This design comes from an exercise in tuning for a short achievable clock period and few clock cycles on the open sky130 flow, not from production work.
At most, simulation tests tie the RTL to the original design; equivalence was not proved.
Not every run is shown, and edits may drop behaviour that the tests do not exercise.
No functional check of the RTL was part of runs 4, 8 and 9.
Power figures rest on the tool's default switching activity, not on a simulated workload.

===== flow/constraint.sdc =====
create_clock -name core_clock -period 12.0 [get_ports {clk}]
set_input_delay 2.4000 -clock core_clock [delete_from_list [all_inputs] [get_ports {clk}]]
set_output_delay 2.4000 -clock core_clock [all_outputs]
set_load 0.01 [all_outputs]

===== flow/config.mk =====
export PLATFORM = sky130hd
export DESIGN_NAME = riscv_processor
export DESIGN_NICKNAME = riscv_processor
export VERILOG_FILES = /design/flow/design.v
export SDC_FILE = /design/flow/constraint.sdc
export NUM_CORES = 4
export LEC_CHECK = 0
export ABC_CLOCK_PERIOD_IN_PS = 3000
export CAP_MARGIN = 20
export CORE_MARGIN = 2
export CORE_UTILIZATION = 40
export SETUP_SLACK_MARGIN = 5
export SLEW_MARGIN = 20

===== flow/design.v =====
module riscv_processor(clk, rst, imem_addr, imem_rdata, dmem_addr, dmem_wdata, dmem_we, dmem_rdata);
    input clk, rst;
    output [31:0] imem_addr;
    input  [31:0] imem_rdata;
    output [31:0] dmem_addr;
    output [31:0] dmem_wdata;
    output dmem_we;
    input  [31:0] dmem_rdata;
    reg [31:0] fa;                   
    reg        f2v;                  
    reg [31:0] f2pc;
    reg        skv;                  
    reg [31:0] sk, skpc;
    reg        dv;                   
    reg [31:0] ir, dpc;
    reg [31:0] ea, eb, eimm, epc4, ebt;             
    reg        eaM, eaW, ebM, ebW;                  
    reg        e_bimm, e_sub, e_rsum, e_rand, e_ror, e_rslt, e_rimm, e_rlink;
    reg        e_br, e_bne, e_pred, e_jalr, e_load, e_store, e_we;
    reg [4:0]  erd;
    reg [31:0] mres, mwd;                           
    reg        mst, mload, mwe;
    reg [4:0]  mrd;
    reg [31:0] wres;                                
    reg        wload, wwe;
    reg [4:0]  wrd;
    reg [31:0] wbv;                                 
    reg        w2we;
    reg [4:0]  w2rd;
    reg [31:0] rf [1:31];
    reg [31:1] rv;                                  
    wire [4:0] dop = ir[6:2];
    wire d_R  = dop == 5'b01100;
    wire d_I  = dop == 5'b00100;
    wire d_L  = dop == 5'b00000;
    wire d_S  = dop == 5'b01000;
    wire d_B  = dop == 5'b11000;
    wire d_J  = dop == 5'b11011;
    wire d_JR = dop == 5'b11001;
    wire d_U  = dop == 5'b01101;
    wire [2:0] f3 = ir[14:12];
    wire [4:0] rs1 = ir[19:15];
    wire [4:0] rs2 = ir[24:20];
    wire [4:0] rd  = ir[11:7];
    wire use1 = d_R | d_I | d_L | d_S | d_B | d_JR;
    wire use2 = d_R | d_S | d_B;
    wire d_we = (d_R | d_I | d_L | d_J | d_JR | d_U) & (rd != 5'd0);
    wire [31:0] immI = {{20{ir[31]}}, ir[31:20]};
    wire [31:0] immS = {{20{ir[31]}}, ir[31:25], ir[11:7]};
    wire [31:0] immB = {{20{ir[31]}}, ir[7], ir[30:25], ir[11:8], 1'b0};
    wire [31:0] immJ = {{12{ir[31]}}, ir[19:12], ir[20], ir[30:21], 1'b0};
    wire [31:0] immU = {ir[31:12], 12'b0};
    wire [31:0] dimm = d_S ? immS : (d_U ? immU : immI);
    wire [31:0] dbt  = dpc + (d_J ? immJ : immB);
    wire [31:0] dpc4 = dpc + 32'd4;
    wire [31:0] rv0 = {rv, 1'b0};
    wire [31:0] rf1 = rv0[rs1] ? rf[rs1] : 32'd0;
    wire [31:0] rf2 = rv0[rs2] ? rf[rs2] : 32'd0;
    wire hE1 = e_we & (erd == rs1);
    wire hM1 = mwe  & (mrd == rs1);
    wire hW1 = wwe  & (wrd == rs1);
    wire hX1 = w2we & (w2rd == rs1);
    wire hE2 = e_we & (erd == rs2);
    wire hM2 = mwe  & (mrd == rs2);
    wire hW2 = wwe  & (wrd == rs2);
    wire hX2 = w2we & (w2rd == rs2);
    wire st1 = use1 & ((hE1 & e_load) | (~hE1 & hM1 & mload));
    wire st2 = use2 & ((hE2 & e_load) | (~hE2 & hM2 & mload));
    wire stallD = dv & (st1 | st2);
    wire [31:0] dA = hM1 ? mres : hW1 ? wres : hX1 ? wbv : rf1;
    wire [31:0] dB = hM2 ? mres : hW2 ? wres : hX2 ? wbv : rf2;
    wire [31:0] A  = eaM ? mres : (eaW ? wbv : ea);
    wire [31:0] Bv = ebM ? mres : (ebW ? wbv : eb);
    wire [31:0] B  = e_bimm ? eimm : Bv;
    wire [33:0] s34 = {1'b0, A, 1'b1} + {1'b0, B ^ {32{e_sub}}, e_sub};
    wire [31:0] sum = s34[32:1];
    wire lt = ~s34[33];
    wire [31:0] res = ({32{e_rsum}} & sum) | ({32{e_rand}} & (A & B)) | ({32{e_ror}} & (A | B)) |
                      {31'd0, e_rslt & lt} | ({32{e_rimm}} & eimm) | ({32{e_rlink}} & epc4);
    wire eq = (A == Bv);
    wire taken = e_br & (eq ^ e_bne);
    wire redirE = (e_br & (taken ^ e_pred)) | e_jalr;
    wire [31:0] tgtE = e_jalr ? sum : (e_pred ? epc4 : ebt);
    wire redirD = dv & ~stallD & ~redirE & (d_J | (d_B & ir[31]));
    wire flush = redirE | redirD;
    wire issue = dv & ~stallD & ~redirE;
    assign imem_addr = fa;
    always @(posedge clk or posedge rst) begin
        if (rst) begin
            fa <= 32'd0; f2v <= 1'b0; skv <= 1'b0; dv <= 1'b0;
        end else begin
            fa   <= redirE ? tgtE : (redirD ? dbt : (stallD ? fa : fa + 32'd4));
            f2v  <= ~flush & ~stallD;
            if (flush) begin
                skv <= 1'b0;
                dv  <= 1'b0;
            end else if (stallD) begin
                if (~skv) skv <= f2v;
            end else begin
                skv <= 1'b0;
                dv  <= skv | f2v;
            end
        end
    end
    always @(posedge clk) begin
        f2pc <= fa;
        if (stallD) begin
            if (~skv) begin
                sk   <= imem_rdata;
                skpc <= f2pc;
            end
        end else begin
            ir  <= skv ? sk : imem_rdata;
            dpc <= skv ? skpc : f2pc;
        end
    end
    always @(posedge clk or posedge rst) begin
        if (rst) begin
            e_br <= 1'b0; e_jalr <= 1'b0; e_load <= 1'b0; e_store <= 1'b0; e_we <= 1'b0;
        end else begin
            e_br    <= issue & d_B;
            e_jalr  <= issue & d_JR;
            e_load  <= issue & d_L;
            e_store <= issue & d_S;
            e_we    <= issue & d_we;
        end
    end
    always @(posedge clk) begin
        begin
            ea   <= dA;
            eb   <= dB;
            eimm <= dimm;
            epc4 <= dpc4;
            ebt  <= dbt;
            eaM  <= hE1;
            eaW  <= ~hE1 & ~hM1 & hW1 & wload;
            ebM  <= hE2;
            ebW  <= ~hE2 & ~hM2 & hW2 & wload;
            e_bimm  <= d_I | d_L | d_S | d_JR | d_U;
            e_sub   <= (d_R & (f3 == 3'b000) & ir[30]) | ((d_R | d_I) & (f3 == 3'b010));
            e_rsum  <= ((d_R | d_I) & (f3 == 3'b000)) | d_L | d_S;
            e_rand  <= (d_R | d_I) & (f3 == 3'b111);
            e_ror   <= (d_R | d_I) & (f3 == 3'b110);
            e_rslt  <= (d_R | d_I) & (f3 == 3'b010);
            e_rimm  <= d_U;
            e_rlink <= d_J | d_JR;
            e_bne   <= ir[12];
            e_pred  <= ir[31];
            erd     <= rd;
        end
    end
    assign dmem_addr  = mres;
    assign dmem_wdata = mwd;
    assign dmem_we    = mst;
    always @(posedge clk or posedge rst) begin
        if (rst) begin
            mst <= 1'b0; mload <= 1'b0; mwe <= 1'b0;
            wload <= 1'b0; wwe <= 1'b0; w2we <= 1'b0;
        end else begin
            mst   <= e_store;
            mload <= e_load;
            mwe   <= e_we;
            wload <= mload;
            wwe   <= mwe;
            w2we  <= wwe;
        end
    end
    always @(posedge clk) begin
        mres <= res;
        mwd  <= Bv;
        mrd  <= erd;
        wres <= mres;
        wrd  <= mrd;
        wbv  <= wload ? dmem_rdata : wres;
        w2rd <= wrd;
    end
    always @(posedge clk or posedge rst) begin
        if (rst) rv <= 31'd0;
        else if (w2we) rv[w2rd] <= 1'b1;
    end
    always @(posedge clk) begin
        if (w2we) rf[w2rd] <= wbv;
    end
endmodule

===== flow/run.sh =====
#!/bin/bash
# synth_recipe.tcl (not shown) runs the flow's synth.tcl, then flattens the netlist and writes it again
# the make line also repeats each setting of config.mk as NAME=value (left out here)
make -C /OpenROAD-flow-scripts/flow DESIGN_CONFIG=/design/flow/config.mk WORK_HOME=/design/flow/orfs CLKGATE_MAP_FILE= SYNTH_SCRIPT=/design/flow/synth_recipe.tcl finish

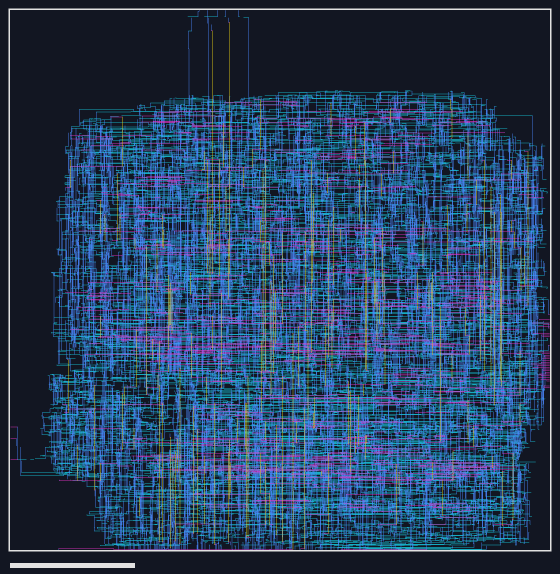
*Routed metal, one colour a layer, run 1*
The bar under the picture is 100 um long.
legend:
  met1:
    colour: cyan
    wire_length: 95.0 mm
  met3:
    colour: magenta
    wire_length: 17,900 um
  met2:
    colour: blue
    wire_length: 104 mm
  met4:
    colour: yellow
    wire_length: 8,330 um
wire per inst: 30.4 um
wirelength, routed: 225,000 um
Tot GR Track Use: 24.0%
total number of vias: 45,300

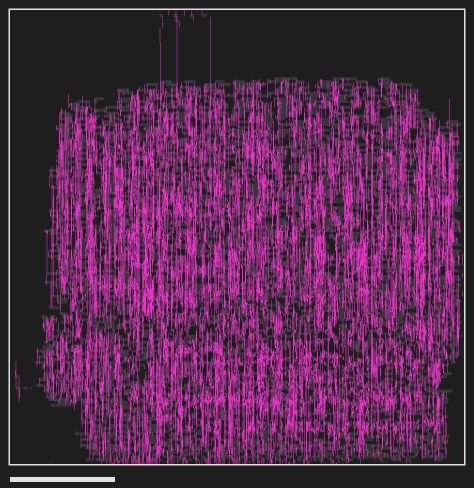
*Metal 2, run 1*
The bar under the picture is 100 um long.
share of all routed wire: 46%
nets with wire on the layer: 4,337

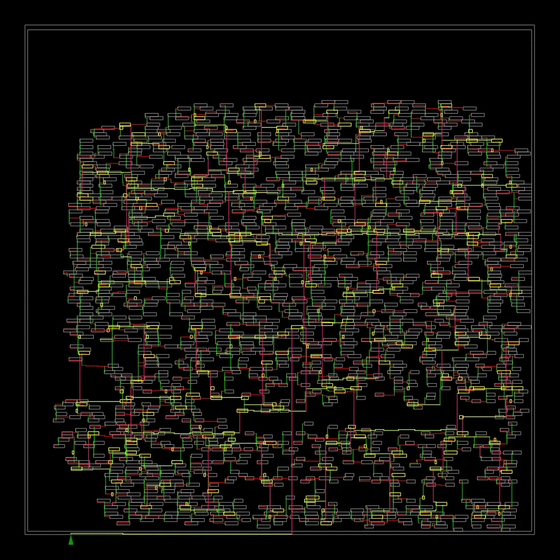
*Clock routing, run 1*
worst-skew pair later-pin latency: 790 ps
Clock Skew: 21.6 ps
number of sequential cells: 1,555
clk sinks: 1,555

run 1: cells in the mapped netlist (8+ instances only):
cell | n | area [um2]
edfxtp_1 | 1116 | 33500
mux4_2 | 594 | 13400
dfxtp_1 | 362 | 7250
nand2_1 | 358 | 1340
mux2i_1 | 256 | 2560
o21ai_0 | 211 | 1060
clkbuf_1 | 204 | 766
nor2_1 | 196 | 736
a21oi_1 | 134 | 671
xnor2_1 | 133 | 1160
mux2_2 | 121 | 1360
buf_1 | 77 | 289
dfrtp_1 | 77 | 1930
ha_1 | 77 | 963
o211ai_1 | 77 | 578
xor2_1 | 73 | 639
a21o_1 | 68 | 510
o21ai_1 | 66 | 330
nand3_1 | 59 | 295
inv_1 | 53 | 199
a22oi_1 | 34 | 255
nand4_1 | 33 | 206
buf_2 | 31 | 155
nor3_1 | 30 | 150
a211oi_1 | 29 | 218
and3_1 | 29 | 181
a221o_1 | 28 | 280
o21bai_1 | 28 | 210
nand2b_1 | 22 | 138
nor2b_1 | 21 | 131
nor4_1 | 16 | 100
o21a_1 | 12 | 90.1
a211o_1 | 11 | 96.3
or3_1 | 11 | 68.8
and2_1 | 10 | 62.6
nor3b_1 | 9 | 67.6
o2111ai_1 | 9 | 78.8
a22o_1 | 8 | 70.1
run 1: power breakdown:
part | leakage (uW) | total [uW] | internal, uW | switching (uW)
Sequential | 0.0144 | 6730 | 6240 | 493
Clock | 0.00253 | 4990 | 2860 | 2130
Combinational | 0.0111 | 2170 | 996 | 1180
Total | 0.0280 | 13900 | 10100 | 3810
run 1: logic make-up after synthesis:
group / after synthesis / share of synthesized area [%]
adder cells (fa/ha/maj): 78 / 1.35
multiplexers: 973 / 23.8
AO/OA/AOI/OAI: 780 / 6.89
AND/OR/NAND/NOR: 810 / 4.97
buffers and inverters: 378 / 2.07
flip-flops: 1555 / 58.5
XOR/XNOR: 206 / 2.47
run 1: cell type report:
cell class,instances,area share [%]
Timing Repair Buffer,260,2.92
Clock buffer,217,5.31
Tap cell,2370,3.59
Multi-Input combinational cell,2847,35.2
Clock inverter,84,0.989
Sequential cell,1555,51.8
Antenna cell,4,0.0121
Inverter,56,0.256
run 1: worst paths after layout:
check                      slack (ps)                  to               from
min                               360       mst$_DFF_PP0_  e_store$_DFF_PP0_
max                              6290     mres[0]$_DFF_P_        ebW$_DFF_P_
max in group asynchronous        8860       skv$_DFF_PP0_                rst
min reg2reg                       360       mst$_DFF_PP0_  e_store$_DFF_PP0_
max reg2reg                      6290     mres[0]$_DFF_P_        ebW$_DFF_P_
min in group asynchronous        1930  rv[31]$_DFFE_PP0P_                rst
run 1: layer usage:
metal / part of all wire (%) / vias up
li1: - / 19200
met3: 7.9 / 377
met5: 0 / -
met2: 46 / 2009
met1: 42 / 23600
met4: 3.7 / 0
run 1: metrics by stage:
stage | area [um2] | setup WS [ps] | cells | total power [uW] | hold WS, ps
global placement | 77400 | 6510 | 7088 | 8960 | 344
global route | 82600 | 6050 | 7392 | 14400 | 373
detailed placement | 77400 | 6370 | 7088 | 8980 | 348
floorplan | 73000 | 7570 | 4780 | 8060 | 331
CTS | 82600 | 6340 | 7389 | 13900 | 361
finish | 82600 | 6290 | 7393 | 13900 | 357
==> summary.txt, run 1 <==
Power and ir drop
  • Pleak: 0.0280 uW
  • Maximum vdd drop: 0.159 mV
  • Pwr per Cell Area: 168 mW/mm2

Synthesis
  • Cell area after synthesis: 0.0730 mm2
  • Cells after Synth: 4,780
  • Distinct cells, synth: 88
  • Post-Syn Nets: 4,924
  • Post-synth EDFFs: 1,116
  • Post-synth ARST share: 4.95%
  • Avg Cell Area, Syn: 15.3 um2
  • Register area share after synthesis: 58.5%
  • Syn. warnings: 1
  • Seq cells post-synth: 1,555
  • Main flop type after synthesis: edfxtp_1

Floorplan
  • Core ar.: 0.181 mm2
  • Die area: 0.186 mm2
  • IO Pins: 163
  • Die H: 431 um
  • FP Rows: 156
  • Initial core utilization: 40.3%
  • Die W: 431 um

Placement
  • GPL Wtd Cong: 0.912
  • Hpwl dp: 135,000 um
  • I/O Buffers: 160

Timing
  • Setup_tns: 0 ps
  • Max Freq: 175 MHz
  • RSZ-0062 raised after global routing: no
  • Period utilisation layout: 47.6%
  • Fin crit period: 5710 ps
  • Slew Limit Fails: 0
  • Worst-Margin Slew: 1170 ps
  • Relative slew slack: 22.0%
  • Final Hold Viols: 0
  • Count of final setup violators: 0

GRT
  • Number of antenna violations at the first check in global routing: 7
  • Gr busiest metal: met2
  • Met3 GRT Util: 3.90%
  • Largest net degree at the start of global routing: 98
  • GR Util met1: 34.2%
  • Global-route wire length before repair: 322,000 um
  • Met2 Track Usage GR: 37.1%
  • Grt total ovfl: 0
  • Vias in the first global route: 45,000

Setup path
  • CP peak stage delay: 910 ps
  • Startpoint Class: flip-flop
  • R2R cell count: 16
  • Worst setup EP type: flip-flop
  • Sequence of cells on the critical path: buf_4 > mux2i_1 > o21ai_1 > mux2_2 > xnor2_1 > ha_1 > o211ai_1 > o211ai_1 > a41oi_2 > a2111oi_0 > or3_1 > o31ai_1 > nand2_1 > a21oi_1 > o21ai_0 > nand4_1
  • Critical Path AT: 6330 ps
  • CP delay by family, top: compound AO/OA/AOI/OAI gates
  • Worst-path fanout max: 32
  • Critical path's slowest cell: a2111oi_0
  • Worst path depth: 16
  • Worst path most repeated cell: o211ai_1
  • Critical path type: reg2reg
  • Critical path buffer and inverter count: 1
  • WP data required: 12,620 ps

Clocking
  • Number of H-tree levels: 4
  • Clock-pin slew on the worst setup and hold paths: 60 ps
  • CTS max path bufs: 3
  • CTS tree: yes
  • Hold buffers post-CTS: 0
  • CTS buffer count: 163
  • Post-CTS Resized: 0
  • Clock root cell: clkbuf_16
  • Post-CTS Setup Repair Bufs: 0

Drt
  • DRC Markers: 0
  • Vias/cell: 6.12
  • Final ANT Viol Nets: 0
  • DRT Pass-1 Iters: 8
  • Iter 0 DRT Violations: 6,004

Cells and area
  • Commonest cells after routing, fill and taps aside: edfxtp_1, mux4_2, nand2_1, dfxtp_1, mux2i_1
  • Commonest non-fill, non-tap cell in the layout: edfxtp_1
  • Fillers: 15,600
  • Register name with the most flops: rf
  • Nets: 5,027
  • Final Core Density: 45.7%
  • Max reg flops: 992
  • Synth-to-layout area growth: 13.2%
  • Multi-input gate area: 0.0291 mm2
  • Layout cells sized above 1: 23.0%
  • Seq. cell area: 0.0428 mm2

Outcome
  • Status: no timing/DRC/antenna violations

Worst hold path
  • Cells on Worst Hold Path: 0
  • Hold Path Class: reg2reg

Flow run
  • Maxcap violations: 0
Testbench counts for the RTL of run 1, summed over its fixed seeds: cycles 151,338.
### Selected gate families, run 1

The bar under the picture is 100 um long.
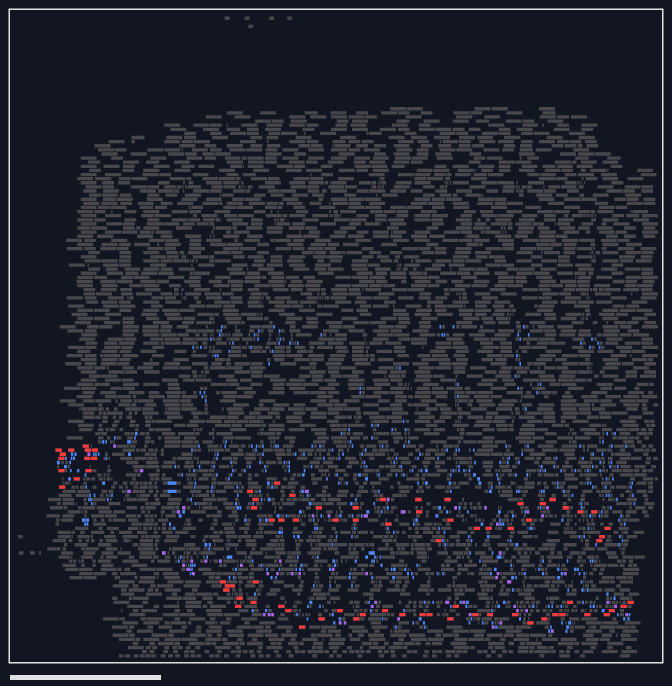

==> run 2, diff against run 1 <==
--- a/flow/design.v
+++ b/flow/design.v
@@ -6,17 +6,33 @@
     output [31:0] dmem_wdata;
     output dmem_we;
     input  [31:0] dmem_rdata;
+    localparam NB = 4;
     reg [31:0] fa;                   
     reg        f2v;                  
     reg [31:0] f2pc;
+    reg        f2pt;                 
+    reg [NB-1:0] f2hv;               
     reg        skv;                  
     reg [31:0] sk, skpc;
+    reg        skpt;
+    reg [NB-1:0] skhv;
     reg        dv;                   
     reg [31:0] ir, dpc;
+    reg        dpt;
+    reg [NB-1:0] dhv;
+    reg [NB-1:0] bv;
+    reg [31:0] btag [0:NB-1];
+    reg [31:0] btgt [0:NB-1];
+    reg [NB-1:0] bptr;               
+    reg        u_alloc;              
+    reg [NB-1:0] u_inval;
+    reg [31:0] u_pc, u_tgt;
+    reg [31:0] epc;
+    reg [NB-1:0] ehv;
     reg [31:0] ea, eb, eimm, epc4, ebt;             
     reg        eaM, eaW, ebM, ebW;                  
     reg        e_bimm, e_sub, e_rsum, e_rand, e_ror, e_rslt, e_rimm, e_rlink;
-    reg        e_br, e_bne, e_pred, e_jalr, e_load, e_store, e_we;
+    reg        e_br, e_bne, e_pred, e_jalr, e_load, e_store, e_we, e_jal;
     reg [4:0]  erd;
     reg [31:0] mres, mwd;                           
     reg        mst, mload, mwe;
@@ -81,7 +97,19 @@
     wire taken = e_br & (eq ^ e_bne);
     wire redirE = (e_br & (taken ^ e_pred)) | e_jalr;
     wire [31:0] tgtE = e_jalr ? sum : (e_pred ? epc4 : ebt);
-    wire redirD = dv & ~stallD & ~redirE & (d_J | (d_B & ir[31]));
+    wire spred = d_J | (d_B & (ir[31] | (~ir[12] & (rs1 == rs2))));
+    wire redirD = dv & ~stallD & ~redirE & ~dpt & spred;
+    reg [NB-1:0] hv;
+    reg [31:0] btarget;
+    integer k;
+    always @(*) begin
+        btarget = 32'd0;
+        for (k = 0; k < NB; k = k + 1) begin
+            hv[k] = bv[k] & (btag[k] == fa);
+            btarget = btarget | ({32{hv[k]}} & btgt[k]);
+        end
+    end
+    wire bhit = |hv;
     wire flush = redirE | redirD;
     wire issue = dv & ~stallD & ~redirE;
     assign imem_addr = fa;
@@ -89,7 +117,7 @@
         if (rst) begin
             fa <= 32'd0; f2v <= 1'b0; skv <= 1'b0; dv <= 1'b0;
         end else begin
-            fa   <= redirE ? tgtE : (redirD ? dbt : (stallD ? fa : fa + 32'd4));
+            fa   <= redirE ? tgtE : (redirD ? dbt : (stallD ? fa : (bhit ? btarget : fa + 32'd4)));
             f2v  <= ~flush & ~stallD;
             if (flush) begin
                 skv <= 1'b0;
@@ -104,20 +132,28 @@
     end
     always @(posedge clk) begin
         f2pc <= fa;
+        f2pt <= bhit;
+        f2hv <= hv;
         if (stallD) begin
             if (~skv) begin
                 sk   <= imem_rdata;
                 skpc <= f2pc;
+                skpt <= f2pt;
+                skhv <= f2hv;
             end
         end else begin
             ir  <= skv ? sk : imem_rdata;
             dpc <= skv ? skpc : f2pc;
+            dpt <= skv ? skpt : f2pt;
+            dhv <= skv ? skhv : f2hv;
         end
     end
     always @(posedge clk or posedge rst) begin
         if (rst) begin
             e_br <= 1'b0; e_jalr <= 1'b0; e_load <= 1'b0; e_store <= 1'b0; e_we <= 1'b0;
-        end else begin
+            e_jal <= 1'b0;
+        end else begin
+            e_jal   <= issue & d_J;
             e_br    <= issue & d_B;
             e_jalr  <= issue & d_JR;
             e_load  <= issue & d_L;
@@ -145,7 +181,9 @@
             e_rimm  <= d_U;
             e_rlink <= d_J | d_JR;
             e_bne   <= ir[12];
-            e_pred  <= ir[31];
+            e_pred  <= dpt | spred;
+            epc     <= dpc;
+            ehv     <= dhv;
             erd     <= rd;
         end
     end
@@ -174,6 +212,34 @@
         wbv  <= wload ? dmem_rdata : wres;
         w2rd <= wrd;
     end
+    reg [NB-1:0] upres;
+    always @(*) begin
+        for (k = 0; k < NB; k = k + 1) upres[k] = bv[k] & (btag[k] == u_pc);
+    end
+    always @(posedge clk or posedge rst) begin
+        if (rst) begin
+            u_alloc <= 1'b0; u_inval <= {NB{1'b0}};
+            bv <= {NB{1'b0}}; bptr <= {{(NB-1){1'b0}}, 1'b1};
+        end else begin
+            u_alloc <= (taken | e_jal) & ~|ehv;
+            u_inval <= (e_br & ~taken) ? ehv : {NB{1'b0}};
+            if (u_alloc & ~|upres) begin
+                bv   <= (bv & ~u_inval) | bptr;
+                bptr <= {bptr[NB-2:0], bptr[NB-1]};
+            end else begin
+                bv   <= bv & ~u_inval;
+            end
+        end
+    end
+    always @(posedge clk) begin
+        u_pc  <= epc;
+        u_tgt <= ebt;
+        for (k = 0; k < NB; k = k + 1)
+            if (u_alloc & ~|upres & bptr[k]) begin
+                btag[k] <= u_pc;
+                btgt[k] <= u_tgt;
+            end
+    end
     always @(posedge clk or posedge rst) begin
         if (rst) rv <= 31'd0;
         else if (w2we) rv[w2rd] <= 1'b1;
==> flow/flow/run.sh (new file) <==
#!/bin/bash
set -euo pipefail
cd "$(dirname "$0")/.."
bash standard.sh SETUP_SLACK_MARGIN=8.3 finish > standard.log 2>&1
==> flow/standard.sh (new file) <==
#!/bin/bash
# synth_recipe.tcl (not shown) runs the flow's synth.tcl, then flattens the netlist and writes it again
# the make line also repeats each setting of config.mk as NAME=value (left out here)
make -C /OpenROAD-flow-scripts/flow DESIGN_CONFIG=/design/flow/config.mk WORK_HOME=/design/flow/orfs CLKGATE_MAP_FILE= SYNTH_SCRIPT=/design/flow/synth_recipe.tcl "${@:-finish}"
removed: flow/run.sh
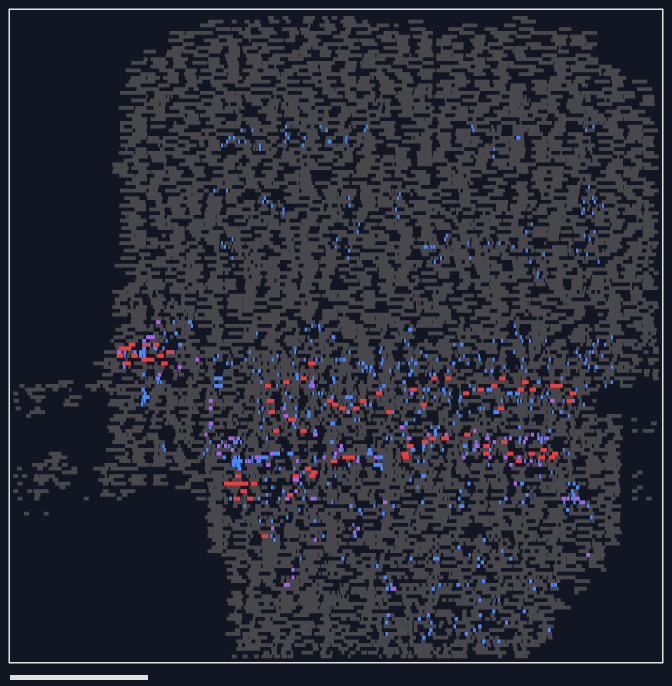
*Selected gate families, run 2*
The bar under the picture is 100 um long.
legend:
  adder and majority cells:
    colour: red
    cells: 78
    most_used: ha_1
  AND and OR gates:
    colour: purple
    cells: 78
    most_used: and3_1
  NAND gates:
    colour: blue
    cells: 521
    most_used: nand2_1

==> run 2 against run 1 <==
  * Still clean
  * Sequential cell count increased by 379
  * Setup slack improved by 1300 ps
  * Clock skew increased by 25 ps
  * Power increased by 36%
  * Via count increased by 24%
  * Routed wire length increased by 31%
  * Non-clock buffer count increased by 270
  * Count of clock-buffer cells in the layout increased by 76
  * Final area increased by 26%
  * Synthesized cell count increased by 20%
  * Largest power group unchanged
==> summary.txt, run 2 <==
Synthesis
  • Compound-cell area share of the yosys netlist: 6.61%
  • Most common cell in the synthesized netlist: edfxtp_1
  • Cells after Synth: 5,736
  • Leading cell types by count after synthesis: edfxtp_1, mux4_2, dfxtp_1
  • Top post-synthesis cells by area: edfxtp_1, mux4_2, dfxtp_1
  • Synth Area in Adders: 1.12%
  • Post-Syn Nets: 5,880
  • Simple-Gate Fraction of Synth Area: 4.99%
  • Area share of the largest cell type after synthesis: 47.2%
  • Main flop type after synthesis: edfxtp_1
  • Seq cells post-synth: 1,934
  • Mux contribution to synthesized area: 20.0%
  • Cell area after synthesis: 0.0876 mm2
  • Post-synth ARST share: 4.71%
  • Post-Synth XOR/XNOR Area: 4.79%
  • Register area share after synthesis: 60.4%
  • Post-synth EDFFs: 1,378
  • Avg Cell Area, Syn: 15.3 um2
  • Area leader, netlist: edfxtp_1
  • Largest family of logic cells by synthesized area: multiplexers
  • Syn. warnings: 3
  • Distinct cells, synth: 88

Clocking
  • Worst-skew pair later-pin latency: 890 ps
  • CTS tree: yes
  • CTS buffer count: 204
  • Hold buffers post-CTS: 0
  • CTS max path bufs: 3
  • Number of H-tree levels: 4
  • Clock root cell: clkbuf_16
  • Clock-pin slew on the worst setup and hold paths: 60 ps
  • Clk sinks: 1,934

Cells and area
  • Multi-input gate area: 0.0345 mm2
  • Commonest cells after routing, fill and taps aside: edfxtp_1, mux4_2, dfxtp_1, nand2_1, buf_4
  • Nets: 6,227
  • Register name with the most flops: rf
  • Synth-to-layout area growth: 18.5%
  • Seq. cell area: 0.0534 mm2
  • Commonest non-fill, non-tap cell in the layout: edfxtp_1
  • Layout cells sized above 1: 30.6%
  • Top flop regs: rf (992), btag (128), btgt (124)
  • Max reg flops: 992
  • Fillers: 18,400

Drt
  • Final ANT Viol Nets: 0
  • Vias/cell: 6.14
  • DRT Pass-1 Iters: 6
  • DRC Markers: 0
  • Wire per inst: 32.3 um
  • Iter 0 DRT Violations: 7,200

Setup path
  • CP delay by family, top: compound AO/OA/AOI/OAI gates
  • Startpoint Class: flip-flop
  • Critical path type: reg2reg
  • Critical path's slowest cell: dfxtp_4
  • WP data required: 12,750 ps
  • Critical path buffer and inverter count: 6
  • Critical Path AT: 5120 ps
  • Worst-path fanout max: 8
  • Worst path most repeated cell: buf_4
  • Worst setup EP type: flip-flop
  • Sequence of cells on the critical path: buf_4 > buf_12 > buf_16 > buf_4 > mux2_4 > o311ai_4 > xnor2_1 > ha_1 > a211oi_2 > nor2_2 > o211ai_1 > buf_4 > a211oi_2 > buf_4 > o31ai_4 > o21ai_2 > a221o_1 > xor2_2 > a221o_1
  • CP peak stage delay: 420 ps

Placement
  • DP Worst Slack: 6530 ps
  • Hpwl dp: 171,000 um
  • I/O Buffers: 160
  • GPL Wtd Cong: 0.916

Floorplan
  • Die W: 472 um
  • Initial core utilization: 40.3%
  • IO Pins: 163
  • Die H: 472 um
  • FP Rows: 171
  • Core ar.: 0.217 mm2
  • Die area: 0.223 mm2

Timing
  • Min Hold Slack: 322 ps
  • Final Hold Viols: 0
  • Max Freq: 229 MHz
  • Period utilisation layout: 36.4%
  • Worst-Margin Slew: 1120 ps
  • Slew Limit Fails: 0
  • Count of final setup violators: 0
  • Fin crit period: 4370 ps
  • RSZ-0062 raised after global routing: yes
  • Setup WS post-layout: 7630 ps
  • Setup_tns: 0 ps
  • Relative slew slack: 25.4%
  • Clock Skew: 46.6 ps

Power and ir drop
  • Maximum vdd drop: 0.138 mV
  • Pwr per Cell Area: 182 mW/mm2
  • Final Power: 18,900 uW
  • Pleak: 0.0357 uW

GRT
  • Vias in the first global route: 54,400
  • Global-route wire length before repair: 409,000 um
  • Grt total ovfl: 0
  • Number of antenna violations at the first check in global routing: 7
  • Tot GR Track Use: 25.8%
  • Largest net degree at the start of global routing: 74

Worst hold path
  • Hold Path Class: reg2reg

Outcome
  • Status: no timing/DRC/antenna violations

Flow run
  • Maxcap violations: 0
Testbench counts for the RTL of run 2, summed over its fixed seeds: cycles 133,059.
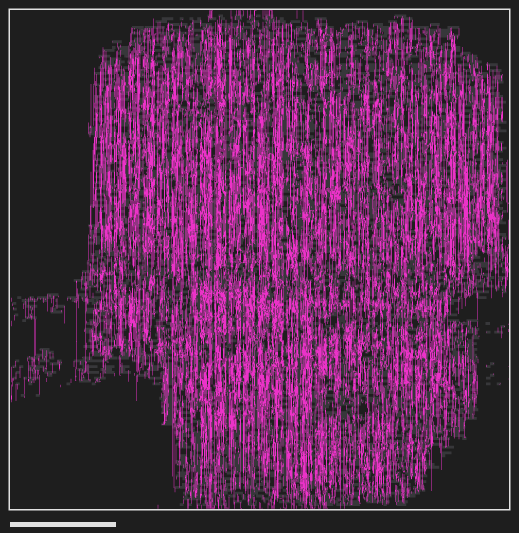
*Metal 2, run 2*
The bar under the picture is 100 um long.
longest straight run: 157 um
wire length on this layer: 133 mm
nets with wire on the layer: 5,487
wirelength, routed: 295,000 um
met2 Track Usage GR: 39.0%
total number of vias: 56,000

==> run 2: changes by cell type in the layout (fill, tap and decap cells not counted), moves of 38 or more <==
cell | before | now
dfxtp_1 | 318 | 359
clkdlybuf4s50_1 | 160 | 63
dfxtp_4 | 9 | 74
buf_4 | 95 | 302
edfxtp_1 | 1116 | 1378
xor2_1 | 73 | 214
xnor2_1 | 133 | 239
mux2i_1 | 256 | 218
buf_6 | 0 | 107
clkbuf_16 | 166 | 216
==> run 2: final cells by class <==
class	instances	share of cell area (%)
sequential	1934	51.4
multi-input combinational	3342	33.2
clock buffer	293	5.77
timing repair buffer	530	4.94
tap	2854	3.44
clock inverter	94	0.970
inverter	71	0.276
antenna	4	0.00964
==> run 2: path summary, 6_finish.rpt <==
path	from	endpoint	slack [ps]	cells past startpoint
max in group asynchronous	rst	fa[1]$_DFFE_PP0P_	8700	4
min	epc[5]$_DFF_P_	u_pc[5]$_DFF_P_	320	0
max	ebW$_DFF_P_	mres[30]$_DFF_P_	7630	19
min in group asynchronous	rst	mst$_DFF_PP0_	2130	3
max reg2reg	ebW$_DFF_P_	mres[30]$_DFF_P_	7630	19
min reg2reg	epc[5]$_DFF_P_	u_pc[5]$_DFF_P_	320	0
==> run 2: where the power goes <==
group / internal (uW) / switching [uW]
registers: 7950 / 881
clock network: 3830 / 2750
logic: 1560 / 1960
total: 13300 / 5590
==> run 2: what timing repair did <==
| item | 4_1_cts | 5_1_grt |
|---|---|---|
| resized for setup | 897 | 163 |
| cloned | 9 | 1 |
| endpoints found under the setup margin | 564 | 392 |
| pin swaps | 58 | 70 |
| setup buffers | 157 | 80 |
| hold endpoints to repair | 0 | 0 |
==> run 2: worst reg2reg max path: stages (launching register included) <==
cell      delay [ps]
dfxtp_4          420
buf_4            150
buf_12           130
buf_16           170
buf_4            160
mux2_4           340
o311ai_4         310
xnor2_1          100
ha_1             340
a211oi_2         210
nor2_2            70
o211ai_1         170
buf_4            180
a211oi_2          70
buf_4            160
o31ai_4          220
o21ai_2          120
a221o_1          410
xor2_2           190
a221o_1          330
==> run 2: per-stage QoR <==
stage | instance area, um2 | instances | utilization, %
floorplan | 87800 | 5736 | -
global placement | 92700 | 8483 | 42.6
detailed placement | 92700 | 8483 | 42.6
CTS | 102000 | 9036 | 47.1
global route | 104000 | 9119 | 47.8
finish | 104000 | 9122 | 47.8
==> run 2: cell families (layout without fill, tap and decap cells) <==
kind of cell | after synthesis | after routing
DFF | 1934 | 1934
muxes | 982 | 982
and+or+nand+nor | 915 | 919
AOI/OAI and AO/OA | 884 | 884
xor gates and xnor gates | 479 | 479
buffers and inverters | 464 | 988
adders and majority gates | 78 | 78
other | 0 | 4
==> run 2: routing by layer <==
metal / vias to the layer above / wire length [um] / global-route usage [%]
met5: - / 0 / 0
met4: 0 / 14200 / 11.7
met3: 558 / 28400 / 4.99
met2: 3116 / 133000 / 39.0
met1: 29100 / 119000 / 36.0
li1: 23200 / - / -
### Clock routing, run 2

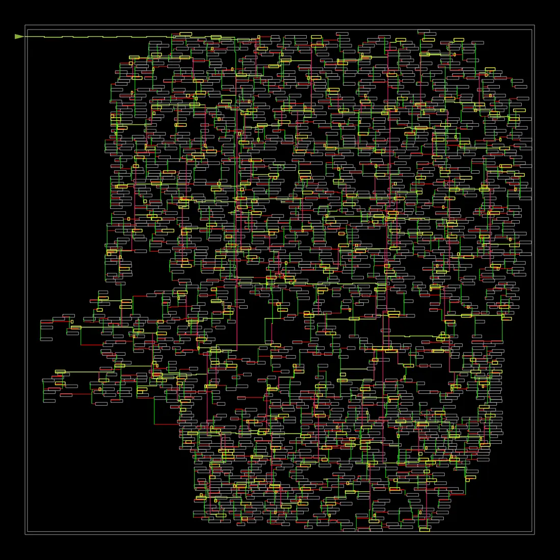

==> run 3, diff against run 2 <==
--- a/flow/design.v
+++ b/flow/design.v
@@ -29,9 +29,8 @@
     reg [31:0] u_pc, u_tgt;
     reg [31:0] epc;
     reg [NB-1:0] ehv;
-    reg [31:0] ea, eb, eimm, epc4, ebt;             
-    reg        eaM, eaW, ebM, ebW;                  
-    reg        e_bimm, e_sub, e_rsum, e_rand, e_ror, e_rslt, e_rimm, e_rlink;
+    reg [31:0] ea, eb, es, eimm, epc4, ebt;
+    reg        e_sub, e_rsum, e_rand, e_ror, e_rslt, e_rimm, e_rlink;
     reg        e_br, e_bne, e_pred, e_jalr, e_load, e_store, e_we, e_jal;
     reg [4:0]  erd;
     reg [31:0] mres, mwd;                           
@@ -43,6 +42,7 @@
     reg [31:0] wbv;                                 
     reg        w2we;
     reg [4:0]  w2rd;
+    wire [31:0] res;                                
     reg [31:0] rf [1:31];
     reg [31:1] rv;                                  
     wire [4:0] dop = ir[6:2];
@@ -60,6 +60,7 @@
     wire [4:0] rd  = ir[11:7];
     wire use1 = d_R | d_I | d_L | d_S | d_B | d_JR;
     wire use2 = d_R | d_S | d_B;
+    wire d_bimm = d_I | d_L | d_S | d_JR | d_U;
     wire d_we = (d_R | d_I | d_L | d_J | d_JR | d_U) & (rd != 5'd0);
     wire [31:0] immI = {{20{ir[31]}}, ir[31:20]};
     wire [31:0] immS = {{20{ir[31]}}, ir[31:25], ir[11:7]};
@@ -67,7 +68,9 @@
     wire [31:0] immJ = {{12{ir[31]}}, ir[19:12], ir[20], ir[30:21], 1'b0};
     wire [31:0] immU = {ir[31:12], 12'b0};
     wire [31:0] dimm = d_S ? immS : (d_U ? immU : immI);
-    wire [31:0] dbt  = dpc + (d_J ? immJ : immB);
+    wire [31:0] dbtJ = dpc + immJ;
+    wire [31:0] dbtB = dpc + immB;
+    wire [31:0] dbt  = ({32{d_J}} & dbtJ) | ({32{~d_J}} & dbtB);    
     wire [31:0] dpc4 = dpc + 32'd4;
     wire [31:0] rv0 = {rv, 1'b0};
     wire [31:0] rf1 = rv0[rs1] ? rf[rs1] : 32'd0;
@@ -83,20 +86,22 @@
     wire st1 = use1 & ((hE1 & e_load) | (~hE1 & hM1 & mload));
     wire st2 = use2 & ((hE2 & e_load) | (~hE2 & hM2 & mload));
     wire stallD = dv & (st1 | st2);
-    wire [31:0] dA = hM1 ? mres : hW1 ? wres : hX1 ? wbv : rf1;
-    wire [31:0] dB = hM2 ? mres : hW2 ? wres : hX2 ? wbv : rf2;
-    wire [31:0] A  = eaM ? mres : (eaW ? wbv : ea);
-    wire [31:0] Bv = ebM ? mres : (ebW ? wbv : eb);
-    wire [31:0] B  = e_bimm ? eimm : Bv;
-    wire [33:0] s34 = {1'b0, A, 1'b1} + {1'b0, B ^ {32{e_sub}}, e_sub};
+    wire [31:0] wbv_n = wload ? dmem_rdata : wres;
+    wire [31:0] dA = hE1 ? res : hM1 ? mres : hW1 ? wbv_n : hX1 ? wbv : rf1;
+    wire [31:0] dB = hE2 ? res : hM2 ? mres : hW2 ? wbv_n : hX2 ? wbv : rf2;
+    wire d_sub = (d_R & (f3 == 3'b000) & ir[30]) | ((d_R | d_I) & (f3 == 3'b010));
+    wire [31:0] A  = ea;
+    wire [31:0] B  = eb;
+    wire [33:0] s34 = {1'b0, A, 1'b1} + {1'b0, B, e_sub};
+    wire [31:0] jt = A + eimm;
     wire [31:0] sum = s34[32:1];
     wire lt = ~s34[33];
-    wire [31:0] res = ({32{e_rsum}} & sum) | ({32{e_rand}} & (A & B)) | ({32{e_ror}} & (A | B)) |
+    assign res = ({32{e_rsum}} & sum) | ({32{e_rand}} & (A & B)) | ({32{e_ror}} & (A | B)) |
                       {31'd0, e_rslt & lt} | ({32{e_rimm}} & eimm) | ({32{e_rlink}} & epc4);
-    wire eq = (A == Bv);
+    wire eq = (A == B);
     wire taken = e_br & (eq ^ e_bne);
     wire redirE = (e_br & (taken ^ e_pred)) | e_jalr;
-    wire [31:0] tgtE = e_jalr ? sum : (e_pred ? epc4 : ebt);
+    wire [31:0] tgtE = e_jalr ? jt : (e_pred ? epc4 : ebt);
     wire spred = d_J | (d_B & (ir[31] | (~ir[12] & (rs1 == rs2))));
     wire redirD = dv & ~stallD & ~redirE & ~dpt & spred;
     reg [NB-1:0] hv;
@@ -164,16 +169,12 @@
     always @(posedge clk) begin
         begin
             ea   <= dA;
-            eb   <= dB;
+            eb   <= (d_bimm ? dimm : dB) ^ {32{d_sub}};
+            es   <= dB;
             eimm <= dimm;
             epc4 <= dpc4;
             ebt  <= dbt;
-            eaM  <= hE1;
-            eaW  <= ~hE1 & ~hM1 & hW1 & wload;
-            ebM  <= hE2;
-            ebW  <= ~hE2 & ~hM2 & hW2 & wload;
-            e_bimm  <= d_I | d_L | d_S | d_JR | d_U;
-            e_sub   <= (d_R & (f3 == 3'b000) & ir[30]) | ((d_R | d_I) & (f3 == 3'b010));
+            e_sub   <= d_sub;
             e_rsum  <= ((d_R | d_I) & (f3 == 3'b000)) | d_L | d_S;
             e_rand  <= (d_R | d_I) & (f3 == 3'b111);
             e_ror   <= (d_R | d_I) & (f3 == 3'b110);
@@ -205,11 +206,11 @@
     end
     always @(posedge clk) begin
         mres <= res;
-        mwd  <= Bv;
+        mwd  <= es;
         mrd  <= erd;
         wres <= mres;
         wrd  <= mrd;
-        wbv  <= wload ? dmem_rdata : wres;
+        wbv  <= wbv_n;
         w2rd <= wrd;
     end
     reg [NB-1:0] upres;
--- a/flow/config.mk
+++ b/flow/config.mk
@@ -8,6 +8,6 @@
 export ABC_CLOCK_PERIOD_IN_PS = 3000
 export CAP_MARGIN = 20
 export CORE_MARGIN = 2
-export CORE_UTILIZATION = 40
+export CORE_UTILIZATION = 60
 export SETUP_SLACK_MARGIN = 5
 export SLEW_MARGIN = 20
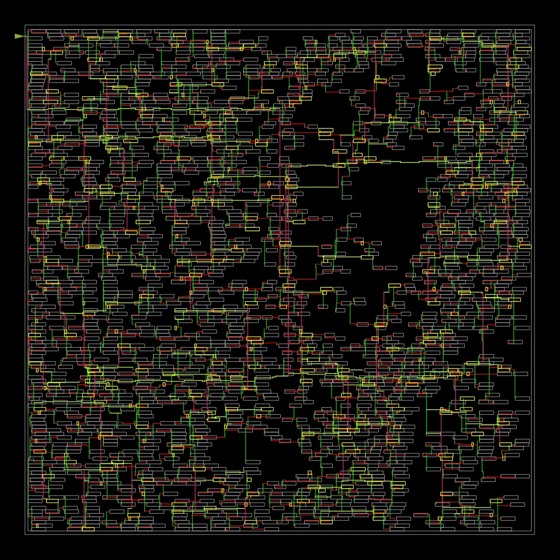
*Clock routing, run 3*
number of sequential cells: 1,967
Power Clock: 6380 uW
worst-skew pair later-pin latency: 840 ps
clock buf count: 246

==> run 3 against run 2 <==
  * Critical path depth fell by 17
  * Final area rose by 0.47%
  * Register-to-register slack gained 670 ps
  * Sequential power grew 1%
  * Cell count is 4.6% lower
  * Synthesized cell count grew 8.9%
  * Worst hold slack got worse by 0.61 ps
  * Routed wire length rose by 4.0%
  * Combinational power is 15% higher
  * Largest power group unchanged
==> summary.txt, run 3 <==
Outcome
  • Status: no timing/DRC/antenna violations

Cells and area
  • Design area: 0.104 mm2
  • Synth-to-layout area growth: 15.2%
  • Seq. cell area: 0.0540 mm2
  • Multi-input gate area: 0.0354 mm2
  • Commonest non-fill, non-tap cell in the layout: edfxtp_1
  • Nets: 6,727
  • Register name with the most flops: rf
  • Top flop regs: rf (992), btag (128), btgt (128)
  • Max reg flops: 992
  • Fillers: 10,100
  • Final Core Density: 69.7%
  • Layout cells sized above 1: 25.1%

Clocking
  • CTS buffer count: 196
  • Clk sinks: 1,967
  • Clock root cell: clkbuf_16
  • Clock-pin slew on the worst setup and hold paths: 70 ps
  • Number of H-tree levels: 4
  • CTS tree: yes

Setup path
  • Startpoint Class: flip-flop
  • CP startpoint: fa[5]$_DFFE_PP0P_
  • Critical path type: reg2out
  • Critical Path AT: 1540 ps
  • Worst setup EP type: output pin

Power and ir drop
  • Maximum vdd drop: 0.150 mV
  • Pleak: 0.0367 uW

Timing
  • Setup_tns: 0 ps
  • Clock Skew: 50.8 ps
  • Final Hold Viols: 0
  • Period utilisation layout: 32.8%
  • Relative slew slack: 16.0%
  • Fin crit period: 3940 ps
  • Worst-Margin Slew: 1260 ps
  • Max Freq: 254 MHz

Drt
  • DRC Markers: 0
  • Wire per inst: 35.2 um
  • Total number of vias: 60,300
  • Wirelength, routed: 307,000 um
  • Final ANT Viol Nets: 0

Synthesis
  • Most common cell in the synthesized netlist: edfxtp_1
  • Avg Cell Area, Syn: 14.5 um2
  • Post-Syn Nets: 6,468
  • Syn. warnings: 3
  • Leading cell types by count after synthesis: edfxtp_1, mux4_2, dfxtp_1
  • Cell area after synthesis: 0.0906 mm2
  • Post-synth EDFFs: 1,382
  • Seq cells post-synth: 1,967
  • Main flop type after synthesis: edfxtp_1
  • Post-synth ARST share: 4.63%
  • Register area share after synthesis: 59.3%
  • Area leader, netlist: edfxtp_1

GRT
  • Number of antenna violations at the first check in global routing: 15
  • Tot GR Track Use: 39.7%
  • Gr busiest metal: met2
  • Global-route wire length before repair: 428,000 um
  • Met2 Track Usage GR: 61.0%
  • Grt total ovfl: 0
  • Vias in the first global route: 58,200

Floorplan
  • Die H: 393 um
  • Core ar.: 0.150 mm2
  • Initial core utilization: 60.5%
  • FP Rows: 142
  • IO Pins: 163
  • Die W: 393 um

Placement
  • DP Worst Slack: 6940 ps
  • Hpwl dp: 184,000 um
  • GPL Wtd Cong: 0.985
  • I/O Buffers: 160
  • DP Area: 0.0945 mm2

Worst hold path
  • Hold_sp: es[16]$_DFF_P_
Testbench counts for the RTL of run 3, summed over its fixed seeds: cycles 133,059.
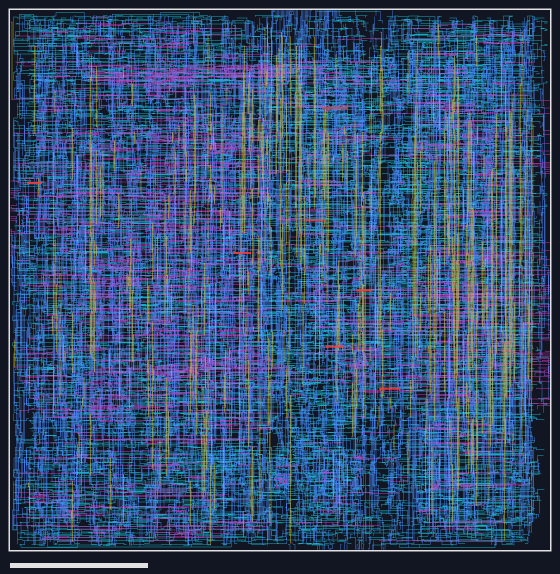
*Routed metal, one colour a layer, run 3*
The bar under the picture is 100 um long.
legend:
  met1:
    colour: cyan
    wire_length: 111 mm
  met4:
    colour: yellow
    wire_length: 21.5 mm
  met3:
    colour: magenta
    wire_length: 34.5 mm
  met2:
    colour: blue
    wire_length: 140 mm
  met5:
    colour: red
    wire_length: 84.6 um

[run 3: cell count changes after synthesis, moves of 39 or more]
cell | previous run | this run
nor2_1 | 191 | 323
inv_1 | 70 | 179
xor2_1 | 224 | 103
o211ai_1 | 97 | 58
o21ai_0 | 245 | 186
a211oi_1 | 14 | 86
buf_2 | 29 | 95
mux4_2 | 594 | 544
nand2_1 | 354 | 239
xnor2_1 | 255 | 365
a21oi_1 | 156 | 346
ha_1 | 77 | 152
[run 3: per-stage QoR]
step	std cells	total power, uW
final	8704	19400
after global routing	8696	19900
after CTS	8663	19200
after detailed placement	8159	12500
after global placement	8159	12500
after floorplan	6246	10900
[run 3: area by class of cell]
type                       instances  share of cell area [%]
clock buffer                     246                    5.06
clock inverter                   125                    1.35
tap                             2016                    2.42
timing repair buffer             471                    4.80
antenna                           10                  0.0240
sequential                      1967                    51.7
multi-input combinational       3690                    34.0
inverter                         179                   0.654
[run 3: worst min path at each step]
| stage | end | slack, ps |
|---|---|---|
| floorplan | mwd[0]$_DFF_P_ | 310 |
| global placement | u_pc[2]$_DFF_P_ | 310 |
| detailed placement | mwd[12]$_DFF_P_ | 310 |
| CTS | mwd[2]$_DFF_P_ | 320 |
| global route | mwd[7]$_DFF_P_ | 330 |
| finish | mwd[16]$_DFF_P_ | 320 |
[run 3: kinds of logic (layout without fill, tap and decap cells)]
kind of cell             Yosys count  in the layout  synth area share (%)
other                              0             10                     0
XOR/XNOR                         469            469                  4.55
AND/OR/NAND/NOR                 1027           1028                  5.49
flip-flops                      1967           1967                  59.3
adder cells (fa/ha/maj)          156            156                  2.19
buffers and inverters            591           1021                  2.69
AO/OA/AOI/OAI                   1130           1131                  8.14
multiplexers                     906            906                  17.7
[run 3: worst max-delay path, cell delays in order (launching register included)]
cell     delay, ps
dfrtp_2        430
buf_12         160
buf_6          120
[run 3: what timing repair did]
item	CTS	global route
hold buffers	0	0
pin swaps	22	18
gates cloned	10	3
endpoints found under the setup margin	641	267
gates resized for setup	826	110
setup buffers	123	27
[run 3: power breakdown]
| part | switching (uW) | internal [uW] |
|---|---|---|
| sequential | 900 | 8060 |
| combinational | 2310 | 1720 |
| clock | 2700 | 3670 |
| total | 5920 | 13500 |
[run 3: metal layers]
metal | wire (um) | share of wire, % | vias up
li1 | - | - | 24800
met1 | 111000 | 36 | 30600
met2 | 140000 | 45 | 3979
met3 | 34500 | 11 | 919
met4 | 21500 | 7.0 | 14
met5 | 84 | 0.027 | -
### Sizing map, run 3

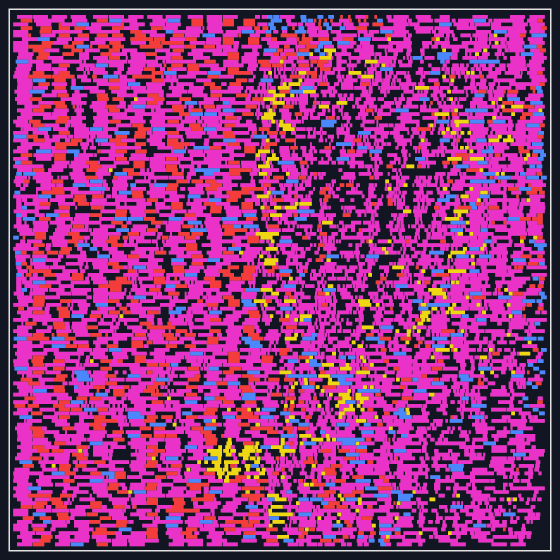

==> run 4, diff against run 3 <==
--- a/flow/design.v
+++ b/flow/design.v
@@ -8,6 +8,7 @@
     input  [31:0] dmem_rdata;
     localparam NB = 4;
     reg [31:0] fa;                   
+    reg [31:0] fa_o;                 
     reg        f2v;                  
     reg [31:0] f2pc;
     reg        f2pt;                 
@@ -117,12 +118,11 @@
     wire bhit = |hv;
     wire flush = redirE | redirD;
     wire issue = dv & ~stallD & ~redirE;
-    assign imem_addr = fa;
-    always @(posedge clk or posedge rst) begin
-        if (rst) begin
-            fa <= 32'd0; f2v <= 1'b0; skv <= 1'b0; dv <= 1'b0;
-        end else begin
-            fa   <= redirE ? tgtE : (redirD ? dbt : (stallD ? fa : (bhit ? btarget : fa + 32'd4)));
+    assign imem_addr = fa_o;
+    always @(posedge clk or posedge rst) begin
+        if (rst) begin
+            f2v <= 1'b0; skv <= 1'b0; dv <= 1'b0;
+        end else begin
             f2v  <= ~flush & ~stallD;
             if (flush) begin
                 skv <= 1'b0;
@@ -134,6 +134,15 @@
                 dv  <= skv | f2v;
             end
         end
+    end
+    wire [31:0] fa_n = redirE ? tgtE : (redirD ? dbt : (stallD ? fa : (bhit ? btarget : fa + 32'd4)));
+    always @(posedge clk or posedge rst) begin
+        if (rst) fa <= 32'd0;
+        else     fa <= fa_n;
+    end
+    always @(posedge clk) begin
+        if (rst) fa_o <= 32'd0;
+        else     fa_o <= fa_n;
     end
     always @(posedge clk) begin
         f2pc <= fa;
@@ -188,21 +197,27 @@
             erd     <= rd;
         end
     end
-    assign dmem_addr  = mres;
+    reg [31:0] maddr;
+    assign dmem_addr  = maddr;
     assign dmem_wdata = mwd;
     assign dmem_we    = mst;
     always @(posedge clk or posedge rst) begin
         if (rst) begin
-            mst <= 1'b0; mload <= 1'b0; mwe <= 1'b0;
+            mload <= 1'b0; mwe <= 1'b0;
             wload <= 1'b0; wwe <= 1'b0; w2we <= 1'b0;
         end else begin
-            mst   <= e_store;
             mload <= e_load;
             mwe   <= e_we;
             wload <= mload;
             wwe   <= mwe;
             w2we  <= wwe;
         end
+    end
+    always @(posedge clk) begin
+        mst <= ~rst & e_store;
+    end
+    always @(posedge clk) begin
+        if (e_load | e_store) maddr <= res;
     end
     always @(posedge clk) begin
         mres <= res;
==> flow/flow/run.sh (replaced) <==
#!/bin/bash
set -euo pipefail
cd "$(dirname "$0")/.."
bash standard.sh SETUP_SLACK_MARGIN=8.8 "BUFFER_PORTS_ARGS=-buffer_cell sky130_fd_sc_hd__buf_4" finish > standard.log 2>&1
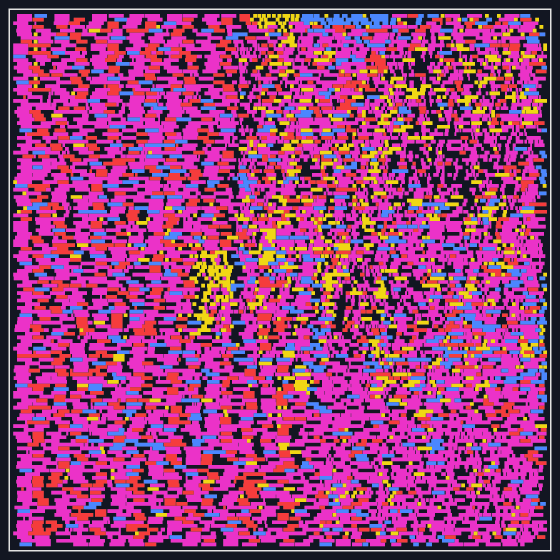
*Sizing map, run 4*
legend:
  drive 1 or less:
    colour: magenta
    cells: 4,525
    share: 64%
  drive 3 to 4:
    colour: yellow
    cells: 823
    share: 12%
  drive 2:
    colour: red
    cells: 1,151
    share: 16%
  drive 6 and up:
    colour: blue
    cells: 617
    share: 8.7%
bufs w/o clock: 833
design area: 0.114 mm2
synth-to-layout area growth: 23.2%

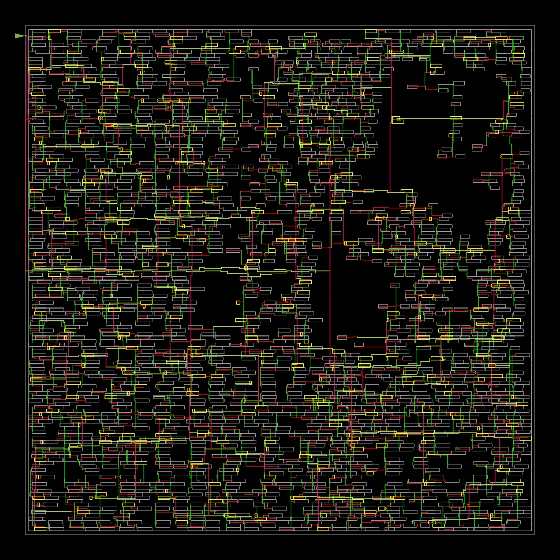
*Clock routing, run 4*
worst-skew pair later-pin latency: 870 ps
number of sequential cells: 2,031
CTS buffer count: 203
clk sinks: 2,031

==> run 4 against run 3 <==
  * Still clean
  * Sequential share of layout area shrank 3.1 points
  * Global-route usage grew 2.2 points
  * Count of clock-buffer cells in the layout grew 28
  * Power grew 5.9%
  * Critical path depth shrank 1
  * Sequential cell count grew 64
  * Worst hold slack lost 4.9 ps
  * Clock skew grew 3.8 ps
  * Critical path type unchanged
  * Largest cell class unchanged
  * Largest power group unchanged
==> summary.txt, run 4 <==
Outcome
  • Status: no timing/DRC/antenna violations

Power and ir drop
  • Maximum vdd drop: 0.153 mV
  • Final Power: 20,500 uW
  • Pleak: 0.0409 uW
  • Pwr per Cell Area: 179 mW/mm2

Placement
  • Hpwl dp: 195,000 um
  • GPL Wtd Cong: 0.998
  • DP Cell Count: 8,238
  • I/O Buffers: 160

Clocking
  • Number of H-tree levels: 4
  • Hold buffers post-CTS: 0
  • CTS max path bufs: 3
  • Clock-pin slew on the worst setup and hold paths: 70 ps
  • CTS tree: yes
  • Clock root cell: clkbuf_16

Cells and area
  • Nets: 7,163
  • Layout cells sized above 1: 36.4%
  • Top flop regs: rf (992), btag (128), btgt (128)
  • Commonest cells after routing, fill and taps aside: edfxtp_1, mux4_2, buf_4, dfxtp_1, xnor2_1
  • Max reg flops: 992
  • Commonest non-fill, non-tap cell in the layout: edfxtp_1
  • Register name with the most flops: rf
  • Post-Layout Cell Count: 9,165

Timing
  • Final Hold Viols: 0
  • Max Freq: 256 MHz
  • Worst-Margin Slew: 1120 ps
  • RSZ-0062 raised after global routing: yes
  • Setup_tns: 0 ps
  • Count of final setup violators: 0
  • Period utilisation layout: 32.6%
  • Fin crit period: 3910 ps
  • Relative slew slack: 25.4%
  • Clock Skew: 54.6 ps
  • Slew Limit Fails: 0

Synthesis
  • Top post-synthesis cells by area: edfxtp_1, mux4_2, dfxtp_1
  • Leading cell types by count after synthesis: edfxtp_1, mux4_2, dfxtp_1
  • Post-Syn Nets: 6,527
  • Post-synth ARST share: 4.43%
  • Area leader, netlist: edfxtp_1
  • Cell area after synthesis: 0.0928 mm2
  • Syn. warnings: 3
  • Cells after Synth: 6,305
  • Distinct cells, synth: 105
  • Area share of the largest cell type after synthesis: 45.7%
  • Avg Cell Area, Syn: 14.7 um2
  • Main flop type after synthesis: edfxtp_1
  • Most common cell in the synthesized netlist: edfxtp_1
  • Register area share after synthesis: 59.5%
  • Seq cells post-synth: 2,031
  • Post-synth EDFFs: 1,414

Worst hold path
  • Hold_sp: es[13]$_DFF_P_
  • Cells on Worst Hold Path: 0
  • Hold Path Class: reg2reg
  • Worst Hold Path EP: mwd[13]$_DFF_P_

Setup path
  • WP data required: 9600 ps
  • CP delay by family, top: flip-flops
  • Critical path buffer and inverter count: 1
  • Worst-path fanout max: 1
  • Worst flop-to-flop path endpoint: eb[29]$_DFF_P_
  • CP peak stage delay: 490 ps
  • FF-to-FF Start: ir[20]$_DFFE_PN_
  • R2R cell count: 13
  • Startpoint Class: flip-flop
  • Worst setup EP type: output pin
  • Reg2reg setup slack: 8450 ps
  • Critical path's slowest cell: edfxtp_1
  • Critical path type: reg2out
  • Sequence of cells on the critical path: buf_6
  • Critical Path AT: 1510 ps

Drt
  • DRT Pass-1 Iters: 6
  • Total number of vias: 64,200
  • Wire per inst: 36.9 um
  • DRC Markers: 0
  • Vias/cell: 7.01
  • Wirelength, routed: 339,000 um
  • Iter 0 DRT Violations: 9,352
  • Final ANT Viol Nets: 0

GRT
  • Global-route wire length before repair: 459,000 um
  • Number of antenna violations at the first check in global routing: 14
  • Vias in the first global route: 60,700
  • Largest net degree at the start of global routing: 65
  • Tot GR Track Use: 41.9%
  • Grt total ovfl: 0

Floorplan
  • Initial core utilization: 60.3%
  • Core ar.: 0.154 mm2
  • Die H: 397 um
  • FP Rows: 144
  • Die W: 397 um
  • Die area: 0.158 mm2
  • IO Pins: 163

Flow run
  • Maxcap violations: 0
[run 4: repair_timing]
action / 4_1_cts / 5_1_grt
cloned: 60 / 13
buffers inserted: 263 / 206
endpoints found under the setup margin: 1006 / 626
resized for setup: 820 / 455
pin swaps: 128 / 271
[run 4: worst max-delay path by stage]
stage / end / slack (ps) / start / depth (start not counted)
after CTS: dmem_addr[21] / 8060 / maddr[21]$_DFFE_PP_ / 1
after floorplan: rf[10][0]$_DFFE_PP_ / 8240 / w2rd[3]$_DFF_P_ / 4
final: dmem_addr[21] / 8090 / maddr[21]$_DFFE_PP_ / 1
after global placement: fa_o[4]$_SDFF_PP0_ / 5950 / ir[23]$_DFFE_PN_ / 12
after global routing: dmem_addr[21] / 8080 / maddr[21]$_DFFE_PP_ / 1
after detailed placement: fa_o[4]$_SDFF_PP0_ / 5820 / ir[23]$_DFFE_PN_ / 12
[run 4: cells by family after synthesis]
group,count (synthesis),synth area share (%)
flip-flops,2031,59.5
AO/OA/AOI/OAI,1122,8.17
AND/OR/NAND/NOR,1041,5.50
multiplexers,924,17.7
buffers and inverters,593,2.84
XOR/XNOR,438,4.15
adder cells (fa/ha/maj),156,2.13
[run 4: metal layers]
metal / routed length (um) / track usage [%] / vias up
met1: 119000 / 55.1 / 32500
met4: 29200 / 27.4 / 8
met5: 52 / 0 / -
met2: 150000 / 62.6 / 4661
met3: 40900 / 10.1 / 1139
li1: - / - / 25900
[run 4: power by group]
group	leakage, uW	switching (uW)	internal (uW)
clock	0.00339	2810	3800
combinational	0.0189	2480	2090
sequential	0.0186	1000	8340
total	0.0409	6290	14200
[run 4: cell type report]
type | count | area [um2]
sequential | 2031 | 55600
fill | 9441 | 39500
multi-input combinational | 3686 | 38900
timing repair buffer | 833 | 9560
clock buffer | 274 | 5660
tap | 2044 | 2560
clock inverter | 106 | 1280
inverter | 180 | 772
timing repair inverter | 6 | 76.3
antenna | 5 | 12.5
[run 4: through the flow]
| step | hold WS [ps] | area [um2] | worst slack (ps) | utilization [%] |
|---|---|---|---|---|
| after floorplan | 310 | 93000 | 8240 | - |
| after global placement | 310 | 96200 | 5950 | 62.6 |
| after detailed placement | 312 | 96300 | 5820 | 62.6 |
| after CTS | 320 | 111000 | 8060 | 71.8 |
| after global routing | 321 | 114000 | 8080 | 74.3 |
| final | 317 | 114000 | 8090 | 74.3 |
### Selected gate families, run 4

The bar under the picture is 100 um long.
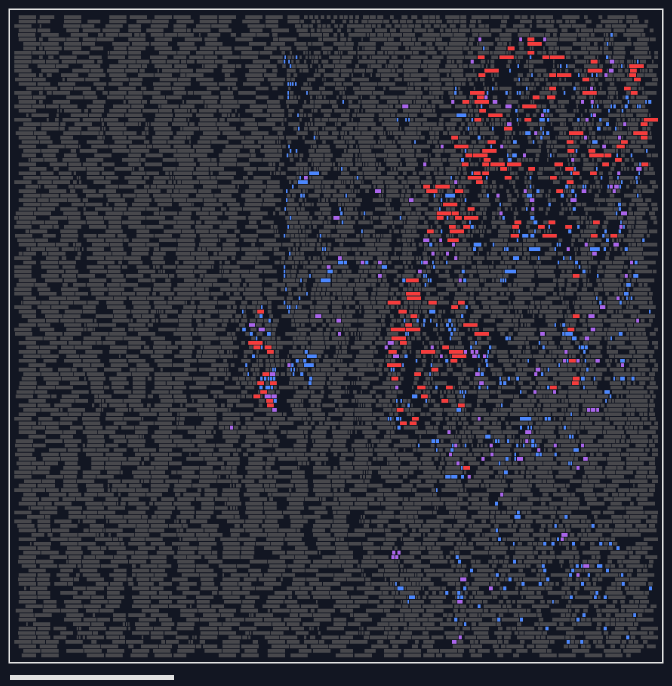

==> run 5, diff against run 4 <==
--- a/flow/design.v
+++ b/flow/design.v
@@ -33,6 +33,8 @@
     reg [31:0] ea, eb, es, eimm, epc4, ebt;
     reg        e_sub, e_rsum, e_rand, e_ror, e_rslt, e_rimm, e_rlink;
     reg        e_br, e_bne, e_pred, e_jalr, e_load, e_store, e_we, e_jal;
+    reg        e_addi;                              
+    reg [31:0] e_nimm;                              
     reg [4:0]  erd;
     reg [31:0] mres, mwd;                           
     reg        mst, mload, mwe;
@@ -103,8 +105,12 @@
     wire taken = e_br & (eq ^ e_bne);
     wire redirE = (e_br & (taken ^ e_pred)) | e_jalr;
     wire [31:0] tgtE = e_jalr ? jt : (e_pred ? epc4 : ebt);
-    wire spred = d_J | (d_B & (ir[31] | (~ir[12] & (rs1 == rs2))));
-    wire redirD = dv & ~stallD & ~redirE & ~dpt & spred;
+    wire fz = d_B & e_addi & (((rs1 == erd) & (rs2 == 5'd0)) | ((rs1 == 5'd0) & (rs2 == erd)));
+    wire fz_taken = (ea == e_nimm) ^ ir[12];
+    wire spred = ir[31] | (~ir[12] & (rs1 == rs2));
+    wire d_des = d_J | (d_B & (fz ? fz_taken : (dpt | spred)));
+    wire redirD = dv & ~stallD & ~redirE & (d_des ^ dpt);
+    wire [31:0] tgtD = d_des ? dbt : dpc4;
     reg [NB-1:0] hv;
     reg [31:0] btarget;
     integer k;
@@ -135,7 +141,7 @@
             end
         end
     end
-    wire [31:0] fa_n = redirE ? tgtE : (redirD ? dbt : (stallD ? fa : (bhit ? btarget : fa + 32'd4)));
+    wire [31:0] fa_n = redirE ? tgtE : (redirD ? tgtD : (stallD ? fa : (bhit ? btarget : fa + 32'd4)));
     always @(posedge clk or posedge rst) begin
         if (rst) fa <= 32'd0;
         else     fa <= fa_n;
@@ -165,7 +171,7 @@
     always @(posedge clk or posedge rst) begin
         if (rst) begin
             e_br <= 1'b0; e_jalr <= 1'b0; e_load <= 1'b0; e_store <= 1'b0; e_we <= 1'b0;
-            e_jal <= 1'b0;
+            e_jal <= 1'b0; e_addi <= 1'b0;
         end else begin
             e_jal   <= issue & d_J;
             e_br    <= issue & d_B;
@@ -173,6 +179,7 @@
             e_load  <= issue & d_L;
             e_store <= issue & d_S;
             e_we    <= issue & d_we;
+            e_addi  <= issue & d_we & d_I & (f3 == 3'b000);
         end
     end
     always @(posedge clk) begin
@@ -191,7 +198,8 @@
             e_rimm  <= d_U;
             e_rlink <= d_J | d_JR;
             e_bne   <= ir[12];
-            e_pred  <= dpt | spred;
+            e_pred  <= d_des;
+            e_nimm  <= 32'd0 - immI;
             epc     <= dpc;
             ehv     <= dhv;
             erd     <= rd;
@@ -217,7 +225,7 @@
         mst <= ~rst & e_store;
     end
     always @(posedge clk) begin
-        if (e_load | e_store) maddr <= res;
+        maddr <= rst ? 32'd0 : res;
     end
     always @(posedge clk) begin
         mres <= res;
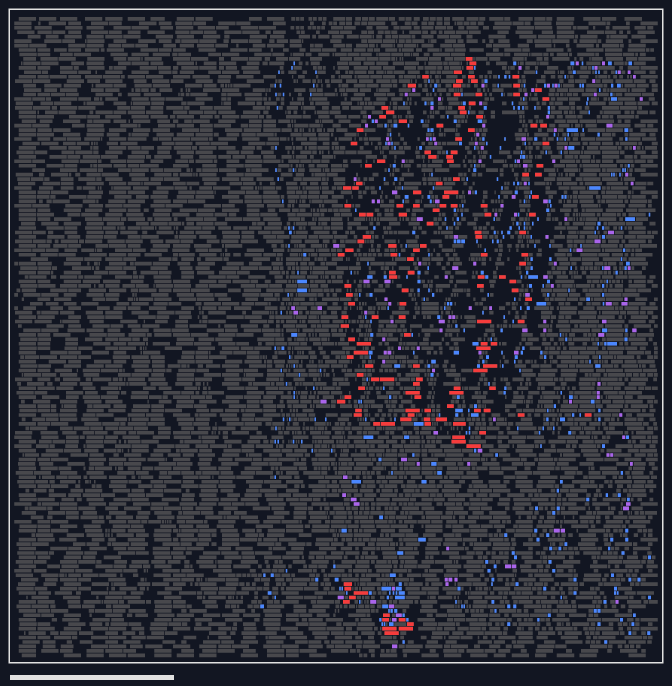
*Selected gate families, run 5*
The bar under the picture is 100 um long.
legend:
  adder and majority cells:
    colour: red
    cells: 158
    most_used: ha_1
  NAND gates:
    colour: blue
    cells: 474
    most_used: nand2_1
  AND and OR gates:
    colour: purple
    cells: 147
    most_used: and2_1
commonest non-fill, non-tap cell in the layout: edfxtp_1
Post-Layout Cell Count: 9,191
fraction of area in multi-input gates: 34.6%

==> run 5 against run 4 <==
  * Still clean
  * Cell count grew 0.28%
  * Count of clock-buffer cells in the layout shrank 4
  * Synthesized cell count grew 2.1%
  * Via count grew 1.2%
  * Routed wire length grew 1.3%
  * Critical endpoint is now eb[28]$_DFF_P_
  * Largest cell class unchanged
  * Highest routed layer unchanged
==> summary.txt, run 5 <==
Timing
  • Count of final setup violators: 0
  • Period utilisation layout: 31.8%
  • Setup_tns: 0 ps
  • Fin crit period: 3810 ps
  • Final Hold Viols: 0
  • Relative slew slack: 23.5%
  • Clock Skew: 55.9 ps
  • Slew Limit Fails: 0

Synthesis
  • Post-synth ARST share: 4.45%
  • Most common cell in the synthesized netlist: edfxtp_1
  • Leading cell types by count after synthesis: edfxtp_1, dfxtp_1, mux4_2
  • Top post-synthesis cells by area: edfxtp_1, mux4_2, dfxtp_1
  • Post-synth EDFFs: 1,382
  • Avg Cell Area, Syn: 14.5 um2
  • Syn. warnings: 3
  • Cell area after synthesis: 0.0934 mm2
  • Distinct cells, synth: 102
  • Synth Area in Adders: 2.15%
  • Area share of the largest cell type after synthesis: 44.5%
  • Simple-Gate Fraction of Synth Area: 5.81%
  • Main flop type after synthesis: edfxtp_1
  • Post-Syn Nets: 6,663
  • Seq cells post-synth: 2,045
  • Compound-cell area share of the yosys netlist: 8.12%
  • Largest family of logic cells by synthesized area: multiplexers
  • Mux contribution to synthesized area: 17.8%
  • Register area share after synthesis: 59.2%
  • Post-Synth XOR/XNOR Area: 4.34%

GRT
  • Grt total ovfl: 0
  • Global-route wire length before repair: 466,000 um
  • Vias in the first global route: 62,700
  • Largest net degree at the start of global routing: 108
  • Tot GR Track Use: 42.1%
  • Number of antenna violations at the first check in global routing: 16

Drt
  • DRT Pass-1 Iters: 8
  • Total number of vias: 65,000
  • Final ANT Viol Nets: 0
  • Vias/cell: 7.07
  • Wire per inst: 37.3 um
  • Iter 0 DRT Violations: 9,173
  • Wirelength, routed: 343,000 um
  • DRC Markers: 0

Setup path
  • Sequence of cells on the critical path: buf_12 > xor2_1 > nor4_2 > and3_4 > buf_12 > nor2_1 > buf_6 > a22oi_1 > nor2_1 > a2111oi_4 > a21oi_2 > mux2_4 > xnor2_2
  • Critical path type: reg2reg
  • Critical Path AT: 4500 ps
  • CP peak stage delay: 580 ps
  • Worst-path fanout max: 16
  • Worst flop-to-flop path endpoint: eb[28]$_DFF_P_
  • Startpoint Class: flip-flop
  • Reg2reg setup slack: 8190 ps
  • R2R cell count: 13
  • FF-to-FF Start: ir[22]$_DFFE_PN_
  • CP delay by family, top: simple AND/OR/NAND/NOR gates
  • Worst setup EP type: flip-flop
  • Critical path buffer and inverter count: 3

Power and ir drop
  • Combinational power share: 20.4%
  • Clock network power share: 32.7%
  • Register share of total power: 46.9%
  • Cell Int Power: 14,100 uW
  • Pwr per Cell Area: 179 mW/mm2
  • NetSw: 6260 uW
  • Sw frac: 30.7%

Worst hold path
  • Worst Hold Path EP: u_pc[3]$_DFF_P_
  • Hold_sp: epc[3]$_DFF_P_
  • Cells on Worst Hold Path: 0
  • Hold Path Class: reg2reg

Cells and area
  • Top flop regs: rf (992), btag (128), btgt (128)
  • Synth-to-layout area growth: 21.9%
  • Design area: 0.114 mm2
  • Layout cells sized above 1: 34.7%
  • Multi-input gate area: 0.0394 mm2
  • Fillers: 9,517
  • Register name with the most flops: rf
  • Commonest cells after routing, fill and taps aside: edfxtp_1, mux4_2, dfxtp_1, buf_4, xnor2_1
  • Nets: 7,183

Floorplan
  • FP Rows: 144
  • Die area: 0.159 mm2
  • Initial core utilization: 60.5%
  • Die W: 398 um
  • Core ar.: 0.154 mm2
  • IO Pins: 163

Clocking
  • CTS buffer count: 203
  • CTS max path bufs: 3
  • CTS tree: yes
  • Clk sinks: 2,045
  • Clock-pin slew on the worst setup and hold paths: 70 ps
  • Hold buffers post-CTS: 0
  • Number of H-tree levels: 4
  • Clock root cell: clkbuf_16

Placement
  • Hpwl dp: 196,000 um
  • DP Area: 0.0969 mm2
  • GPL Wtd Cong: 0.985
  • I/O Buffers: 160

Outcome
  • Status: no timing/DRC/antenna violations

Flow run
  • Maxcap violations: 0
Testbench counts for the RTL of run 5, summed over its fixed seeds: cycles 131,336.
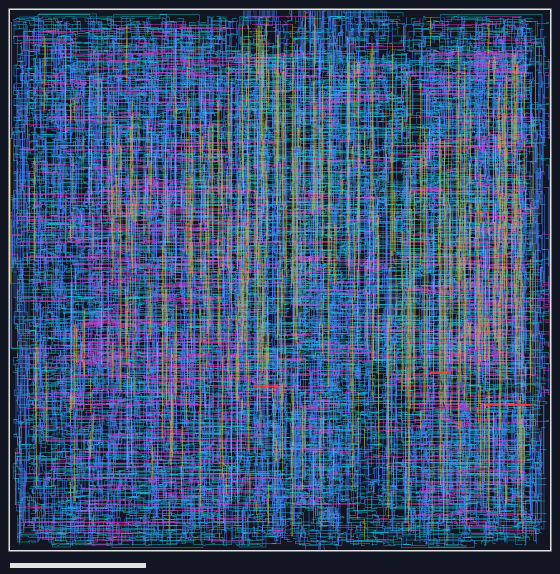
*Routed metal, one colour a layer, run 5*
The bar under the picture is 100 um long.
legend:
  met1:
    colour: cyan
    wire_length: 115 mm
  met3:
    colour: magenta
    wire_length: 38.6 mm
  met2:
    colour: blue
    wire_length: 158 mm
  met4:
    colour: yellow
    wire_length: 31.1 mm
  met5:
    colour: red
    wire_length: 56.4 um

-- run 5: cell count changes after synthesis, moves of 17 or more --
cell and delta:
nor2_1 +64, nand2_1 -19, clkbuf_1 +30, xor2_1 +18, a21oi_1 +30, a22oi_1 +17, dfxtp_1 +45, a211oi_1 +30
edfxtp_1 -32, buf_2 -20, mux2i_1 +21
-- run 5: metal layers --
metal  part of all wire, %  global-route usage [%]  wire [um]  vias up
met5                 0.016                       0         56        -
met4                   9.1                    29.5      31100        8
li1                      -                       -          -    26100
met1                    33                    52.5     115000    32900
met3                    11                    8.90      38600     1229
met2                    46                    66.0     158000     4801
-- run 5: what timing repair did --
action | 4_1_cts | 5_1_grt
pin swaps | 161 | 194
buffers inserted | 273 | 111
resized for setup | 875 | 353
endpoints found under the setup margin | 856 | 499
cloned | 48 | 11
-- run 5: through the flow --
step,power (uW),hold slack [ps],worst slack (ps),cells,utilization [%]
after CTS,19900,318,8260,9056,72.1
after detailed placement,12600,312,6640,8355,62.8
after global routing,20900,326,8140,9187,73.8
final,20400,321,8190,9191,73.8
after global placement,12600,310,6640,8354,62.8
after floorplan,11100,310,8240,6439,-
-- run 5: layout make-up --
cell class                 instances  area share, %
timing repair inverter             4         0.0363
timing repair buffer             711           7.42
antenna                           13         0.0286
sequential                      2045           48.9
multi-input combinational       3820           34.6
tap                             2044           2.25
clock inverter                   110           1.15
inverter                         174          0.627
clock buffer                     270           4.98
-- run 5: worst max-delay path by stage --
| stage | start | to | slack (ps) | cells past startpoint |
|---|---|---|---|---|
| finish | ir[22]$_DFFE_PN_ | eb[28]$_DFF_P_ | 8190 | 13 |
| detailed placement | flip-flop | eb[28]$_DFF_P_ | 6640 | 9 |
| global route | ir[22]$_DFFE_PN_ | eb[28]$_DFF_P_ | 8140 | 13 |
| global placement | flip-flop | eb[28]$_DFF_P_ | 6640 | 9 |
| floorplan | w2rd[0]$_DFF_P_ | rf[6][0]$_DFFE_PP_ | 8240 | 6 |
| CTS | fa_o[20]$_SDFF_PP0_ | imem_addr[20] | 8260 | 1 |
-- run 5: kinds of logic (layout without fill, tap and decap cells) --
| group | Yosys count | count (layout) |
|---|---|---|
| adders and majority gates | 158 | 158 |
| and+or+nand+nor | 1114 | 1119 |
| xor gates and xnor gates | 461 | 461 |
| muxes | 945 | 945 |
| other | 0 | 13 |
| DFF | 2045 | 2045 |
| buffers and inverters | 581 | 1269 |
| AOI/OAI and AO/OA | 1135 | 1137 |
-- run 5: power by group through the flow --
stage | sequential [uW] | clock [uW] | combinational [uW]
after global routing | 9550 | 6960 | 4360
after global placement | 9630 | 0 | 2960
after detailed placement | 9660 | 0 | 2980
after floorplan | 8840 | 0 | 2280
final | 9550 | 6670 | 4160
after CTS | 9440 | 6670 | 3800
### Sizing map, run 5

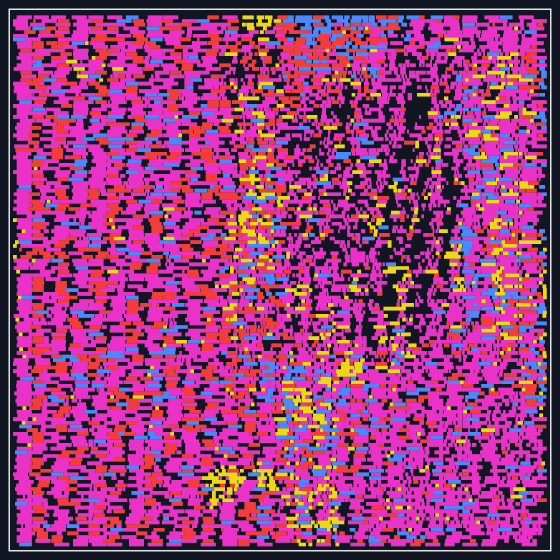

==> run 6, diff against run 5 <==
--- a/flow/design.v
+++ b/flow/design.v
@@ -21,6 +21,7 @@
     reg [31:0] ir, dpc;
     reg        dpt;
     reg [NB-1:0] dhv;
+    reg        c1E, c1M, c1W, c1X, c2E, c2M, c2W, c2X;
     reg [NB-1:0] bv;
     reg [31:0] btag [0:NB-1];
     reg [31:0] btgt [0:NB-1];
@@ -78,14 +79,14 @@
     wire [31:0] rv0 = {rv, 1'b0};
     wire [31:0] rf1 = rv0[rs1] ? rf[rs1] : 32'd0;
     wire [31:0] rf2 = rv0[rs2] ? rf[rs2] : 32'd0;
-    wire hE1 = e_we & (erd == rs1);
-    wire hM1 = mwe  & (mrd == rs1);
-    wire hW1 = wwe  & (wrd == rs1);
-    wire hX1 = w2we & (w2rd == rs1);
-    wire hE2 = e_we & (erd == rs2);
-    wire hM2 = mwe  & (mrd == rs2);
-    wire hW2 = wwe  & (wrd == rs2);
-    wire hX2 = w2we & (w2rd == rs2);
+    wire hE1 = e_we & c1E;
+    wire hM1 = mwe  & c1M;
+    wire hW1 = wwe  & c1W;
+    wire hX1 = w2we & c1X;
+    wire hE2 = e_we & c2E;
+    wire hM2 = mwe  & c2M;
+    wire hW2 = wwe  & c2W;
+    wire hX2 = w2we & c2X;
     wire st1 = use1 & ((hE1 & e_load) | (~hE1 & hM1 & mload));
     wire st2 = use2 & ((hE2 & e_load) | (~hE2 & hM2 & mload));
     wire stallD = dv & (st1 | st2);
@@ -105,7 +106,7 @@
     wire taken = e_br & (eq ^ e_bne);
     wire redirE = (e_br & (taken ^ e_pred)) | e_jalr;
     wire [31:0] tgtE = e_jalr ? jt : (e_pred ? epc4 : ebt);
-    wire fz = d_B & e_addi & (((rs1 == erd) & (rs2 == 5'd0)) | ((rs1 == 5'd0) & (rs2 == erd)));
+    wire fz = d_B & e_addi & ((c1E & (rs2 == 5'd0)) | ((rs1 == 5'd0) & c2E));
     wire fz_taken = (ea == e_nimm) ^ ir[12];
     wire spred = ir[31] | (~ir[12] & (rs1 == rs2));
     wire d_des = d_J | (d_B & (fz ? fz_taken : (dpt | spred)));
@@ -150,6 +151,18 @@
         if (rst) fa_o <= 32'd0;
         else     fa_o <= fa_n;
     end
+    wire [31:0] nir = skv ? sk : imem_rdata;
+    always @(posedge clk) begin
+        if (stallD) begin
+            c1E <= 1'b0; c1M <= c1E; c1W <= c1M; c1X <= c1W;
+            c2E <= 1'b0; c2M <= c2E; c2W <= c2M; c2X <= c2W;
+        end else begin
+            c1E <= nir[19:15] == rd;  c1M <= nir[19:15] == erd;
+            c1W <= nir[19:15] == mrd; c1X <= nir[19:15] == wrd;
+            c2E <= nir[24:20] == rd;  c2M <= nir[24:20] == erd;
+            c2W <= nir[24:20] == mrd; c2X <= nir[24:20] == wrd;
+        end
+    end
     always @(posedge clk) begin
         f2pc <= fa;
         f2pt <= bhit;
@@ -162,7 +175,7 @@
                 skhv <= f2hv;
             end
         end else begin
-            ir  <= skv ? sk : imem_rdata;
+            ir  <= nir;
             dpc <= skv ? skpc : f2pc;
             dpt <= skv ? skpt : f2pt;
             dhv <= skv ? skhv : f2hv;
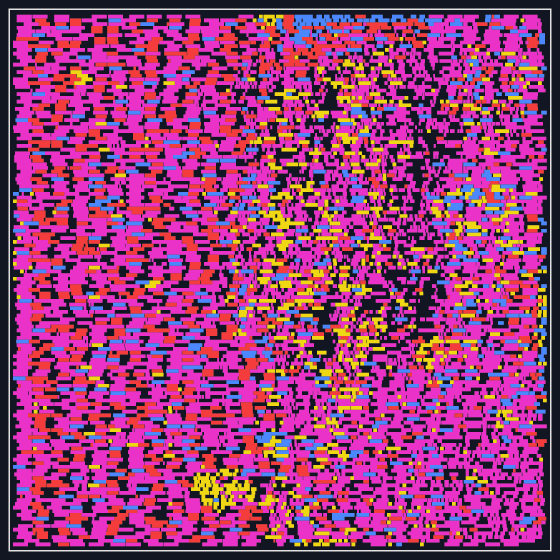
*Sizing map, run 6*
legend:
  drive 6 and up:
    colour: blue
    cells: 572
    share: 8.1%
  drive 1 or less:
    colour: magenta
    cells: 4,581
    share: 65%
  drive 2:
    colour: red
    cells: 1,141
    share: 16%
  drive 3 to 4:
    colour: yellow
    cells: 778
    share: 11%
synth-to-layout area growth: 21.6%
Setup WS post-layout: 8240 ps
bufs w/o clock: 711
design area: 0.113 mm2

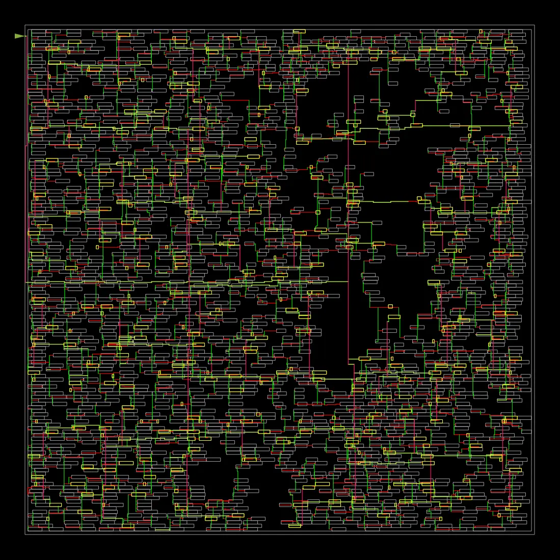
*Clock routing, run 6*
clock buf count: 263
clk sinks: 2,053
number of sequential cells: 2,053
CTS buffer count: 204

==> run 6 against run 5 <==
  * Still clean
  * Critical endpoint is now imem_addr[5]
  * Critical path type is now reg2out
  * Final area down 0.42%
  * Power down 0.66%
  * Largest cell class unchanged
  * Register-to-register slack better by 290 ps
==> summary.txt, run 6 <==
Synthesis
  • Cells after Synth: 6,361
  • Most common cell in the synthesized netlist: edfxtp_1
  • Top post-synthesis cells by area: edfxtp_1, mux4_2, dfxtp_1
  • Register area share after synthesis: 59.5%
  • Main flop type after synthesis: edfxtp_1
  • Post-synth EDFFs: 1,382
  • Seq cells post-synth: 2,053
  • Cell area after synthesis: 0.0931 mm2
  • Distinct cells, synth: 95
  • Post-synth ARST share: 4.43%
  • Area leader, netlist: edfxtp_1
  • Avg Cell Area, Syn: 14.6 um2
  • Post-Syn Nets: 6,585
  • Syn. warnings: 3

GRT
  • Vias in the first global route: 61,200
  • Grt total ovfl: 0
  • Global-route wire length before repair: 449,000 um

Setup path
  • CP delay by family, top: flip-flops
  • Critical path's slowest cell: dfxtp_4
  • FF-to-FF Start: ir[14]$_DFFE_PN_
  • CP startpoint: fa_o[5]$_SDFF_PP0_
  • WP data required: 9600 ps
  • Worst setup EP type: output pin
  • Critical Path AT: 1360 ps
  • Sequence of cells on the critical path: buf_6
  • Worst-path fanout max: 1
  • Critical path type: reg2out
  • Startpoint Class: flip-flop

Cells and area
  • Fillers: 9,652
  • Top flop regs: rf (992), btag (128), btgt (128)
  • Post-Layout Cell Count: 9,118
  • Commonest cells after routing, fill and taps aside: edfxtp_1, mux4_2, buf_4, dfxtp_1, a21oi_1
  • Register name with the most flops: rf
  • Multi-input gate area: 0.0396 mm2
  • Nets: 7,118
  • Commonest non-fill, non-tap cell in the layout: edfxtp_1
  • Max reg flops: 992
  • Layout cells sized above 1: 35.2%

Timing
  • Count of final setup violators: 0
  • Fin crit period: 3760 ps
  • Setup_tns: 0 ps
  • Worst-Margin Slew: 1280 ps
  • Relative slew slack: 14.4%
  • Period utilisation layout: 31.4%
  • Clock Skew: 32.2 ps
  • Min Hold Slack: 302 ps
  • Slew Limit Fails: 0
  • Max Freq: 266 MHz

Power and ir drop
  • Combinational power share: 21.5%
  • NetSw: 6160 uW
  • Sw frac: 30.4%
  • Pwr per Cell Area: 179 mW/mm2
  • Clock network power share: 32.5%
  • Cell Int Power: 14,100 uW
  • Pleak: 0.0404 uW

Drt
  • Vias/cell: 6.92
  • Wirelength, routed: 323,000 um
  • DRC Markers: 0
  • Iter 0 DRT Violations: 8,599
  • Total number of vias: 63,100
  • DRT Pass-1 Iters: 8
  • Final ANT Viol Nets: 0

Floorplan
  • Initial core utilization: 60.5%
  • IO Pins: 163
  • FP Rows: 144
  • Die area: 0.158 mm2
  • Core ar.: 0.154 mm2
  • Die H: 398 um

Worst hold path
  • Hold Path Class: reg2reg
  • Hold_sp: epc[20]$_DFF_P_

Placement
  • DP Cell Count: 8,311
  • GPL Wtd Cong: 1.01
  • I/O Buffers: 160
  • Hpwl dp: 196,000 um

Clocking
  • Hold buffers post-CTS: 0
  • Worst-skew pair later-pin latency: 860 ps
  • Clock-pin slew on the worst setup and hold paths: 60 ps
  • CTS tree: yes
  • Clock root cell: clkbuf_16
  • CTS max path bufs: 3
  • Number of H-tree levels: 4

Outcome
  • Status: no timing/DRC/antenna violations
Testbench counts for the RTL of run 6, summed over its fixed seeds: cycles 131,336.
-- run 6: worst paths after layout --
| check | slack [ps] | cells past startpoint | to |
|---|---|---|---|
| hold reg to reg | 300 | 0 | u_pc[20]$_DFF_P_ |
| setup reg to reg | 8480 | 13 | fa_o[25]$_SDFF_PP0_ |
| min in group asynchronous | 1760 | 2 | fa[23]$_DFF_PP0_ |
| hold / removal | 300 | 0 | u_pc[20]$_DFF_P_ |
| max in group asynchronous | 9320 | 3 | fa[17]$_DFF_PP0_ |
| setup / recovery | 8240 | 1 | imem_addr[5] |
-- run 6: cell families after synthesis --
family,after synthesis,share of synthesized area (%)
buffers and inverters,575,2.48
adder cells (fa/ha/maj),158,2.16
multiplexers,923,18.0
flip-flops,2053,59.5
XOR/XNOR,462,4.35
AO/OA/AOI/OAI,1101,7.71
AND/OR/NAND/NOR,1089,5.80
-- run 6: routing by layer --
layer | up-vias | track usage, % | wire, um
met4 | 6 | 27.1 | 27100
met3 | 1092 | 8.96 | 33300
met1 | 32100 | 50.8 | 112000
li1 | 25900 | - | -
met5 | - | 0 | 45
met2 | 4019 | 63.1 | 150000
-- run 6: final cells by class --
| class | count | share of cell area (%) |
|---|---|---|
| clock inverter | 121 | 1.13 |
| clock buffer | 263 | 4.96 |
| tap | 2044 | 2.26 |
| antenna | 2 | 0.00442 |
| timing repair buffer | 711 | 6.75 |
| timing repair inverter | 1 | 0.00663 |
| multi-input combinational | 3737 | 34.9 |
| inverter | 186 | 0.690 |
| sequential | 2053 | 49.3 |
-- run 6: through the flow --
stage / util [%] / power [uW] / area (um2)
global placement: 63.0 / 12500 / 97000
floorplan: - / 11000 / 93500
global route: 73.5 / 20800 / 113000
CTS: 72.1 / 19800 / 111000
finish: 73.5 / 20200 / 113000
detailed placement: 63.0 / 12500 / 97000
-- run 6: repair_timing --
action / in CTS / in global routing
setup endpoints to repair: 794 / 534
pin swaps: 216 / 197
setup buffers: 290 / 97
resized for setup: 981 / 304
gates cloned: 27 / 7
-- run 6: power groups by stage --
stage                     clock, uW  combinational [uW]  sequential [uW]
after floorplan                   0                2150             8850
after global placement            0                3030             9470
after detailed placement          0                3040             9500
after CTS                      6590                3950             9280
after global routing           6890                4530             9350
final                          6580                4340             9330
### Routed metal, one colour a layer, run 6

The bar under the picture is 100 um long.
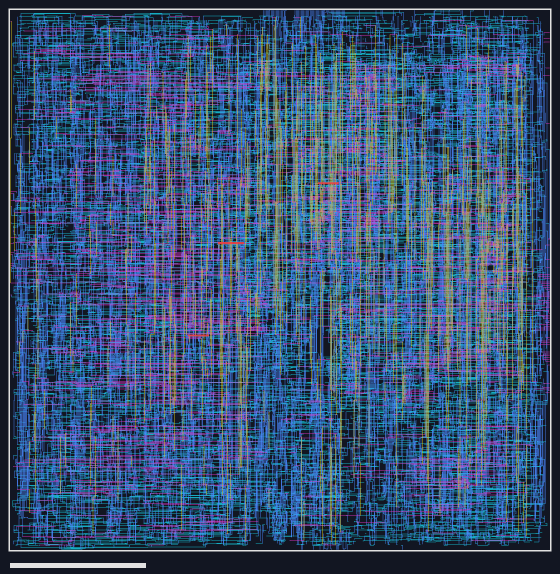

==> run 7, diff against run 6 <==
--- a/flow/config.mk
+++ b/flow/config.mk
@@ -9,5 +9,8 @@
 export CAP_MARGIN = 20
 export CORE_MARGIN = 2
 export CORE_UTILIZATION = 60
+export CTS_CLUSTER_DIAMETER = 100
+export CTS_CLUSTER_SIZE = 22
+export PLACE_DENSITY = 0.75
 export SETUP_SLACK_MARGIN = 5
 export SLEW_MARGIN = 20
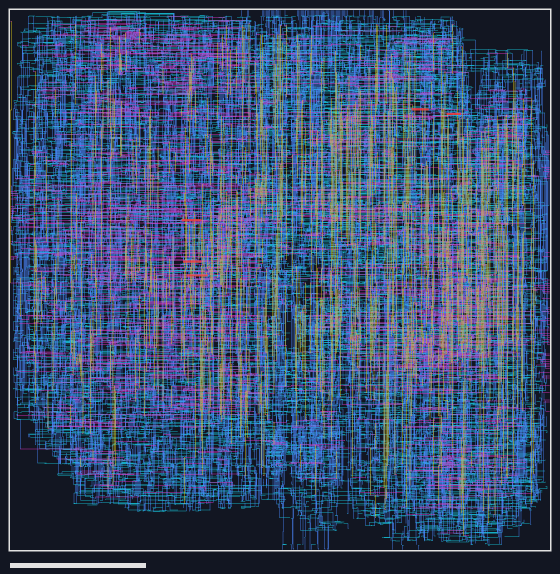
*Routed metal, one colour a layer, run 7*
The bar under the picture is 100 um long.
legend:
  met4:
    colour: yellow
    wire_length: 31.1 mm
  met3:
    colour: magenta
    wire_length: 41.2 mm
  met2:
    colour: blue
    wire_length: 148 mm
  met5:
    colour: red
    wire_length: 58.9 um
  met1:
    colour: cyan
    wire_length: 106 mm
Tot GR Track Use: 40.6%
total number of vias: 63,600
wirelength, routed: 326,000 um
wire per inst: 36.7 um

==> run 7 against run 6 <==
  * Largest power group unchanged
  * Critical endpoint is now dmem_addr[20]
  * Cell count down 2.6%
  * Largest cell class unchanged
  * Count of clock-buffer cells in the layout down 94
  * Critical path type unchanged
  * Sequential cell count unchanged
==> summary.txt, run 7 <==
Floorplan
  • IO Pins: 163
  • Die H: 398 um
  • Die W: 398 um
  • FP Rows: 144
  • Core ar.: 0.154 mm2
  • Initial core utilization: 60.5%
  • Die area: 0.158 mm2

Timing
  • Worst-Margin Slew: 1350 ps
  • Fin crit period: 3680 ps
  • Max Freq: 272 MHz
  • Relative slew slack: 9.31%
  • Slew Limit Fails: 0
  • Setup WS post-layout: 8320 ps
  • Clock Skew: 46.6 ps
  • Final Hold Viols: 0
  • Period utilisation layout: 30.7%
  • RSZ-0062 raised after global routing: yes
  • Setup_tns: 0 ps
  • Count of final setup violators: 0

Clocking
  • CTS tree: yes
  • CTS max path bufs: 3
  • Clock-pin slew on the worst setup and hold paths: 100 ps
  • Worst-skew pair later-pin latency: 810 ps
  • Number of H-tree levels: 3
  • Clk sinks: 2,053
  • Hold buffers post-CTS: 0
  • Clock root cell: clkbuf_16

Flow run
  • Maxcap violations: 0

Synthesis
  • Main flop type after synthesis: edfxtp_1
  • Post-synth EDFFs: 1,382
  • Avg Cell Area, Syn: 14.6 um2
  • Cell area after synthesis: 0.0931 mm2
  • Top post-synthesis cells by area: edfxtp_1, mux4_2, dfxtp_1
  • Area leader, netlist: edfxtp_1
  • Distinct cells, synth: 95
  • Register area share after synthesis: 59.5%
  • Leading cell types by count after synthesis: edfxtp_1, mux4_2, dfxtp_1
  • Most common cell in the synthesized netlist: edfxtp_1
  • Syn. warnings: 3
  • Area share of the largest cell type after synthesis: 44.6%
  • Seq cells post-synth: 2,053
  • Cells after Synth: 6,361
  • Post-Syn Nets: 6,585
  • Post-synth ARST share: 4.43%

GRT
  • Number of antenna violations at the first check in global routing: 14
  • Largest net degree at the start of global routing: 76
  • Gr busiest metal: met2
  • Global-route wire length before repair: 453,000 um
  • Met3 GRT Util: 10.6%
  • Met2 Track Usage GR: 62.1%
  • Vias in the first global route: 62,100
  • GR Util met1: 49.9%
  • Grt total ovfl: 0

Placement
  • DP Worst Slack: 6700 ps
  • DP Cell Count: 8,298
  • I/O Buffers: 160
  • GPL Wtd Cong: 1.03
  • Hpwl dp: 192,000 um

Cells and area
  • Post-Layout Cell Count: 8,883
  • Top flop regs: rf (992), btag (128), btgt (128)
  • Fillers: 9,639
  • Layout cells sized above 1: 33.2%
  • Commonest non-fill, non-tap cell in the layout: edfxtp_1
  • Commonest cells after routing, fill and taps aside: edfxtp_1, mux4_2, dfxtp_1, buf_4, a21oi_1
  • Register name with the most flops: rf
  • Synth-to-layout area growth: 17.5%
  • Max reg flops: 992
  • Final Core Density: 71.0%
  • Nets: 6,984

Drt
  • DRC Markers: 0
  • Vias/cell: 7.16
  • Final ANT Viol Nets: 0
  • DRT Pass-1 Iters: 8
  • Iter 0 DRT Violations: 9,650

Setup path
  • WP data required: 9600 ps
  • Sequence of cells on the critical path: buf_6
  • Worst setup EP type: output pin
  • Worst-path fanout max: 1
  • CP delay by family, top: flip-flops
  • Critical path type: reg2out
  • Startpoint Class: flip-flop
  • Critical path's slowest cell: dfxtp_4
  • Critical Path AT: 1280 ps
  • Critical path buffer and inverter count: 1
  • CP peak stage delay: 400 ps

Power and ir drop
  • Pwr per Cell Area: 162 mW/mm2
  • Maximum vdd drop: 0.154 mV
  • Pleak: 0.0383 uW

Outcome
  • Status: no timing/DRC/antenna violations

Worst hold path
  • Hold Path Class: reg2reg
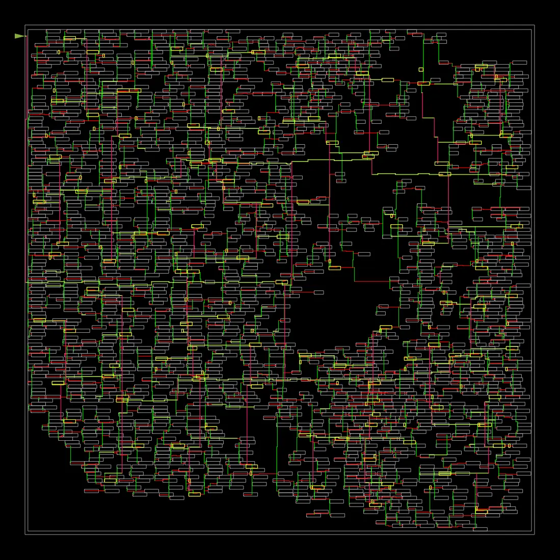
*Clock routing, run 7*
clock buf count: 169
Power Clock: 3930 uW
CTS buffer count: 103

## run 7: cell counts after synthesis
Identical to the previous run, type by type.
## run 7: worst paths after layout
check / depth (start not counted) / startpoint / endpoint / slack (ps)
max reg2reg: 9 / flip-flop / eb[24]$_DFF_P_ / 8450
max in group asynchronous: 3 / rst / fa[18]$_DFF_PP0_ / 9120
min in group asynchronous: 2 / rst / fa[22]$_DFF_PP0_ / 1920
min: 0 / epc[10]$_DFF_P_ / u_pc[10]$_DFF_P_ / 310
max: 1 / maddr[20]$_SDFF_PP0_ / dmem_addr[20] / 8320
min reg2reg: 0 / epc[10]$_DFF_P_ / u_pc[10]$_DFF_P_ / 310
## run 7: layer usage
layer | share of wire [%] | vias up
li1 | - | 25500
met2 | 45 | 5171
met4 | 9.5 | 10
met5 | 0.018 | -
met3 | 13 | 1373
met1 | 33 | 31500
## run 7: metrics by stage
stage | total power, uW | hold WS (ps) | instance area, um2
after floorplan | 11000 | 310 | 93500
after global placement | 12500 | 311 | 96900
after detailed placement | 12500 | 312 | 96900
after CTS | 17200 | 321 | 107000
after global routing | 18100 | 325 | 109000
final | 17800 | 309 | 109000
## run 7: timing repair
item                        CTS  global route
resized for setup          1039           272
pin swaps                   207           192
buffers inserted            271            89
setup endpoints to repair   741           523
gates cloned                 35             5
## run 7: power breakdown
group | switching (uW) | total (uW) | internal [uW]
sequential | 1060 | 9420 | 8360
combinational | 2440 | 4420 | 1980
clock | 2290 | 3930 | 1640
## run 7: cell type report
| class | count | area (um2) | area share [%] |
|---|---|---|---|
| antenna | 6 | 15.0 | 0.0137 |
| clock inverter | 9 | 151 | 0.138 |
| clock buffer | 169 | 2830 | 2.58 |
| timing repair inverter | 2 | 16.3 | 0.0149 |
| timing repair buffer | 677 | 7650 | 6.99 |
| sequential | 2053 | 55800 | 51.0 |
| tap | 2044 | 2560 | 2.34 |
| inverter | 186 | 783 | 0.716 |
| multi-input combinational | 3737 | 39600 | 36.2 |
## run 7: cell families (layout without fill, tap and decap cells)
group / after synthesis / in the layout / share of synthesized area, %
AO/OA/AOI/OAI: 1101 / 1101 / 7.71
XOR/XNOR: 462 / 462 / 4.35
flip-flops: 2053 / 2053 / 59.5
multiplexers: 923 / 925 / 18.0
other: 0 / 6 / 0
adder cells (fa/ha/maj): 158 / 158 / 2.16
AND/OR/NAND/NOR: 1089 / 1091 / 5.80
buffers and inverters: 575 / 1043 / 2.48
### Sizing map, run 7

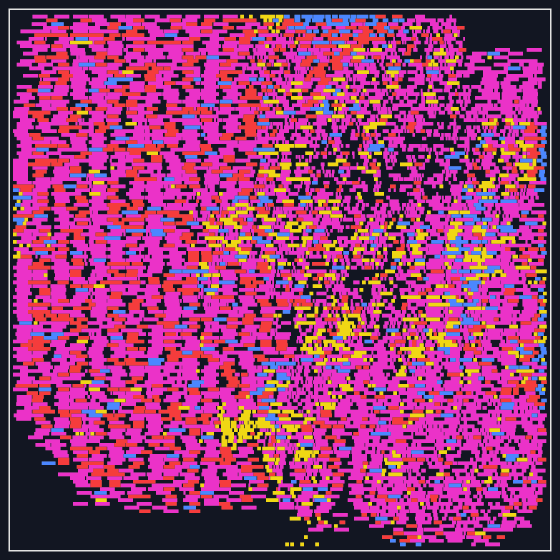

==> run 8, diff against run 7 <==
--- a/flow/design.v
+++ b/flow/design.v
@@ -9,6 +9,7 @@
     localparam NB = 4;
     reg [31:0] fa;                   
     reg [31:0] fa_o;                 
+    reg [31:0] fa_b;                 
     reg        f2v;                  
     reg [31:0] f2pc;
     reg        f2pt;                 
@@ -91,8 +92,14 @@
     wire st2 = use2 & ((hE2 & e_load) | (~hE2 & hM2 & mload));
     wire stallD = dv & (st1 | st2);
     wire [31:0] wbv_n = wload ? dmem_rdata : wres;
-    wire [31:0] dA = hE1 ? res : hM1 ? mres : hW1 ? wbv_n : hX1 ? wbv : rf1;
-    wire [31:0] dB = hE2 ? res : hM2 ? mres : hW2 ? wbv_n : hX2 ? wbv : rf2;
+    wire sE1 = hE1, sM1 = ~hE1 & hM1, sW1 = ~hE1 & ~hM1 & hW1, sX1 = ~hE1 & ~hM1 & ~hW1 & hX1;
+    wire sR1 = ~hE1 & ~hM1 & ~hW1 & ~hX1;
+    wire sE2 = hE2, sM2 = ~hE2 & hM2, sW2 = ~hE2 & ~hM2 & hW2, sX2 = ~hE2 & ~hM2 & ~hW2 & hX2;
+    wire sR2 = ~hE2 & ~hM2 & ~hW2 & ~hX2;
+    wire [31:0] dA = ({32{sE1}} & res) | ({32{sM1}} & mres) | ({32{sW1}} & wbv_n) |
+                     ({32{sX1}} & wbv) | ({32{sR1}} & rf1);
+    wire [31:0] dB = ({32{sE2}} & res) | ({32{sM2}} & mres) | ({32{sW2}} & wbv_n) |
+                     ({32{sX2}} & wbv) | ({32{sR2}} & rf2);
     wire d_sub = (d_R & (f3 == 3'b000) & ir[30]) | ((d_R | d_I) & (f3 == 3'b010));
     wire [31:0] A  = ea;
     wire [31:0] B  = eb;
@@ -118,7 +125,7 @@
     always @(*) begin
         btarget = 32'd0;
         for (k = 0; k < NB; k = k + 1) begin
-            hv[k] = bv[k] & (btag[k] == fa);
+            hv[k] = bv[k] & (btag[k] == fa_b);
             btarget = btarget | ({32{hv[k]}} & btgt[k]);
         end
     end
@@ -150,6 +157,9 @@
     always @(posedge clk) begin
         if (rst) fa_o <= 32'd0;
         else     fa_o <= fa_n;
+    end
+    always @(posedge clk) begin
+        fa_b <= fa_n;
     end
     wire [31:0] nir = skv ? sk : imem_rdata;
     always @(posedge clk) begin
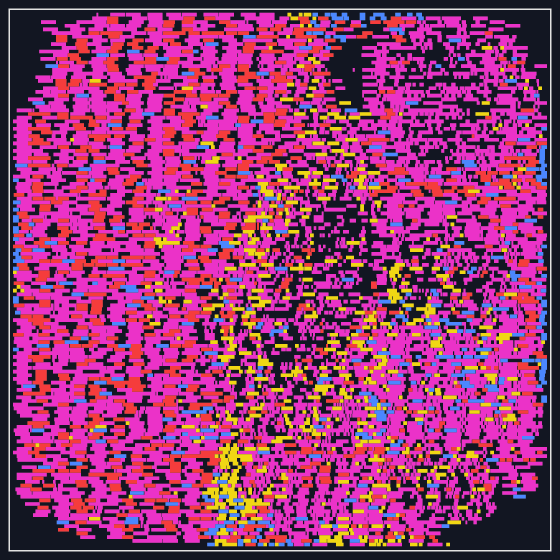
*Sizing map, run 8*
legend:
  drive 6 and up:
    colour: blue
    cells: 381
    share: 5.6%
  drive 3 to 4:
    colour: yellow
    cells: 689
    share: 10%
  drive 1 or less:
    colour: magenta
    cells: 4,633
    share: 69%
  drive 2:
    colour: red
    cells: 1,053
    share: 16%
synth-to-layout area growth: 16.0%
bufs w/o clock: 600
Setup WS post-layout: 8260 ps
design area: 0.109 mm2

==> run 8 against run 7 <==
  * Still clean
  * Cell count decreased by 0.74%
  * Synthesized area up 0.64%
  * Global-route usage decreased by 0.98 points
  * Utilization shrank 1.2 points
  * Power is 1.9% higher
  * Sequential share of layout area increased by 0.90 points
  * Setup slack worse by 53 ps
  * Fmax is 1.4% lower
  * Largest cell class unchanged
  * Largest power group unchanged
==> summary.txt, run 8 <==
Synthesis
  • Distinct cells, synth: 91
  • Cell area after synthesis: 0.0937 mm2
  • Post-synth ARST share: 4.36%
  • Cells after Synth: 6,334
  • Register area share after synthesis: 59.8%
  • Leading cell types by count after synthesis: edfxtp_1, dfxtp_1, mux4_2
  • Area leader, netlist: edfxtp_1
  • Syn. warnings: 3
  • Seq cells post-synth: 2,085
  • Main flop type after synthesis: edfxtp_1
  • Area share of the largest cell type after synthesis: 44.3%
  • Post-synth EDFFs: 1,382
  • Most common cell in the synthesized netlist: edfxtp_1
  • Top post-synthesis cells by area: edfxtp_1, mux4_2, dfxtp_1
  • Post-Syn Nets: 6,558
  • Avg Cell Area, Syn: 14.8 um2

Cells and area
  • Register name with the most flops: rf
  • Commonest non-fill, non-tap cell in the layout: edfxtp_1
  • Nets: 6,888
  • Layout cells sized above 1: 31.4%
  • Max reg flops: 992
  • Fillers: 10,100
  • Commonest cells after routing, fill and taps aside: edfxtp_1, mux4_2, dfxtp_1, buf_4, xnor2_1
  • Top flop regs: rf (992), btag (128), btgt (128)

Worst hold path
  • Hold Path Class: reg2reg

Clocking
  • Hold buffers post-CTS: 0
  • CTS tree: yes
  • Clock-pin slew on the worst setup and hold paths: 100 ps
  • CTS max path bufs: 3
  • Clock root cell: clkbuf_16
  • Number of H-tree levels: 3
  • CTS buffer count: 105

Timing
  • Period utilisation layout: 31.1%
  • RSZ-0062 raised after global routing: yes
  • Slew Limit Fails: 0
  • Fin crit period: 3740 ps
  • Worst-Margin Slew: 1160 ps
  • Max Freq: 268 MHz
  • Final Hold Viols: 0
  • Count of final setup violators: 0
  • Setup_tns: 0 ps
  • Relative slew slack: 22.4%

Placement
  • DP Worst Slack: 6870 ps
  • I/O Buffers: 160
  • GPL Wtd Cong: 1.01
  • Hpwl dp: 195,000 um

Drt
  • Iter 0 DRT Violations: 9,270
  • Final ANT Viol Nets: 0
  • Wirelength, routed: 320,000 um
  • DRC Markers: 0
  • Wire per inst: 36.3 um
  • DRT Pass-1 Iters: 9
  • Vias/cell: 7.13
  • Total number of vias: 62,800

Power and ir drop
  • Combinational power share: 24.2%
  • Clock network power share: 22.4%
  • Sw frac: 32.8%
  • Register share of total power: 53.4%
  • Cell Int Power: 12,200 uW
  • Pleak: 0.0377 uW
  • NetSw: 5930 uW
  • Pwr per Cell Area: 167 mW/mm2
  • Maximum vdd drop: 0.165 mV

Floorplan
  • Initial core utilization: 60.2%
  • Die area: 0.159 mm2
  • Core ar.: 0.156 mm2
  • Die H: 399 um
  • FP Rows: 145
  • IO Pins: 163
  • Die W: 399 um

GRT
  • Vias in the first global route: 60,800
  • Tot GR Track Use: 39.6%
  • Largest net degree at the start of global routing: 67
  • Global-route wire length before repair: 444,000 um
  • Grt total ovfl: 0
  • Number of antenna violations at the first check in global routing: 23

Flow run
  • Maxcap violations: 0

Setup path
  • FF-to-FF Start: btag[0][18]$_DFFE_PP_
  • R2R cell count: 13
  • WP data required: 12,660 ps
  • Worst setup endpoint: fa_o[2]$_SDFF_PP0_
  • Worst flop-to-flop path endpoint: fa_o[2]$_SDFF_PP0_
  • Critical Path AT: 4390 ps
  • Worst setup EP type: flip-flop
  • Critical path type: reg2reg
  • Reg2reg setup slack: 8260 ps
  • CP startpoint: btag[0][18]$_DFFE_PP_
  • Startpoint Class: flip-flop
  • Worst-path fanout max: 17

Outcome
  • Status: no timing/DRC/antenna violations
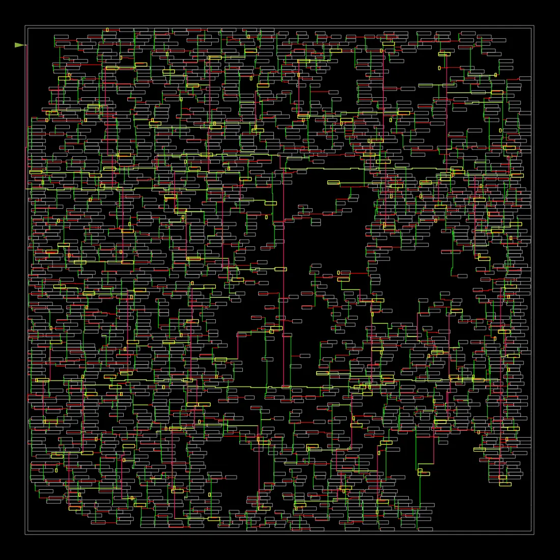
*Clock routing, run 8*
clk sinks: 2,085
Clock Skew: 59.4 ps
worst-skew pair later-pin latency: 810 ps

run 8: worst min path at each step:
stage                    startpoint               end  slack (ps)  cells past startpoint
floorplan             es[0]$_DFF_P_    mwd[0]$_DFF_P_         310                      0
global placement      es[5]$_DFF_P_    mwd[5]$_DFF_P_         310                      0
detailed placement   es[30]$_DFF_P_   mwd[30]$_DFF_P_         310                      0
CTS                   es[2]$_DFF_P_    mwd[2]$_DFF_P_         330                      0
global route        epc[31]$_DFF_P_  u_pc[31]$_DFF_P_         330                      0
finish                es[2]$_DFF_P_    mwd[2]$_DFF_P_         320                      0
run 8: through the flow:
stage          instances  instance area (um2)  hold WS (ps)  power (uW)  util (%)
6_report            8817               109000           323       18100      69.8
5_1_grt             8814               109000           332       18600      69.8
4_1_cts             8718               107000           329       17700      68.6
3_5_place_dp        8285                97600           312       13100      62.7
3_3_place_gp        8284                97600           312       13100      62.7
2_1_floorplan       6334                94200           310       11400         -
run 8: cells by family after synthesis:
group	share of synthesized area, %
flops	59.8
simple gates	6.00
compound gates	7.57
mux	17.7
buf+inv	2.38
xor+xnor	4.41
fa+ha+maj	2.14
run 8: timing repair:
action	in CTS	in global routing
setup endpoints to repair	733	540
resized for setup	857	256
pin swaps	161	124
cloned	22	2
buffers inserted	212	93
run 8: power by group through the flow:
stage,registers (uW),clock network [uW],logic [uW]
finish,9670,4050,4380
global route,9700,4290,4560
CTS,9610,4060,4010
detailed placement,9860,0,3240
global placement,9830,0,3220
floorplan,9100,0,2320
run 8: final cells by class:
cell class | instances | area [um2] | share of cell area, %
tap | 2058 | 2570 | 2.37
multi-input combinational | 3680 | 39400 | 36.2
timing repair buffer | 600 | 6440 | 5.92
inverter | 188 | 766 | 0.704
sequential | 2085 | 56400 | 51.9
clock inverter | 9 | 153 | 0.140
antenna | 3 | 7.51 | 0.00691
timing repair inverter | 4 | 26.3 | 0.0242
clock buffer | 190 | 2970 | 2.73
run 8: critical path: stages, from the launching register on:
cell,delay (ps)
edfxtp_1,440
xnor2_2,220
nand4_1,130
nor4_1,60
and4_1,200
buf_6,180
buf_4,250
a22o_1,270
a221oi_1,860
o211ai_1,260
o211ai_1,220
a31oi_4,140
buf_12,180
and2_1,150
run 8: per-layer routing:
| metal | vias up | share of wire, % | wire [um] | GRT usage [%] |
|---|---|---|---|---|
| met5 | - | 0.046 | 148 | 0 |
| met4 | 22 | 8.2 | 26200 | 26.5 |
| met2 | 4587 | 46 | 148000 | 62.0 |
| li1 | 25400 | - | - | - |
| met3 | 1173 | 11 | 36600 | 9.40 |
| met1 | 31600 | 34 | 109000 | 49.4 |
### Selected gate families, run 8

The bar under the picture is 100 um long.
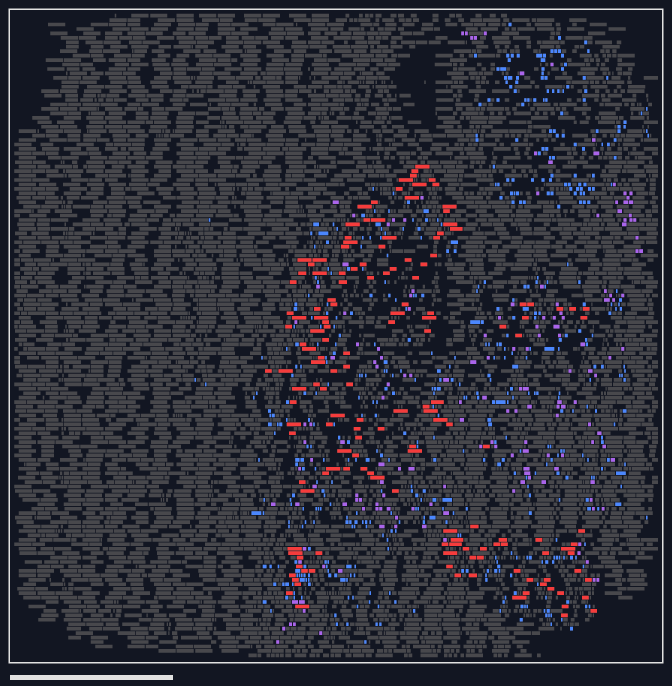

==> run 9, diff against run 8 <==
--- a/flow/design.v
+++ b/flow/design.v
@@ -36,6 +36,7 @@
     reg        e_sub, e_rsum, e_rand, e_ror, e_rslt, e_rimm, e_rlink;
     reg        e_br, e_bne, e_pred, e_jalr, e_load, e_store, e_we, e_jal;
     reg        e_addi;                              
+    reg        e_t4;                                
     reg [31:0] e_nimm;                              
     reg [4:0]  erd;
     reg [31:0] mres, mwd;                           
@@ -111,13 +112,15 @@
                       {31'd0, e_rslt & lt} | ({32{e_rimm}} & eimm) | ({32{e_rlink}} & epc4);
     wire eq = (A == B);
     wire taken = e_br & (eq ^ e_bne);
-    wire redirE = (e_br & (taken ^ e_pred)) | e_jalr;
+    wire redirE = (e_br & ~e_t4 & (taken ^ e_pred)) | e_jalr;
     wire [31:0] tgtE = e_jalr ? jt : (e_pred ? epc4 : ebt);
     wire fz = d_B & e_addi & ((c1E & (rs2 == 5'd0)) | ((rs1 == 5'd0) & c2E));
     wire fz_taken = (ea == e_nimm) ^ ir[12];
     wire spred = ir[31] | (~ir[12] & (rs1 == rs2));
     wire d_des = d_J | (d_B & (fz ? fz_taken : (dpt | spred)));
-    wire redirD = dv & ~stallD & ~redirE & (d_des ^ dpt);
+    wire d_t4 = (d_B & (ir[31:25] == 7'd0) & (ir[11:7] == 5'b00100)) |
+                (d_J & (ir[31:12] == 20'h00400));
+    wire redirD = dv & ~stallD & ~redirE & ~d_t4 & (d_des ^ dpt);
     wire [31:0] tgtD = d_des ? dbt : dpc4;
     reg [NB-1:0] hv;
     reg [31:0] btarget;
@@ -222,6 +225,7 @@
             e_rlink <= d_J | d_JR;
             e_bne   <= ir[12];
             e_pred  <= d_des;
+            e_t4    <= d_t4;
             e_nimm  <= 32'd0 - immI;
             epc     <= dpc;
             ehv     <= dhv;
@@ -268,7 +272,7 @@
             u_alloc <= 1'b0; u_inval <= {NB{1'b0}};
             bv <= {NB{1'b0}}; bptr <= {{(NB-1){1'b0}}, 1'b1};
         end else begin
-            u_alloc <= (taken | e_jal) & ~|ehv;
+            u_alloc <= (taken | e_jal) & ~|ehv & ~e_t4;
             u_inval <= (e_br & ~taken) ? ehv : {NB{1'b0}};
             if (u_alloc & ~|upres) begin
                 bv   <= (bv & ~u_inval) | bptr;
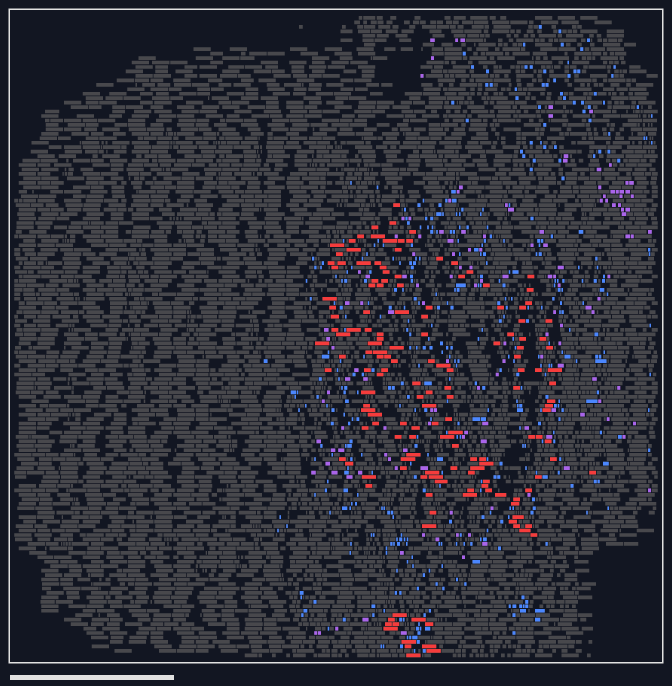
*Selected gate families, run 9*
The bar under the picture is 100 um long.
legend:
  adder and majority cells:
    colour: red
    cells: 158
    most_used: ha_1
  NAND gates:
    colour: blue
    cells: 456
    most_used: nand2_1
  AND and OR gates:
    colour: purple
    cells: 142
    most_used: and2_1
Post-Layout Cell Count: 8,710
fraction of area in multi-input gates: 35.9%

==> run 9 against run 8 <==
  * Critical path depth down 2
  * Cell count decreased by 1.2%
  * Sequential share of layout area increased by 0.36 points
  * Global-route usage shrank 1.3 points
  * Via count down 0.39%
  * Count of clock-buffer cells in the layout is 2 lower
  * Critical path type unchanged
  * Critical endpoint is now fa_o[28]$_SDFF_PP0_
==> summary.txt, run 9 <==
Floorplan
  • Die W: 398 um
  • Die H: 398 um
  • Initial core utilization: 60.4%
  • Core ar.: 0.154 mm2
  • IO Pins: 163
  • FP Rows: 144
  • Die area: 0.158 mm2

Placement
  • I/O Buffers: 160
  • GPL Wtd Cong: 1.04
  • Hpwl dp: 183,000 um
  • DP Cell Count: 8,180

Timing
  • Final Hold Viols: 0
  • Period utilisation layout: 31.2%
  • Relative slew slack: 23.2%
  • Setup_tns: 0 ps
  • Slew Limit Fails: 0
  • RSZ-0062 raised after global routing: yes
  • Worst-Margin Slew: 1150 ps
  • Count of final setup violators: 0
  • Fin crit period: 3740 ps
  • Clock Skew: 37.3 ps
  • Max Freq: 267 MHz

Drt
  • Wl on met1: 106,000 um
  • Wire per inst: 35.4 um
  • DRT Pass-1 Iters: 9
  • Vias/cell: 7.19
  • Iter 0 DRT Violations: 10,400
  • DRC Markers: 0
  • Top Layer Used: met5
  • Wirelength, routed: 308,000 um
  • Routed wire length on met3: 39,000 um
  • Metal2 WL: 141,000 um
  • Final ANT Viol Nets: 0
  • Total number of vias: 62,600

Worst hold path
  • Hold_sp: epc[15]$_DFF_P_
  • Hold Path Class: reg2reg

Setup path
  • Worst-path fanout max: 5
  • Startpoint Class: flip-flop
  • WP data required: 12,670 ps
  • FF-to-FF Start: ea[13]$_DFF_P_
  • CP delay by family, top: simple AND/OR/NAND/NOR gates
  • Critical Path AT: 4410 ps
  • Critical path's slowest cell: or4_4
  • CP peak stage delay: 550 ps
  • Critical path buffer and inverter count: 1
  • Worst setup EP type: flip-flop
  • CP startpoint: ea[13]$_DFF_P_
  • Critical path type: reg2reg
  • Sequence of cells on the critical path: or4_4 > mux2i_4 > nand4_1 > or3_4 > a211oi_4 > nor3_4 > o31a_4 > buf_8 > and3_4 > a2111o_1 > and2_1

GRT
  • Vias in the first global route: 60,100
  • Number of antenna violations at the first check in global routing: 19
  • Largest net degree at the start of global routing: 130
  • Tot GR Track Use: 38.3%
  • Grt total ovfl: 0
  • Global-route wire length before repair: 430,000 um

Synthesis
  • Main flop type after synthesis: edfxtp_1
  • Post-Syn Nets: 6,439
  • Area share of the largest cell type after synthesis: 44.6%
  • Most common cell in the synthesized netlist: edfxtp_1
  • Distinct cells, synth: 97
  • Area leader, netlist: edfxtp_1
  • Syn. warnings: 3
  • Cells after Synth: 6,215
  • Seq cells post-synth: 2,086
  • Cell area after synthesis: 0.0931 mm2
  • Leading cell types by count after synthesis: edfxtp_1, dfxtp_1, mux4_2
  • Top post-synthesis cells by area: edfxtp_1, mux4_2, dfxtp_1
  • Register area share after synthesis: 60.2%
  • Avg Cell Area, Syn: 15.0 um2
  • Post-synth ARST share: 4.36%
  • Post-synth EDFFs: 1,382

Clocking
  • CTS tree: yes
  • Hold buffers post-CTS: 0
  • Clock-pin slew on the worst setup and hold paths: 90 ps
  • CTS max path bufs: 3
  • Clock root cell: clkbuf_16
  • CTS buffer count: 106
  • Number of H-tree levels: 3

Flow run
  • Maxcap violations: 0

Cells and area
  • Synth-to-layout area growth: 16.0%
  • Final Core Density: 70.1%
  • Max reg flops: 992
  • Top flop regs: rf (992), btag (128), btgt (128)
  • Commonest non-fill, non-tap cell in the layout: edfxtp_1
  • Commonest cells after routing, fill and taps aside: edfxtp_1, mux4_2, dfxtp_1, buf_4, xnor2_1
  • Fillers: 9,823
  • Nets: 6,794
  • Register name with the most flops: rf
  • Layout cells sized above 1: 31.5%

Power and ir drop
  • Pwr per Cell Area: 165 mW/mm2
  • Maximum vdd drop: 0.172 mV
  • Pleak: 0.0380 uW

Outcome
  • Status: no timing/DRC/antenna violations
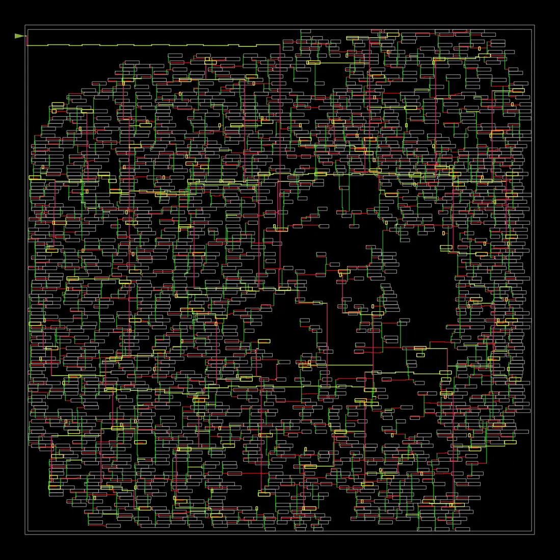
*Clock routing, run 9*
clk sinks: 2,086
worst-skew pair later-pin latency: 800 ps
number of sequential cells: 2,086

[run 9: cell count changes in the layout (fill, tap and decap cells not counted), moves of 17 or more]
cell	previous run	this run
nand4_1	112	84
a211oi_1	7	26
o21ai_0	115	133
a21oi_1	218	193
xnor2_1	308	291
xor2_1	138	183
nand2_1	246	207
dfxtp_2	177	148
dfxtp_1	395	422
[run 9: final timing paths]
path,end,slack [ps],cells past startpoint
setup reg to reg,fa_o[28]$_SDFF_PP0_,8260,11
min in group asynchronous,fa[0]$_DFF_PP0_,1810,2
hold / removal,u_pc[15]$_DFF_P_,310,0
hold reg to reg,u_pc[15]$_DFF_P_,310,0
max in group asynchronous,fa[1]$_DFF_PP0_,9400,3
setup / recovery,fa_o[28]$_SDFF_PP0_,8260,11
[run 9: routing by layer]
layer / global-route usage (%) / vias to the layer above
li1: - / 25000
met4: 24.1 / 12
met5: 0 / -
met2: 57.9 / 4969
met3: 9.34 / 1035
met1: 50.1 / 31600
[run 9: power breakdown]
part / leakage, uW / switching [uW] / internal [uW] / total (uW)
clock network: 0.00149 / 2340 / 1720 / 4060
registers: 0.0191 / 1060 / 8560 / 9620
logic: 0.0174 / 2230 / 1850 / 4080
[run 9: per-stage QoR]
step	cell area (um2)	hold WS [ps]	worst slack, ps	total power, uW
3_5_place_dp	97200	312	6730	12800
6_report	108000	315	8260	17800
2_1_floorplan	93600	310	8290	11300
5_1_grt	108000	335	8270	18200
3_3_place_gp	97200	310	6790	12700
4_1_cts	105000	325	8270	17300
[run 9: cells by family (layout without fill, tap and decap cells)]
| family | count (synthesis) | in the layout | share of synthesized area [%] |
|---|---|---|---|
| DFF | 2086 | 2086 | 60.2 |
| xor gates and xnor gates | 489 | 489 | 4.60 |
| adders and majority gates | 158 | 158 | 2.16 |
| buffers and inverters | 544 | 987 | 2.27 |
| muxes | 900 | 900 | 17.8 |
| AOI/OAI and AO/OA | 1013 | 1013 | 7.47 |
| and+or+nand+nor | 1025 | 1029 | 5.49 |
| other | 0 | 4 | 0 |
[run 9: final cells by class]
cell class                 instances  area [um2]  share of cell area, %
multi-input combinational       3589       38700                   35.9
timing repair inverter             1        7.51                0.00695
clock inverter                    12         179                  0.166
antenna                            4        10.0                0.00927
clock buffer                     188        2980                   2.76
tap                             2044        2560                   2.37
sequential                      2086       56400                   52.3
inverter                         184         758                  0.702
timing repair buffer             602        6330                   5.87
[run 9: what timing repair did]
action,4_1_cts,5_1_grt
cloned,16,5
endpoints found under the setup margin,756,568
buffers inserted,198,107
pin swaps,144,174
gates resized for setup,781,312
[run 9: worst reg2reg max path: stages (launching register included)]
cell and delay [ps]:
dfxtp_4 380, or4_4 550, mux2i_4 250, nand4_1 250
or3_4 420, a211oi_4 320, nor3_4 80, o31a_4 460
buf_8 170, and3_4 170, a2111o_1 380, and2_1 200

==> screenshots <==
Routed metal, one colour a layer.
The bar under the picture is 100 um long.
Plate I
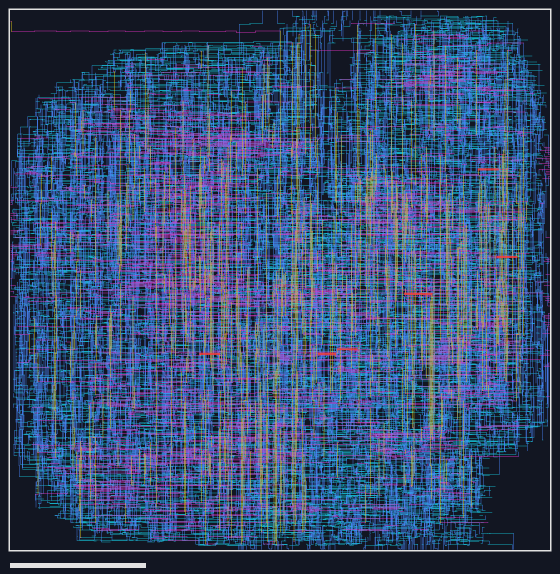
Plate II
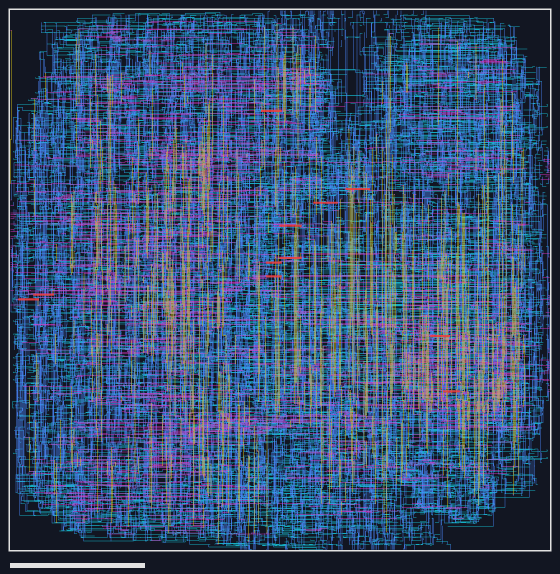
Plate III
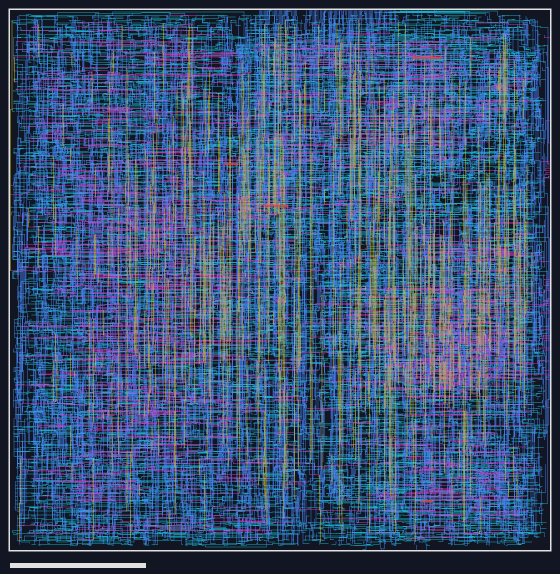
Plate IV
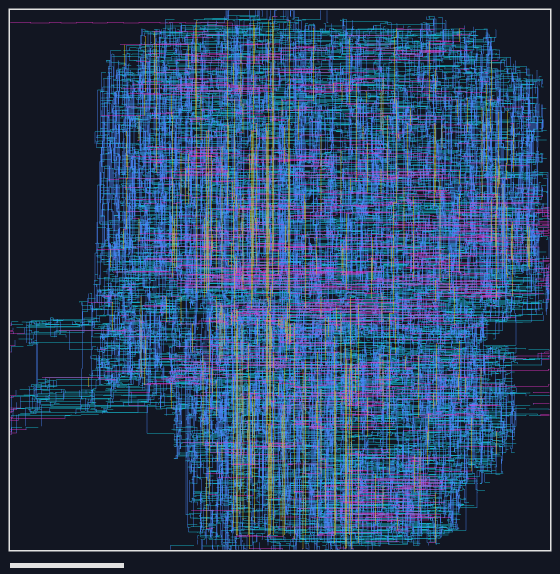
Plate III -> run 4
Plate I -> run 9
Plate IV -> run 2
Plate II -> run 8
Of these, largest die: Plate IV

Key to Plate IV:
legend:
  met2:
    colour: blue
    wire_length: 133 mm
  met1:
    colour: cyan
    wire_length: 119 mm
  met4:
    colour: yellow
    wire_length: 14,200 um
  met3:
    colour: magenta
    wire_length: 28.4 mm

## static timing again, ports no longer ideal
The flow's constraints put no driver on any port. The routed layouts listed below were extracted and timed again, unchanged, in two steps.
Step 1: set_driving_cell puts a clkbuf_16 on clk and a buf_2 on each other input, an assumption about the parent block.
Step 2 also shifts input and output timing later by t, the mid clock arrival at the registers, as if the neighbouring blocks saw the same clock.
Three values: ideal, step 1, step 2; two values: the first two.
| run | t, ns | slack for setup (ns) | worst setup path at the end | worst slew at a driven data input, ns |
|---|---|---|---|---|
| run 1 | 0.861 | 6.291 / 6.291 / 6.291 | register to register | 0.13 |
| run 2 | 0.956 | 7.627 / 7.627 / 7.627 | register to register | 0.08 |
| run 3 | 0.909 | 8.063 / 7.972 / 7.388 | input to register | 0.23 |
| run 4 | 0.928 | 8.088 / 8.005 / 7.789 | input to register | 0.11 |
| run 5 | 0.899 | 8.189 / 8.189 / 7.524 | input to register | 0.10 |
| run 6 | 0.919 | 8.236 / 8.155 / 7.789 | input to register | 0.24 |
| run 7 | 0.873 | 8.318 / 8.232 / 7.844 | input to register | 0.06 |
| run 8 | 0.866 | 8.265 / 8.265 / 7.807 | input to register | 0.07 |
| run 9 | 0.873 | 8.256 / 8.231 / 7.832 | input to register | 0.06 |
After both steps setup and hold are still met in every run listed. The setup slack of run 3, which loses most, moves by -0.091 ns with the drivers and by -0.675 ns with both steps.
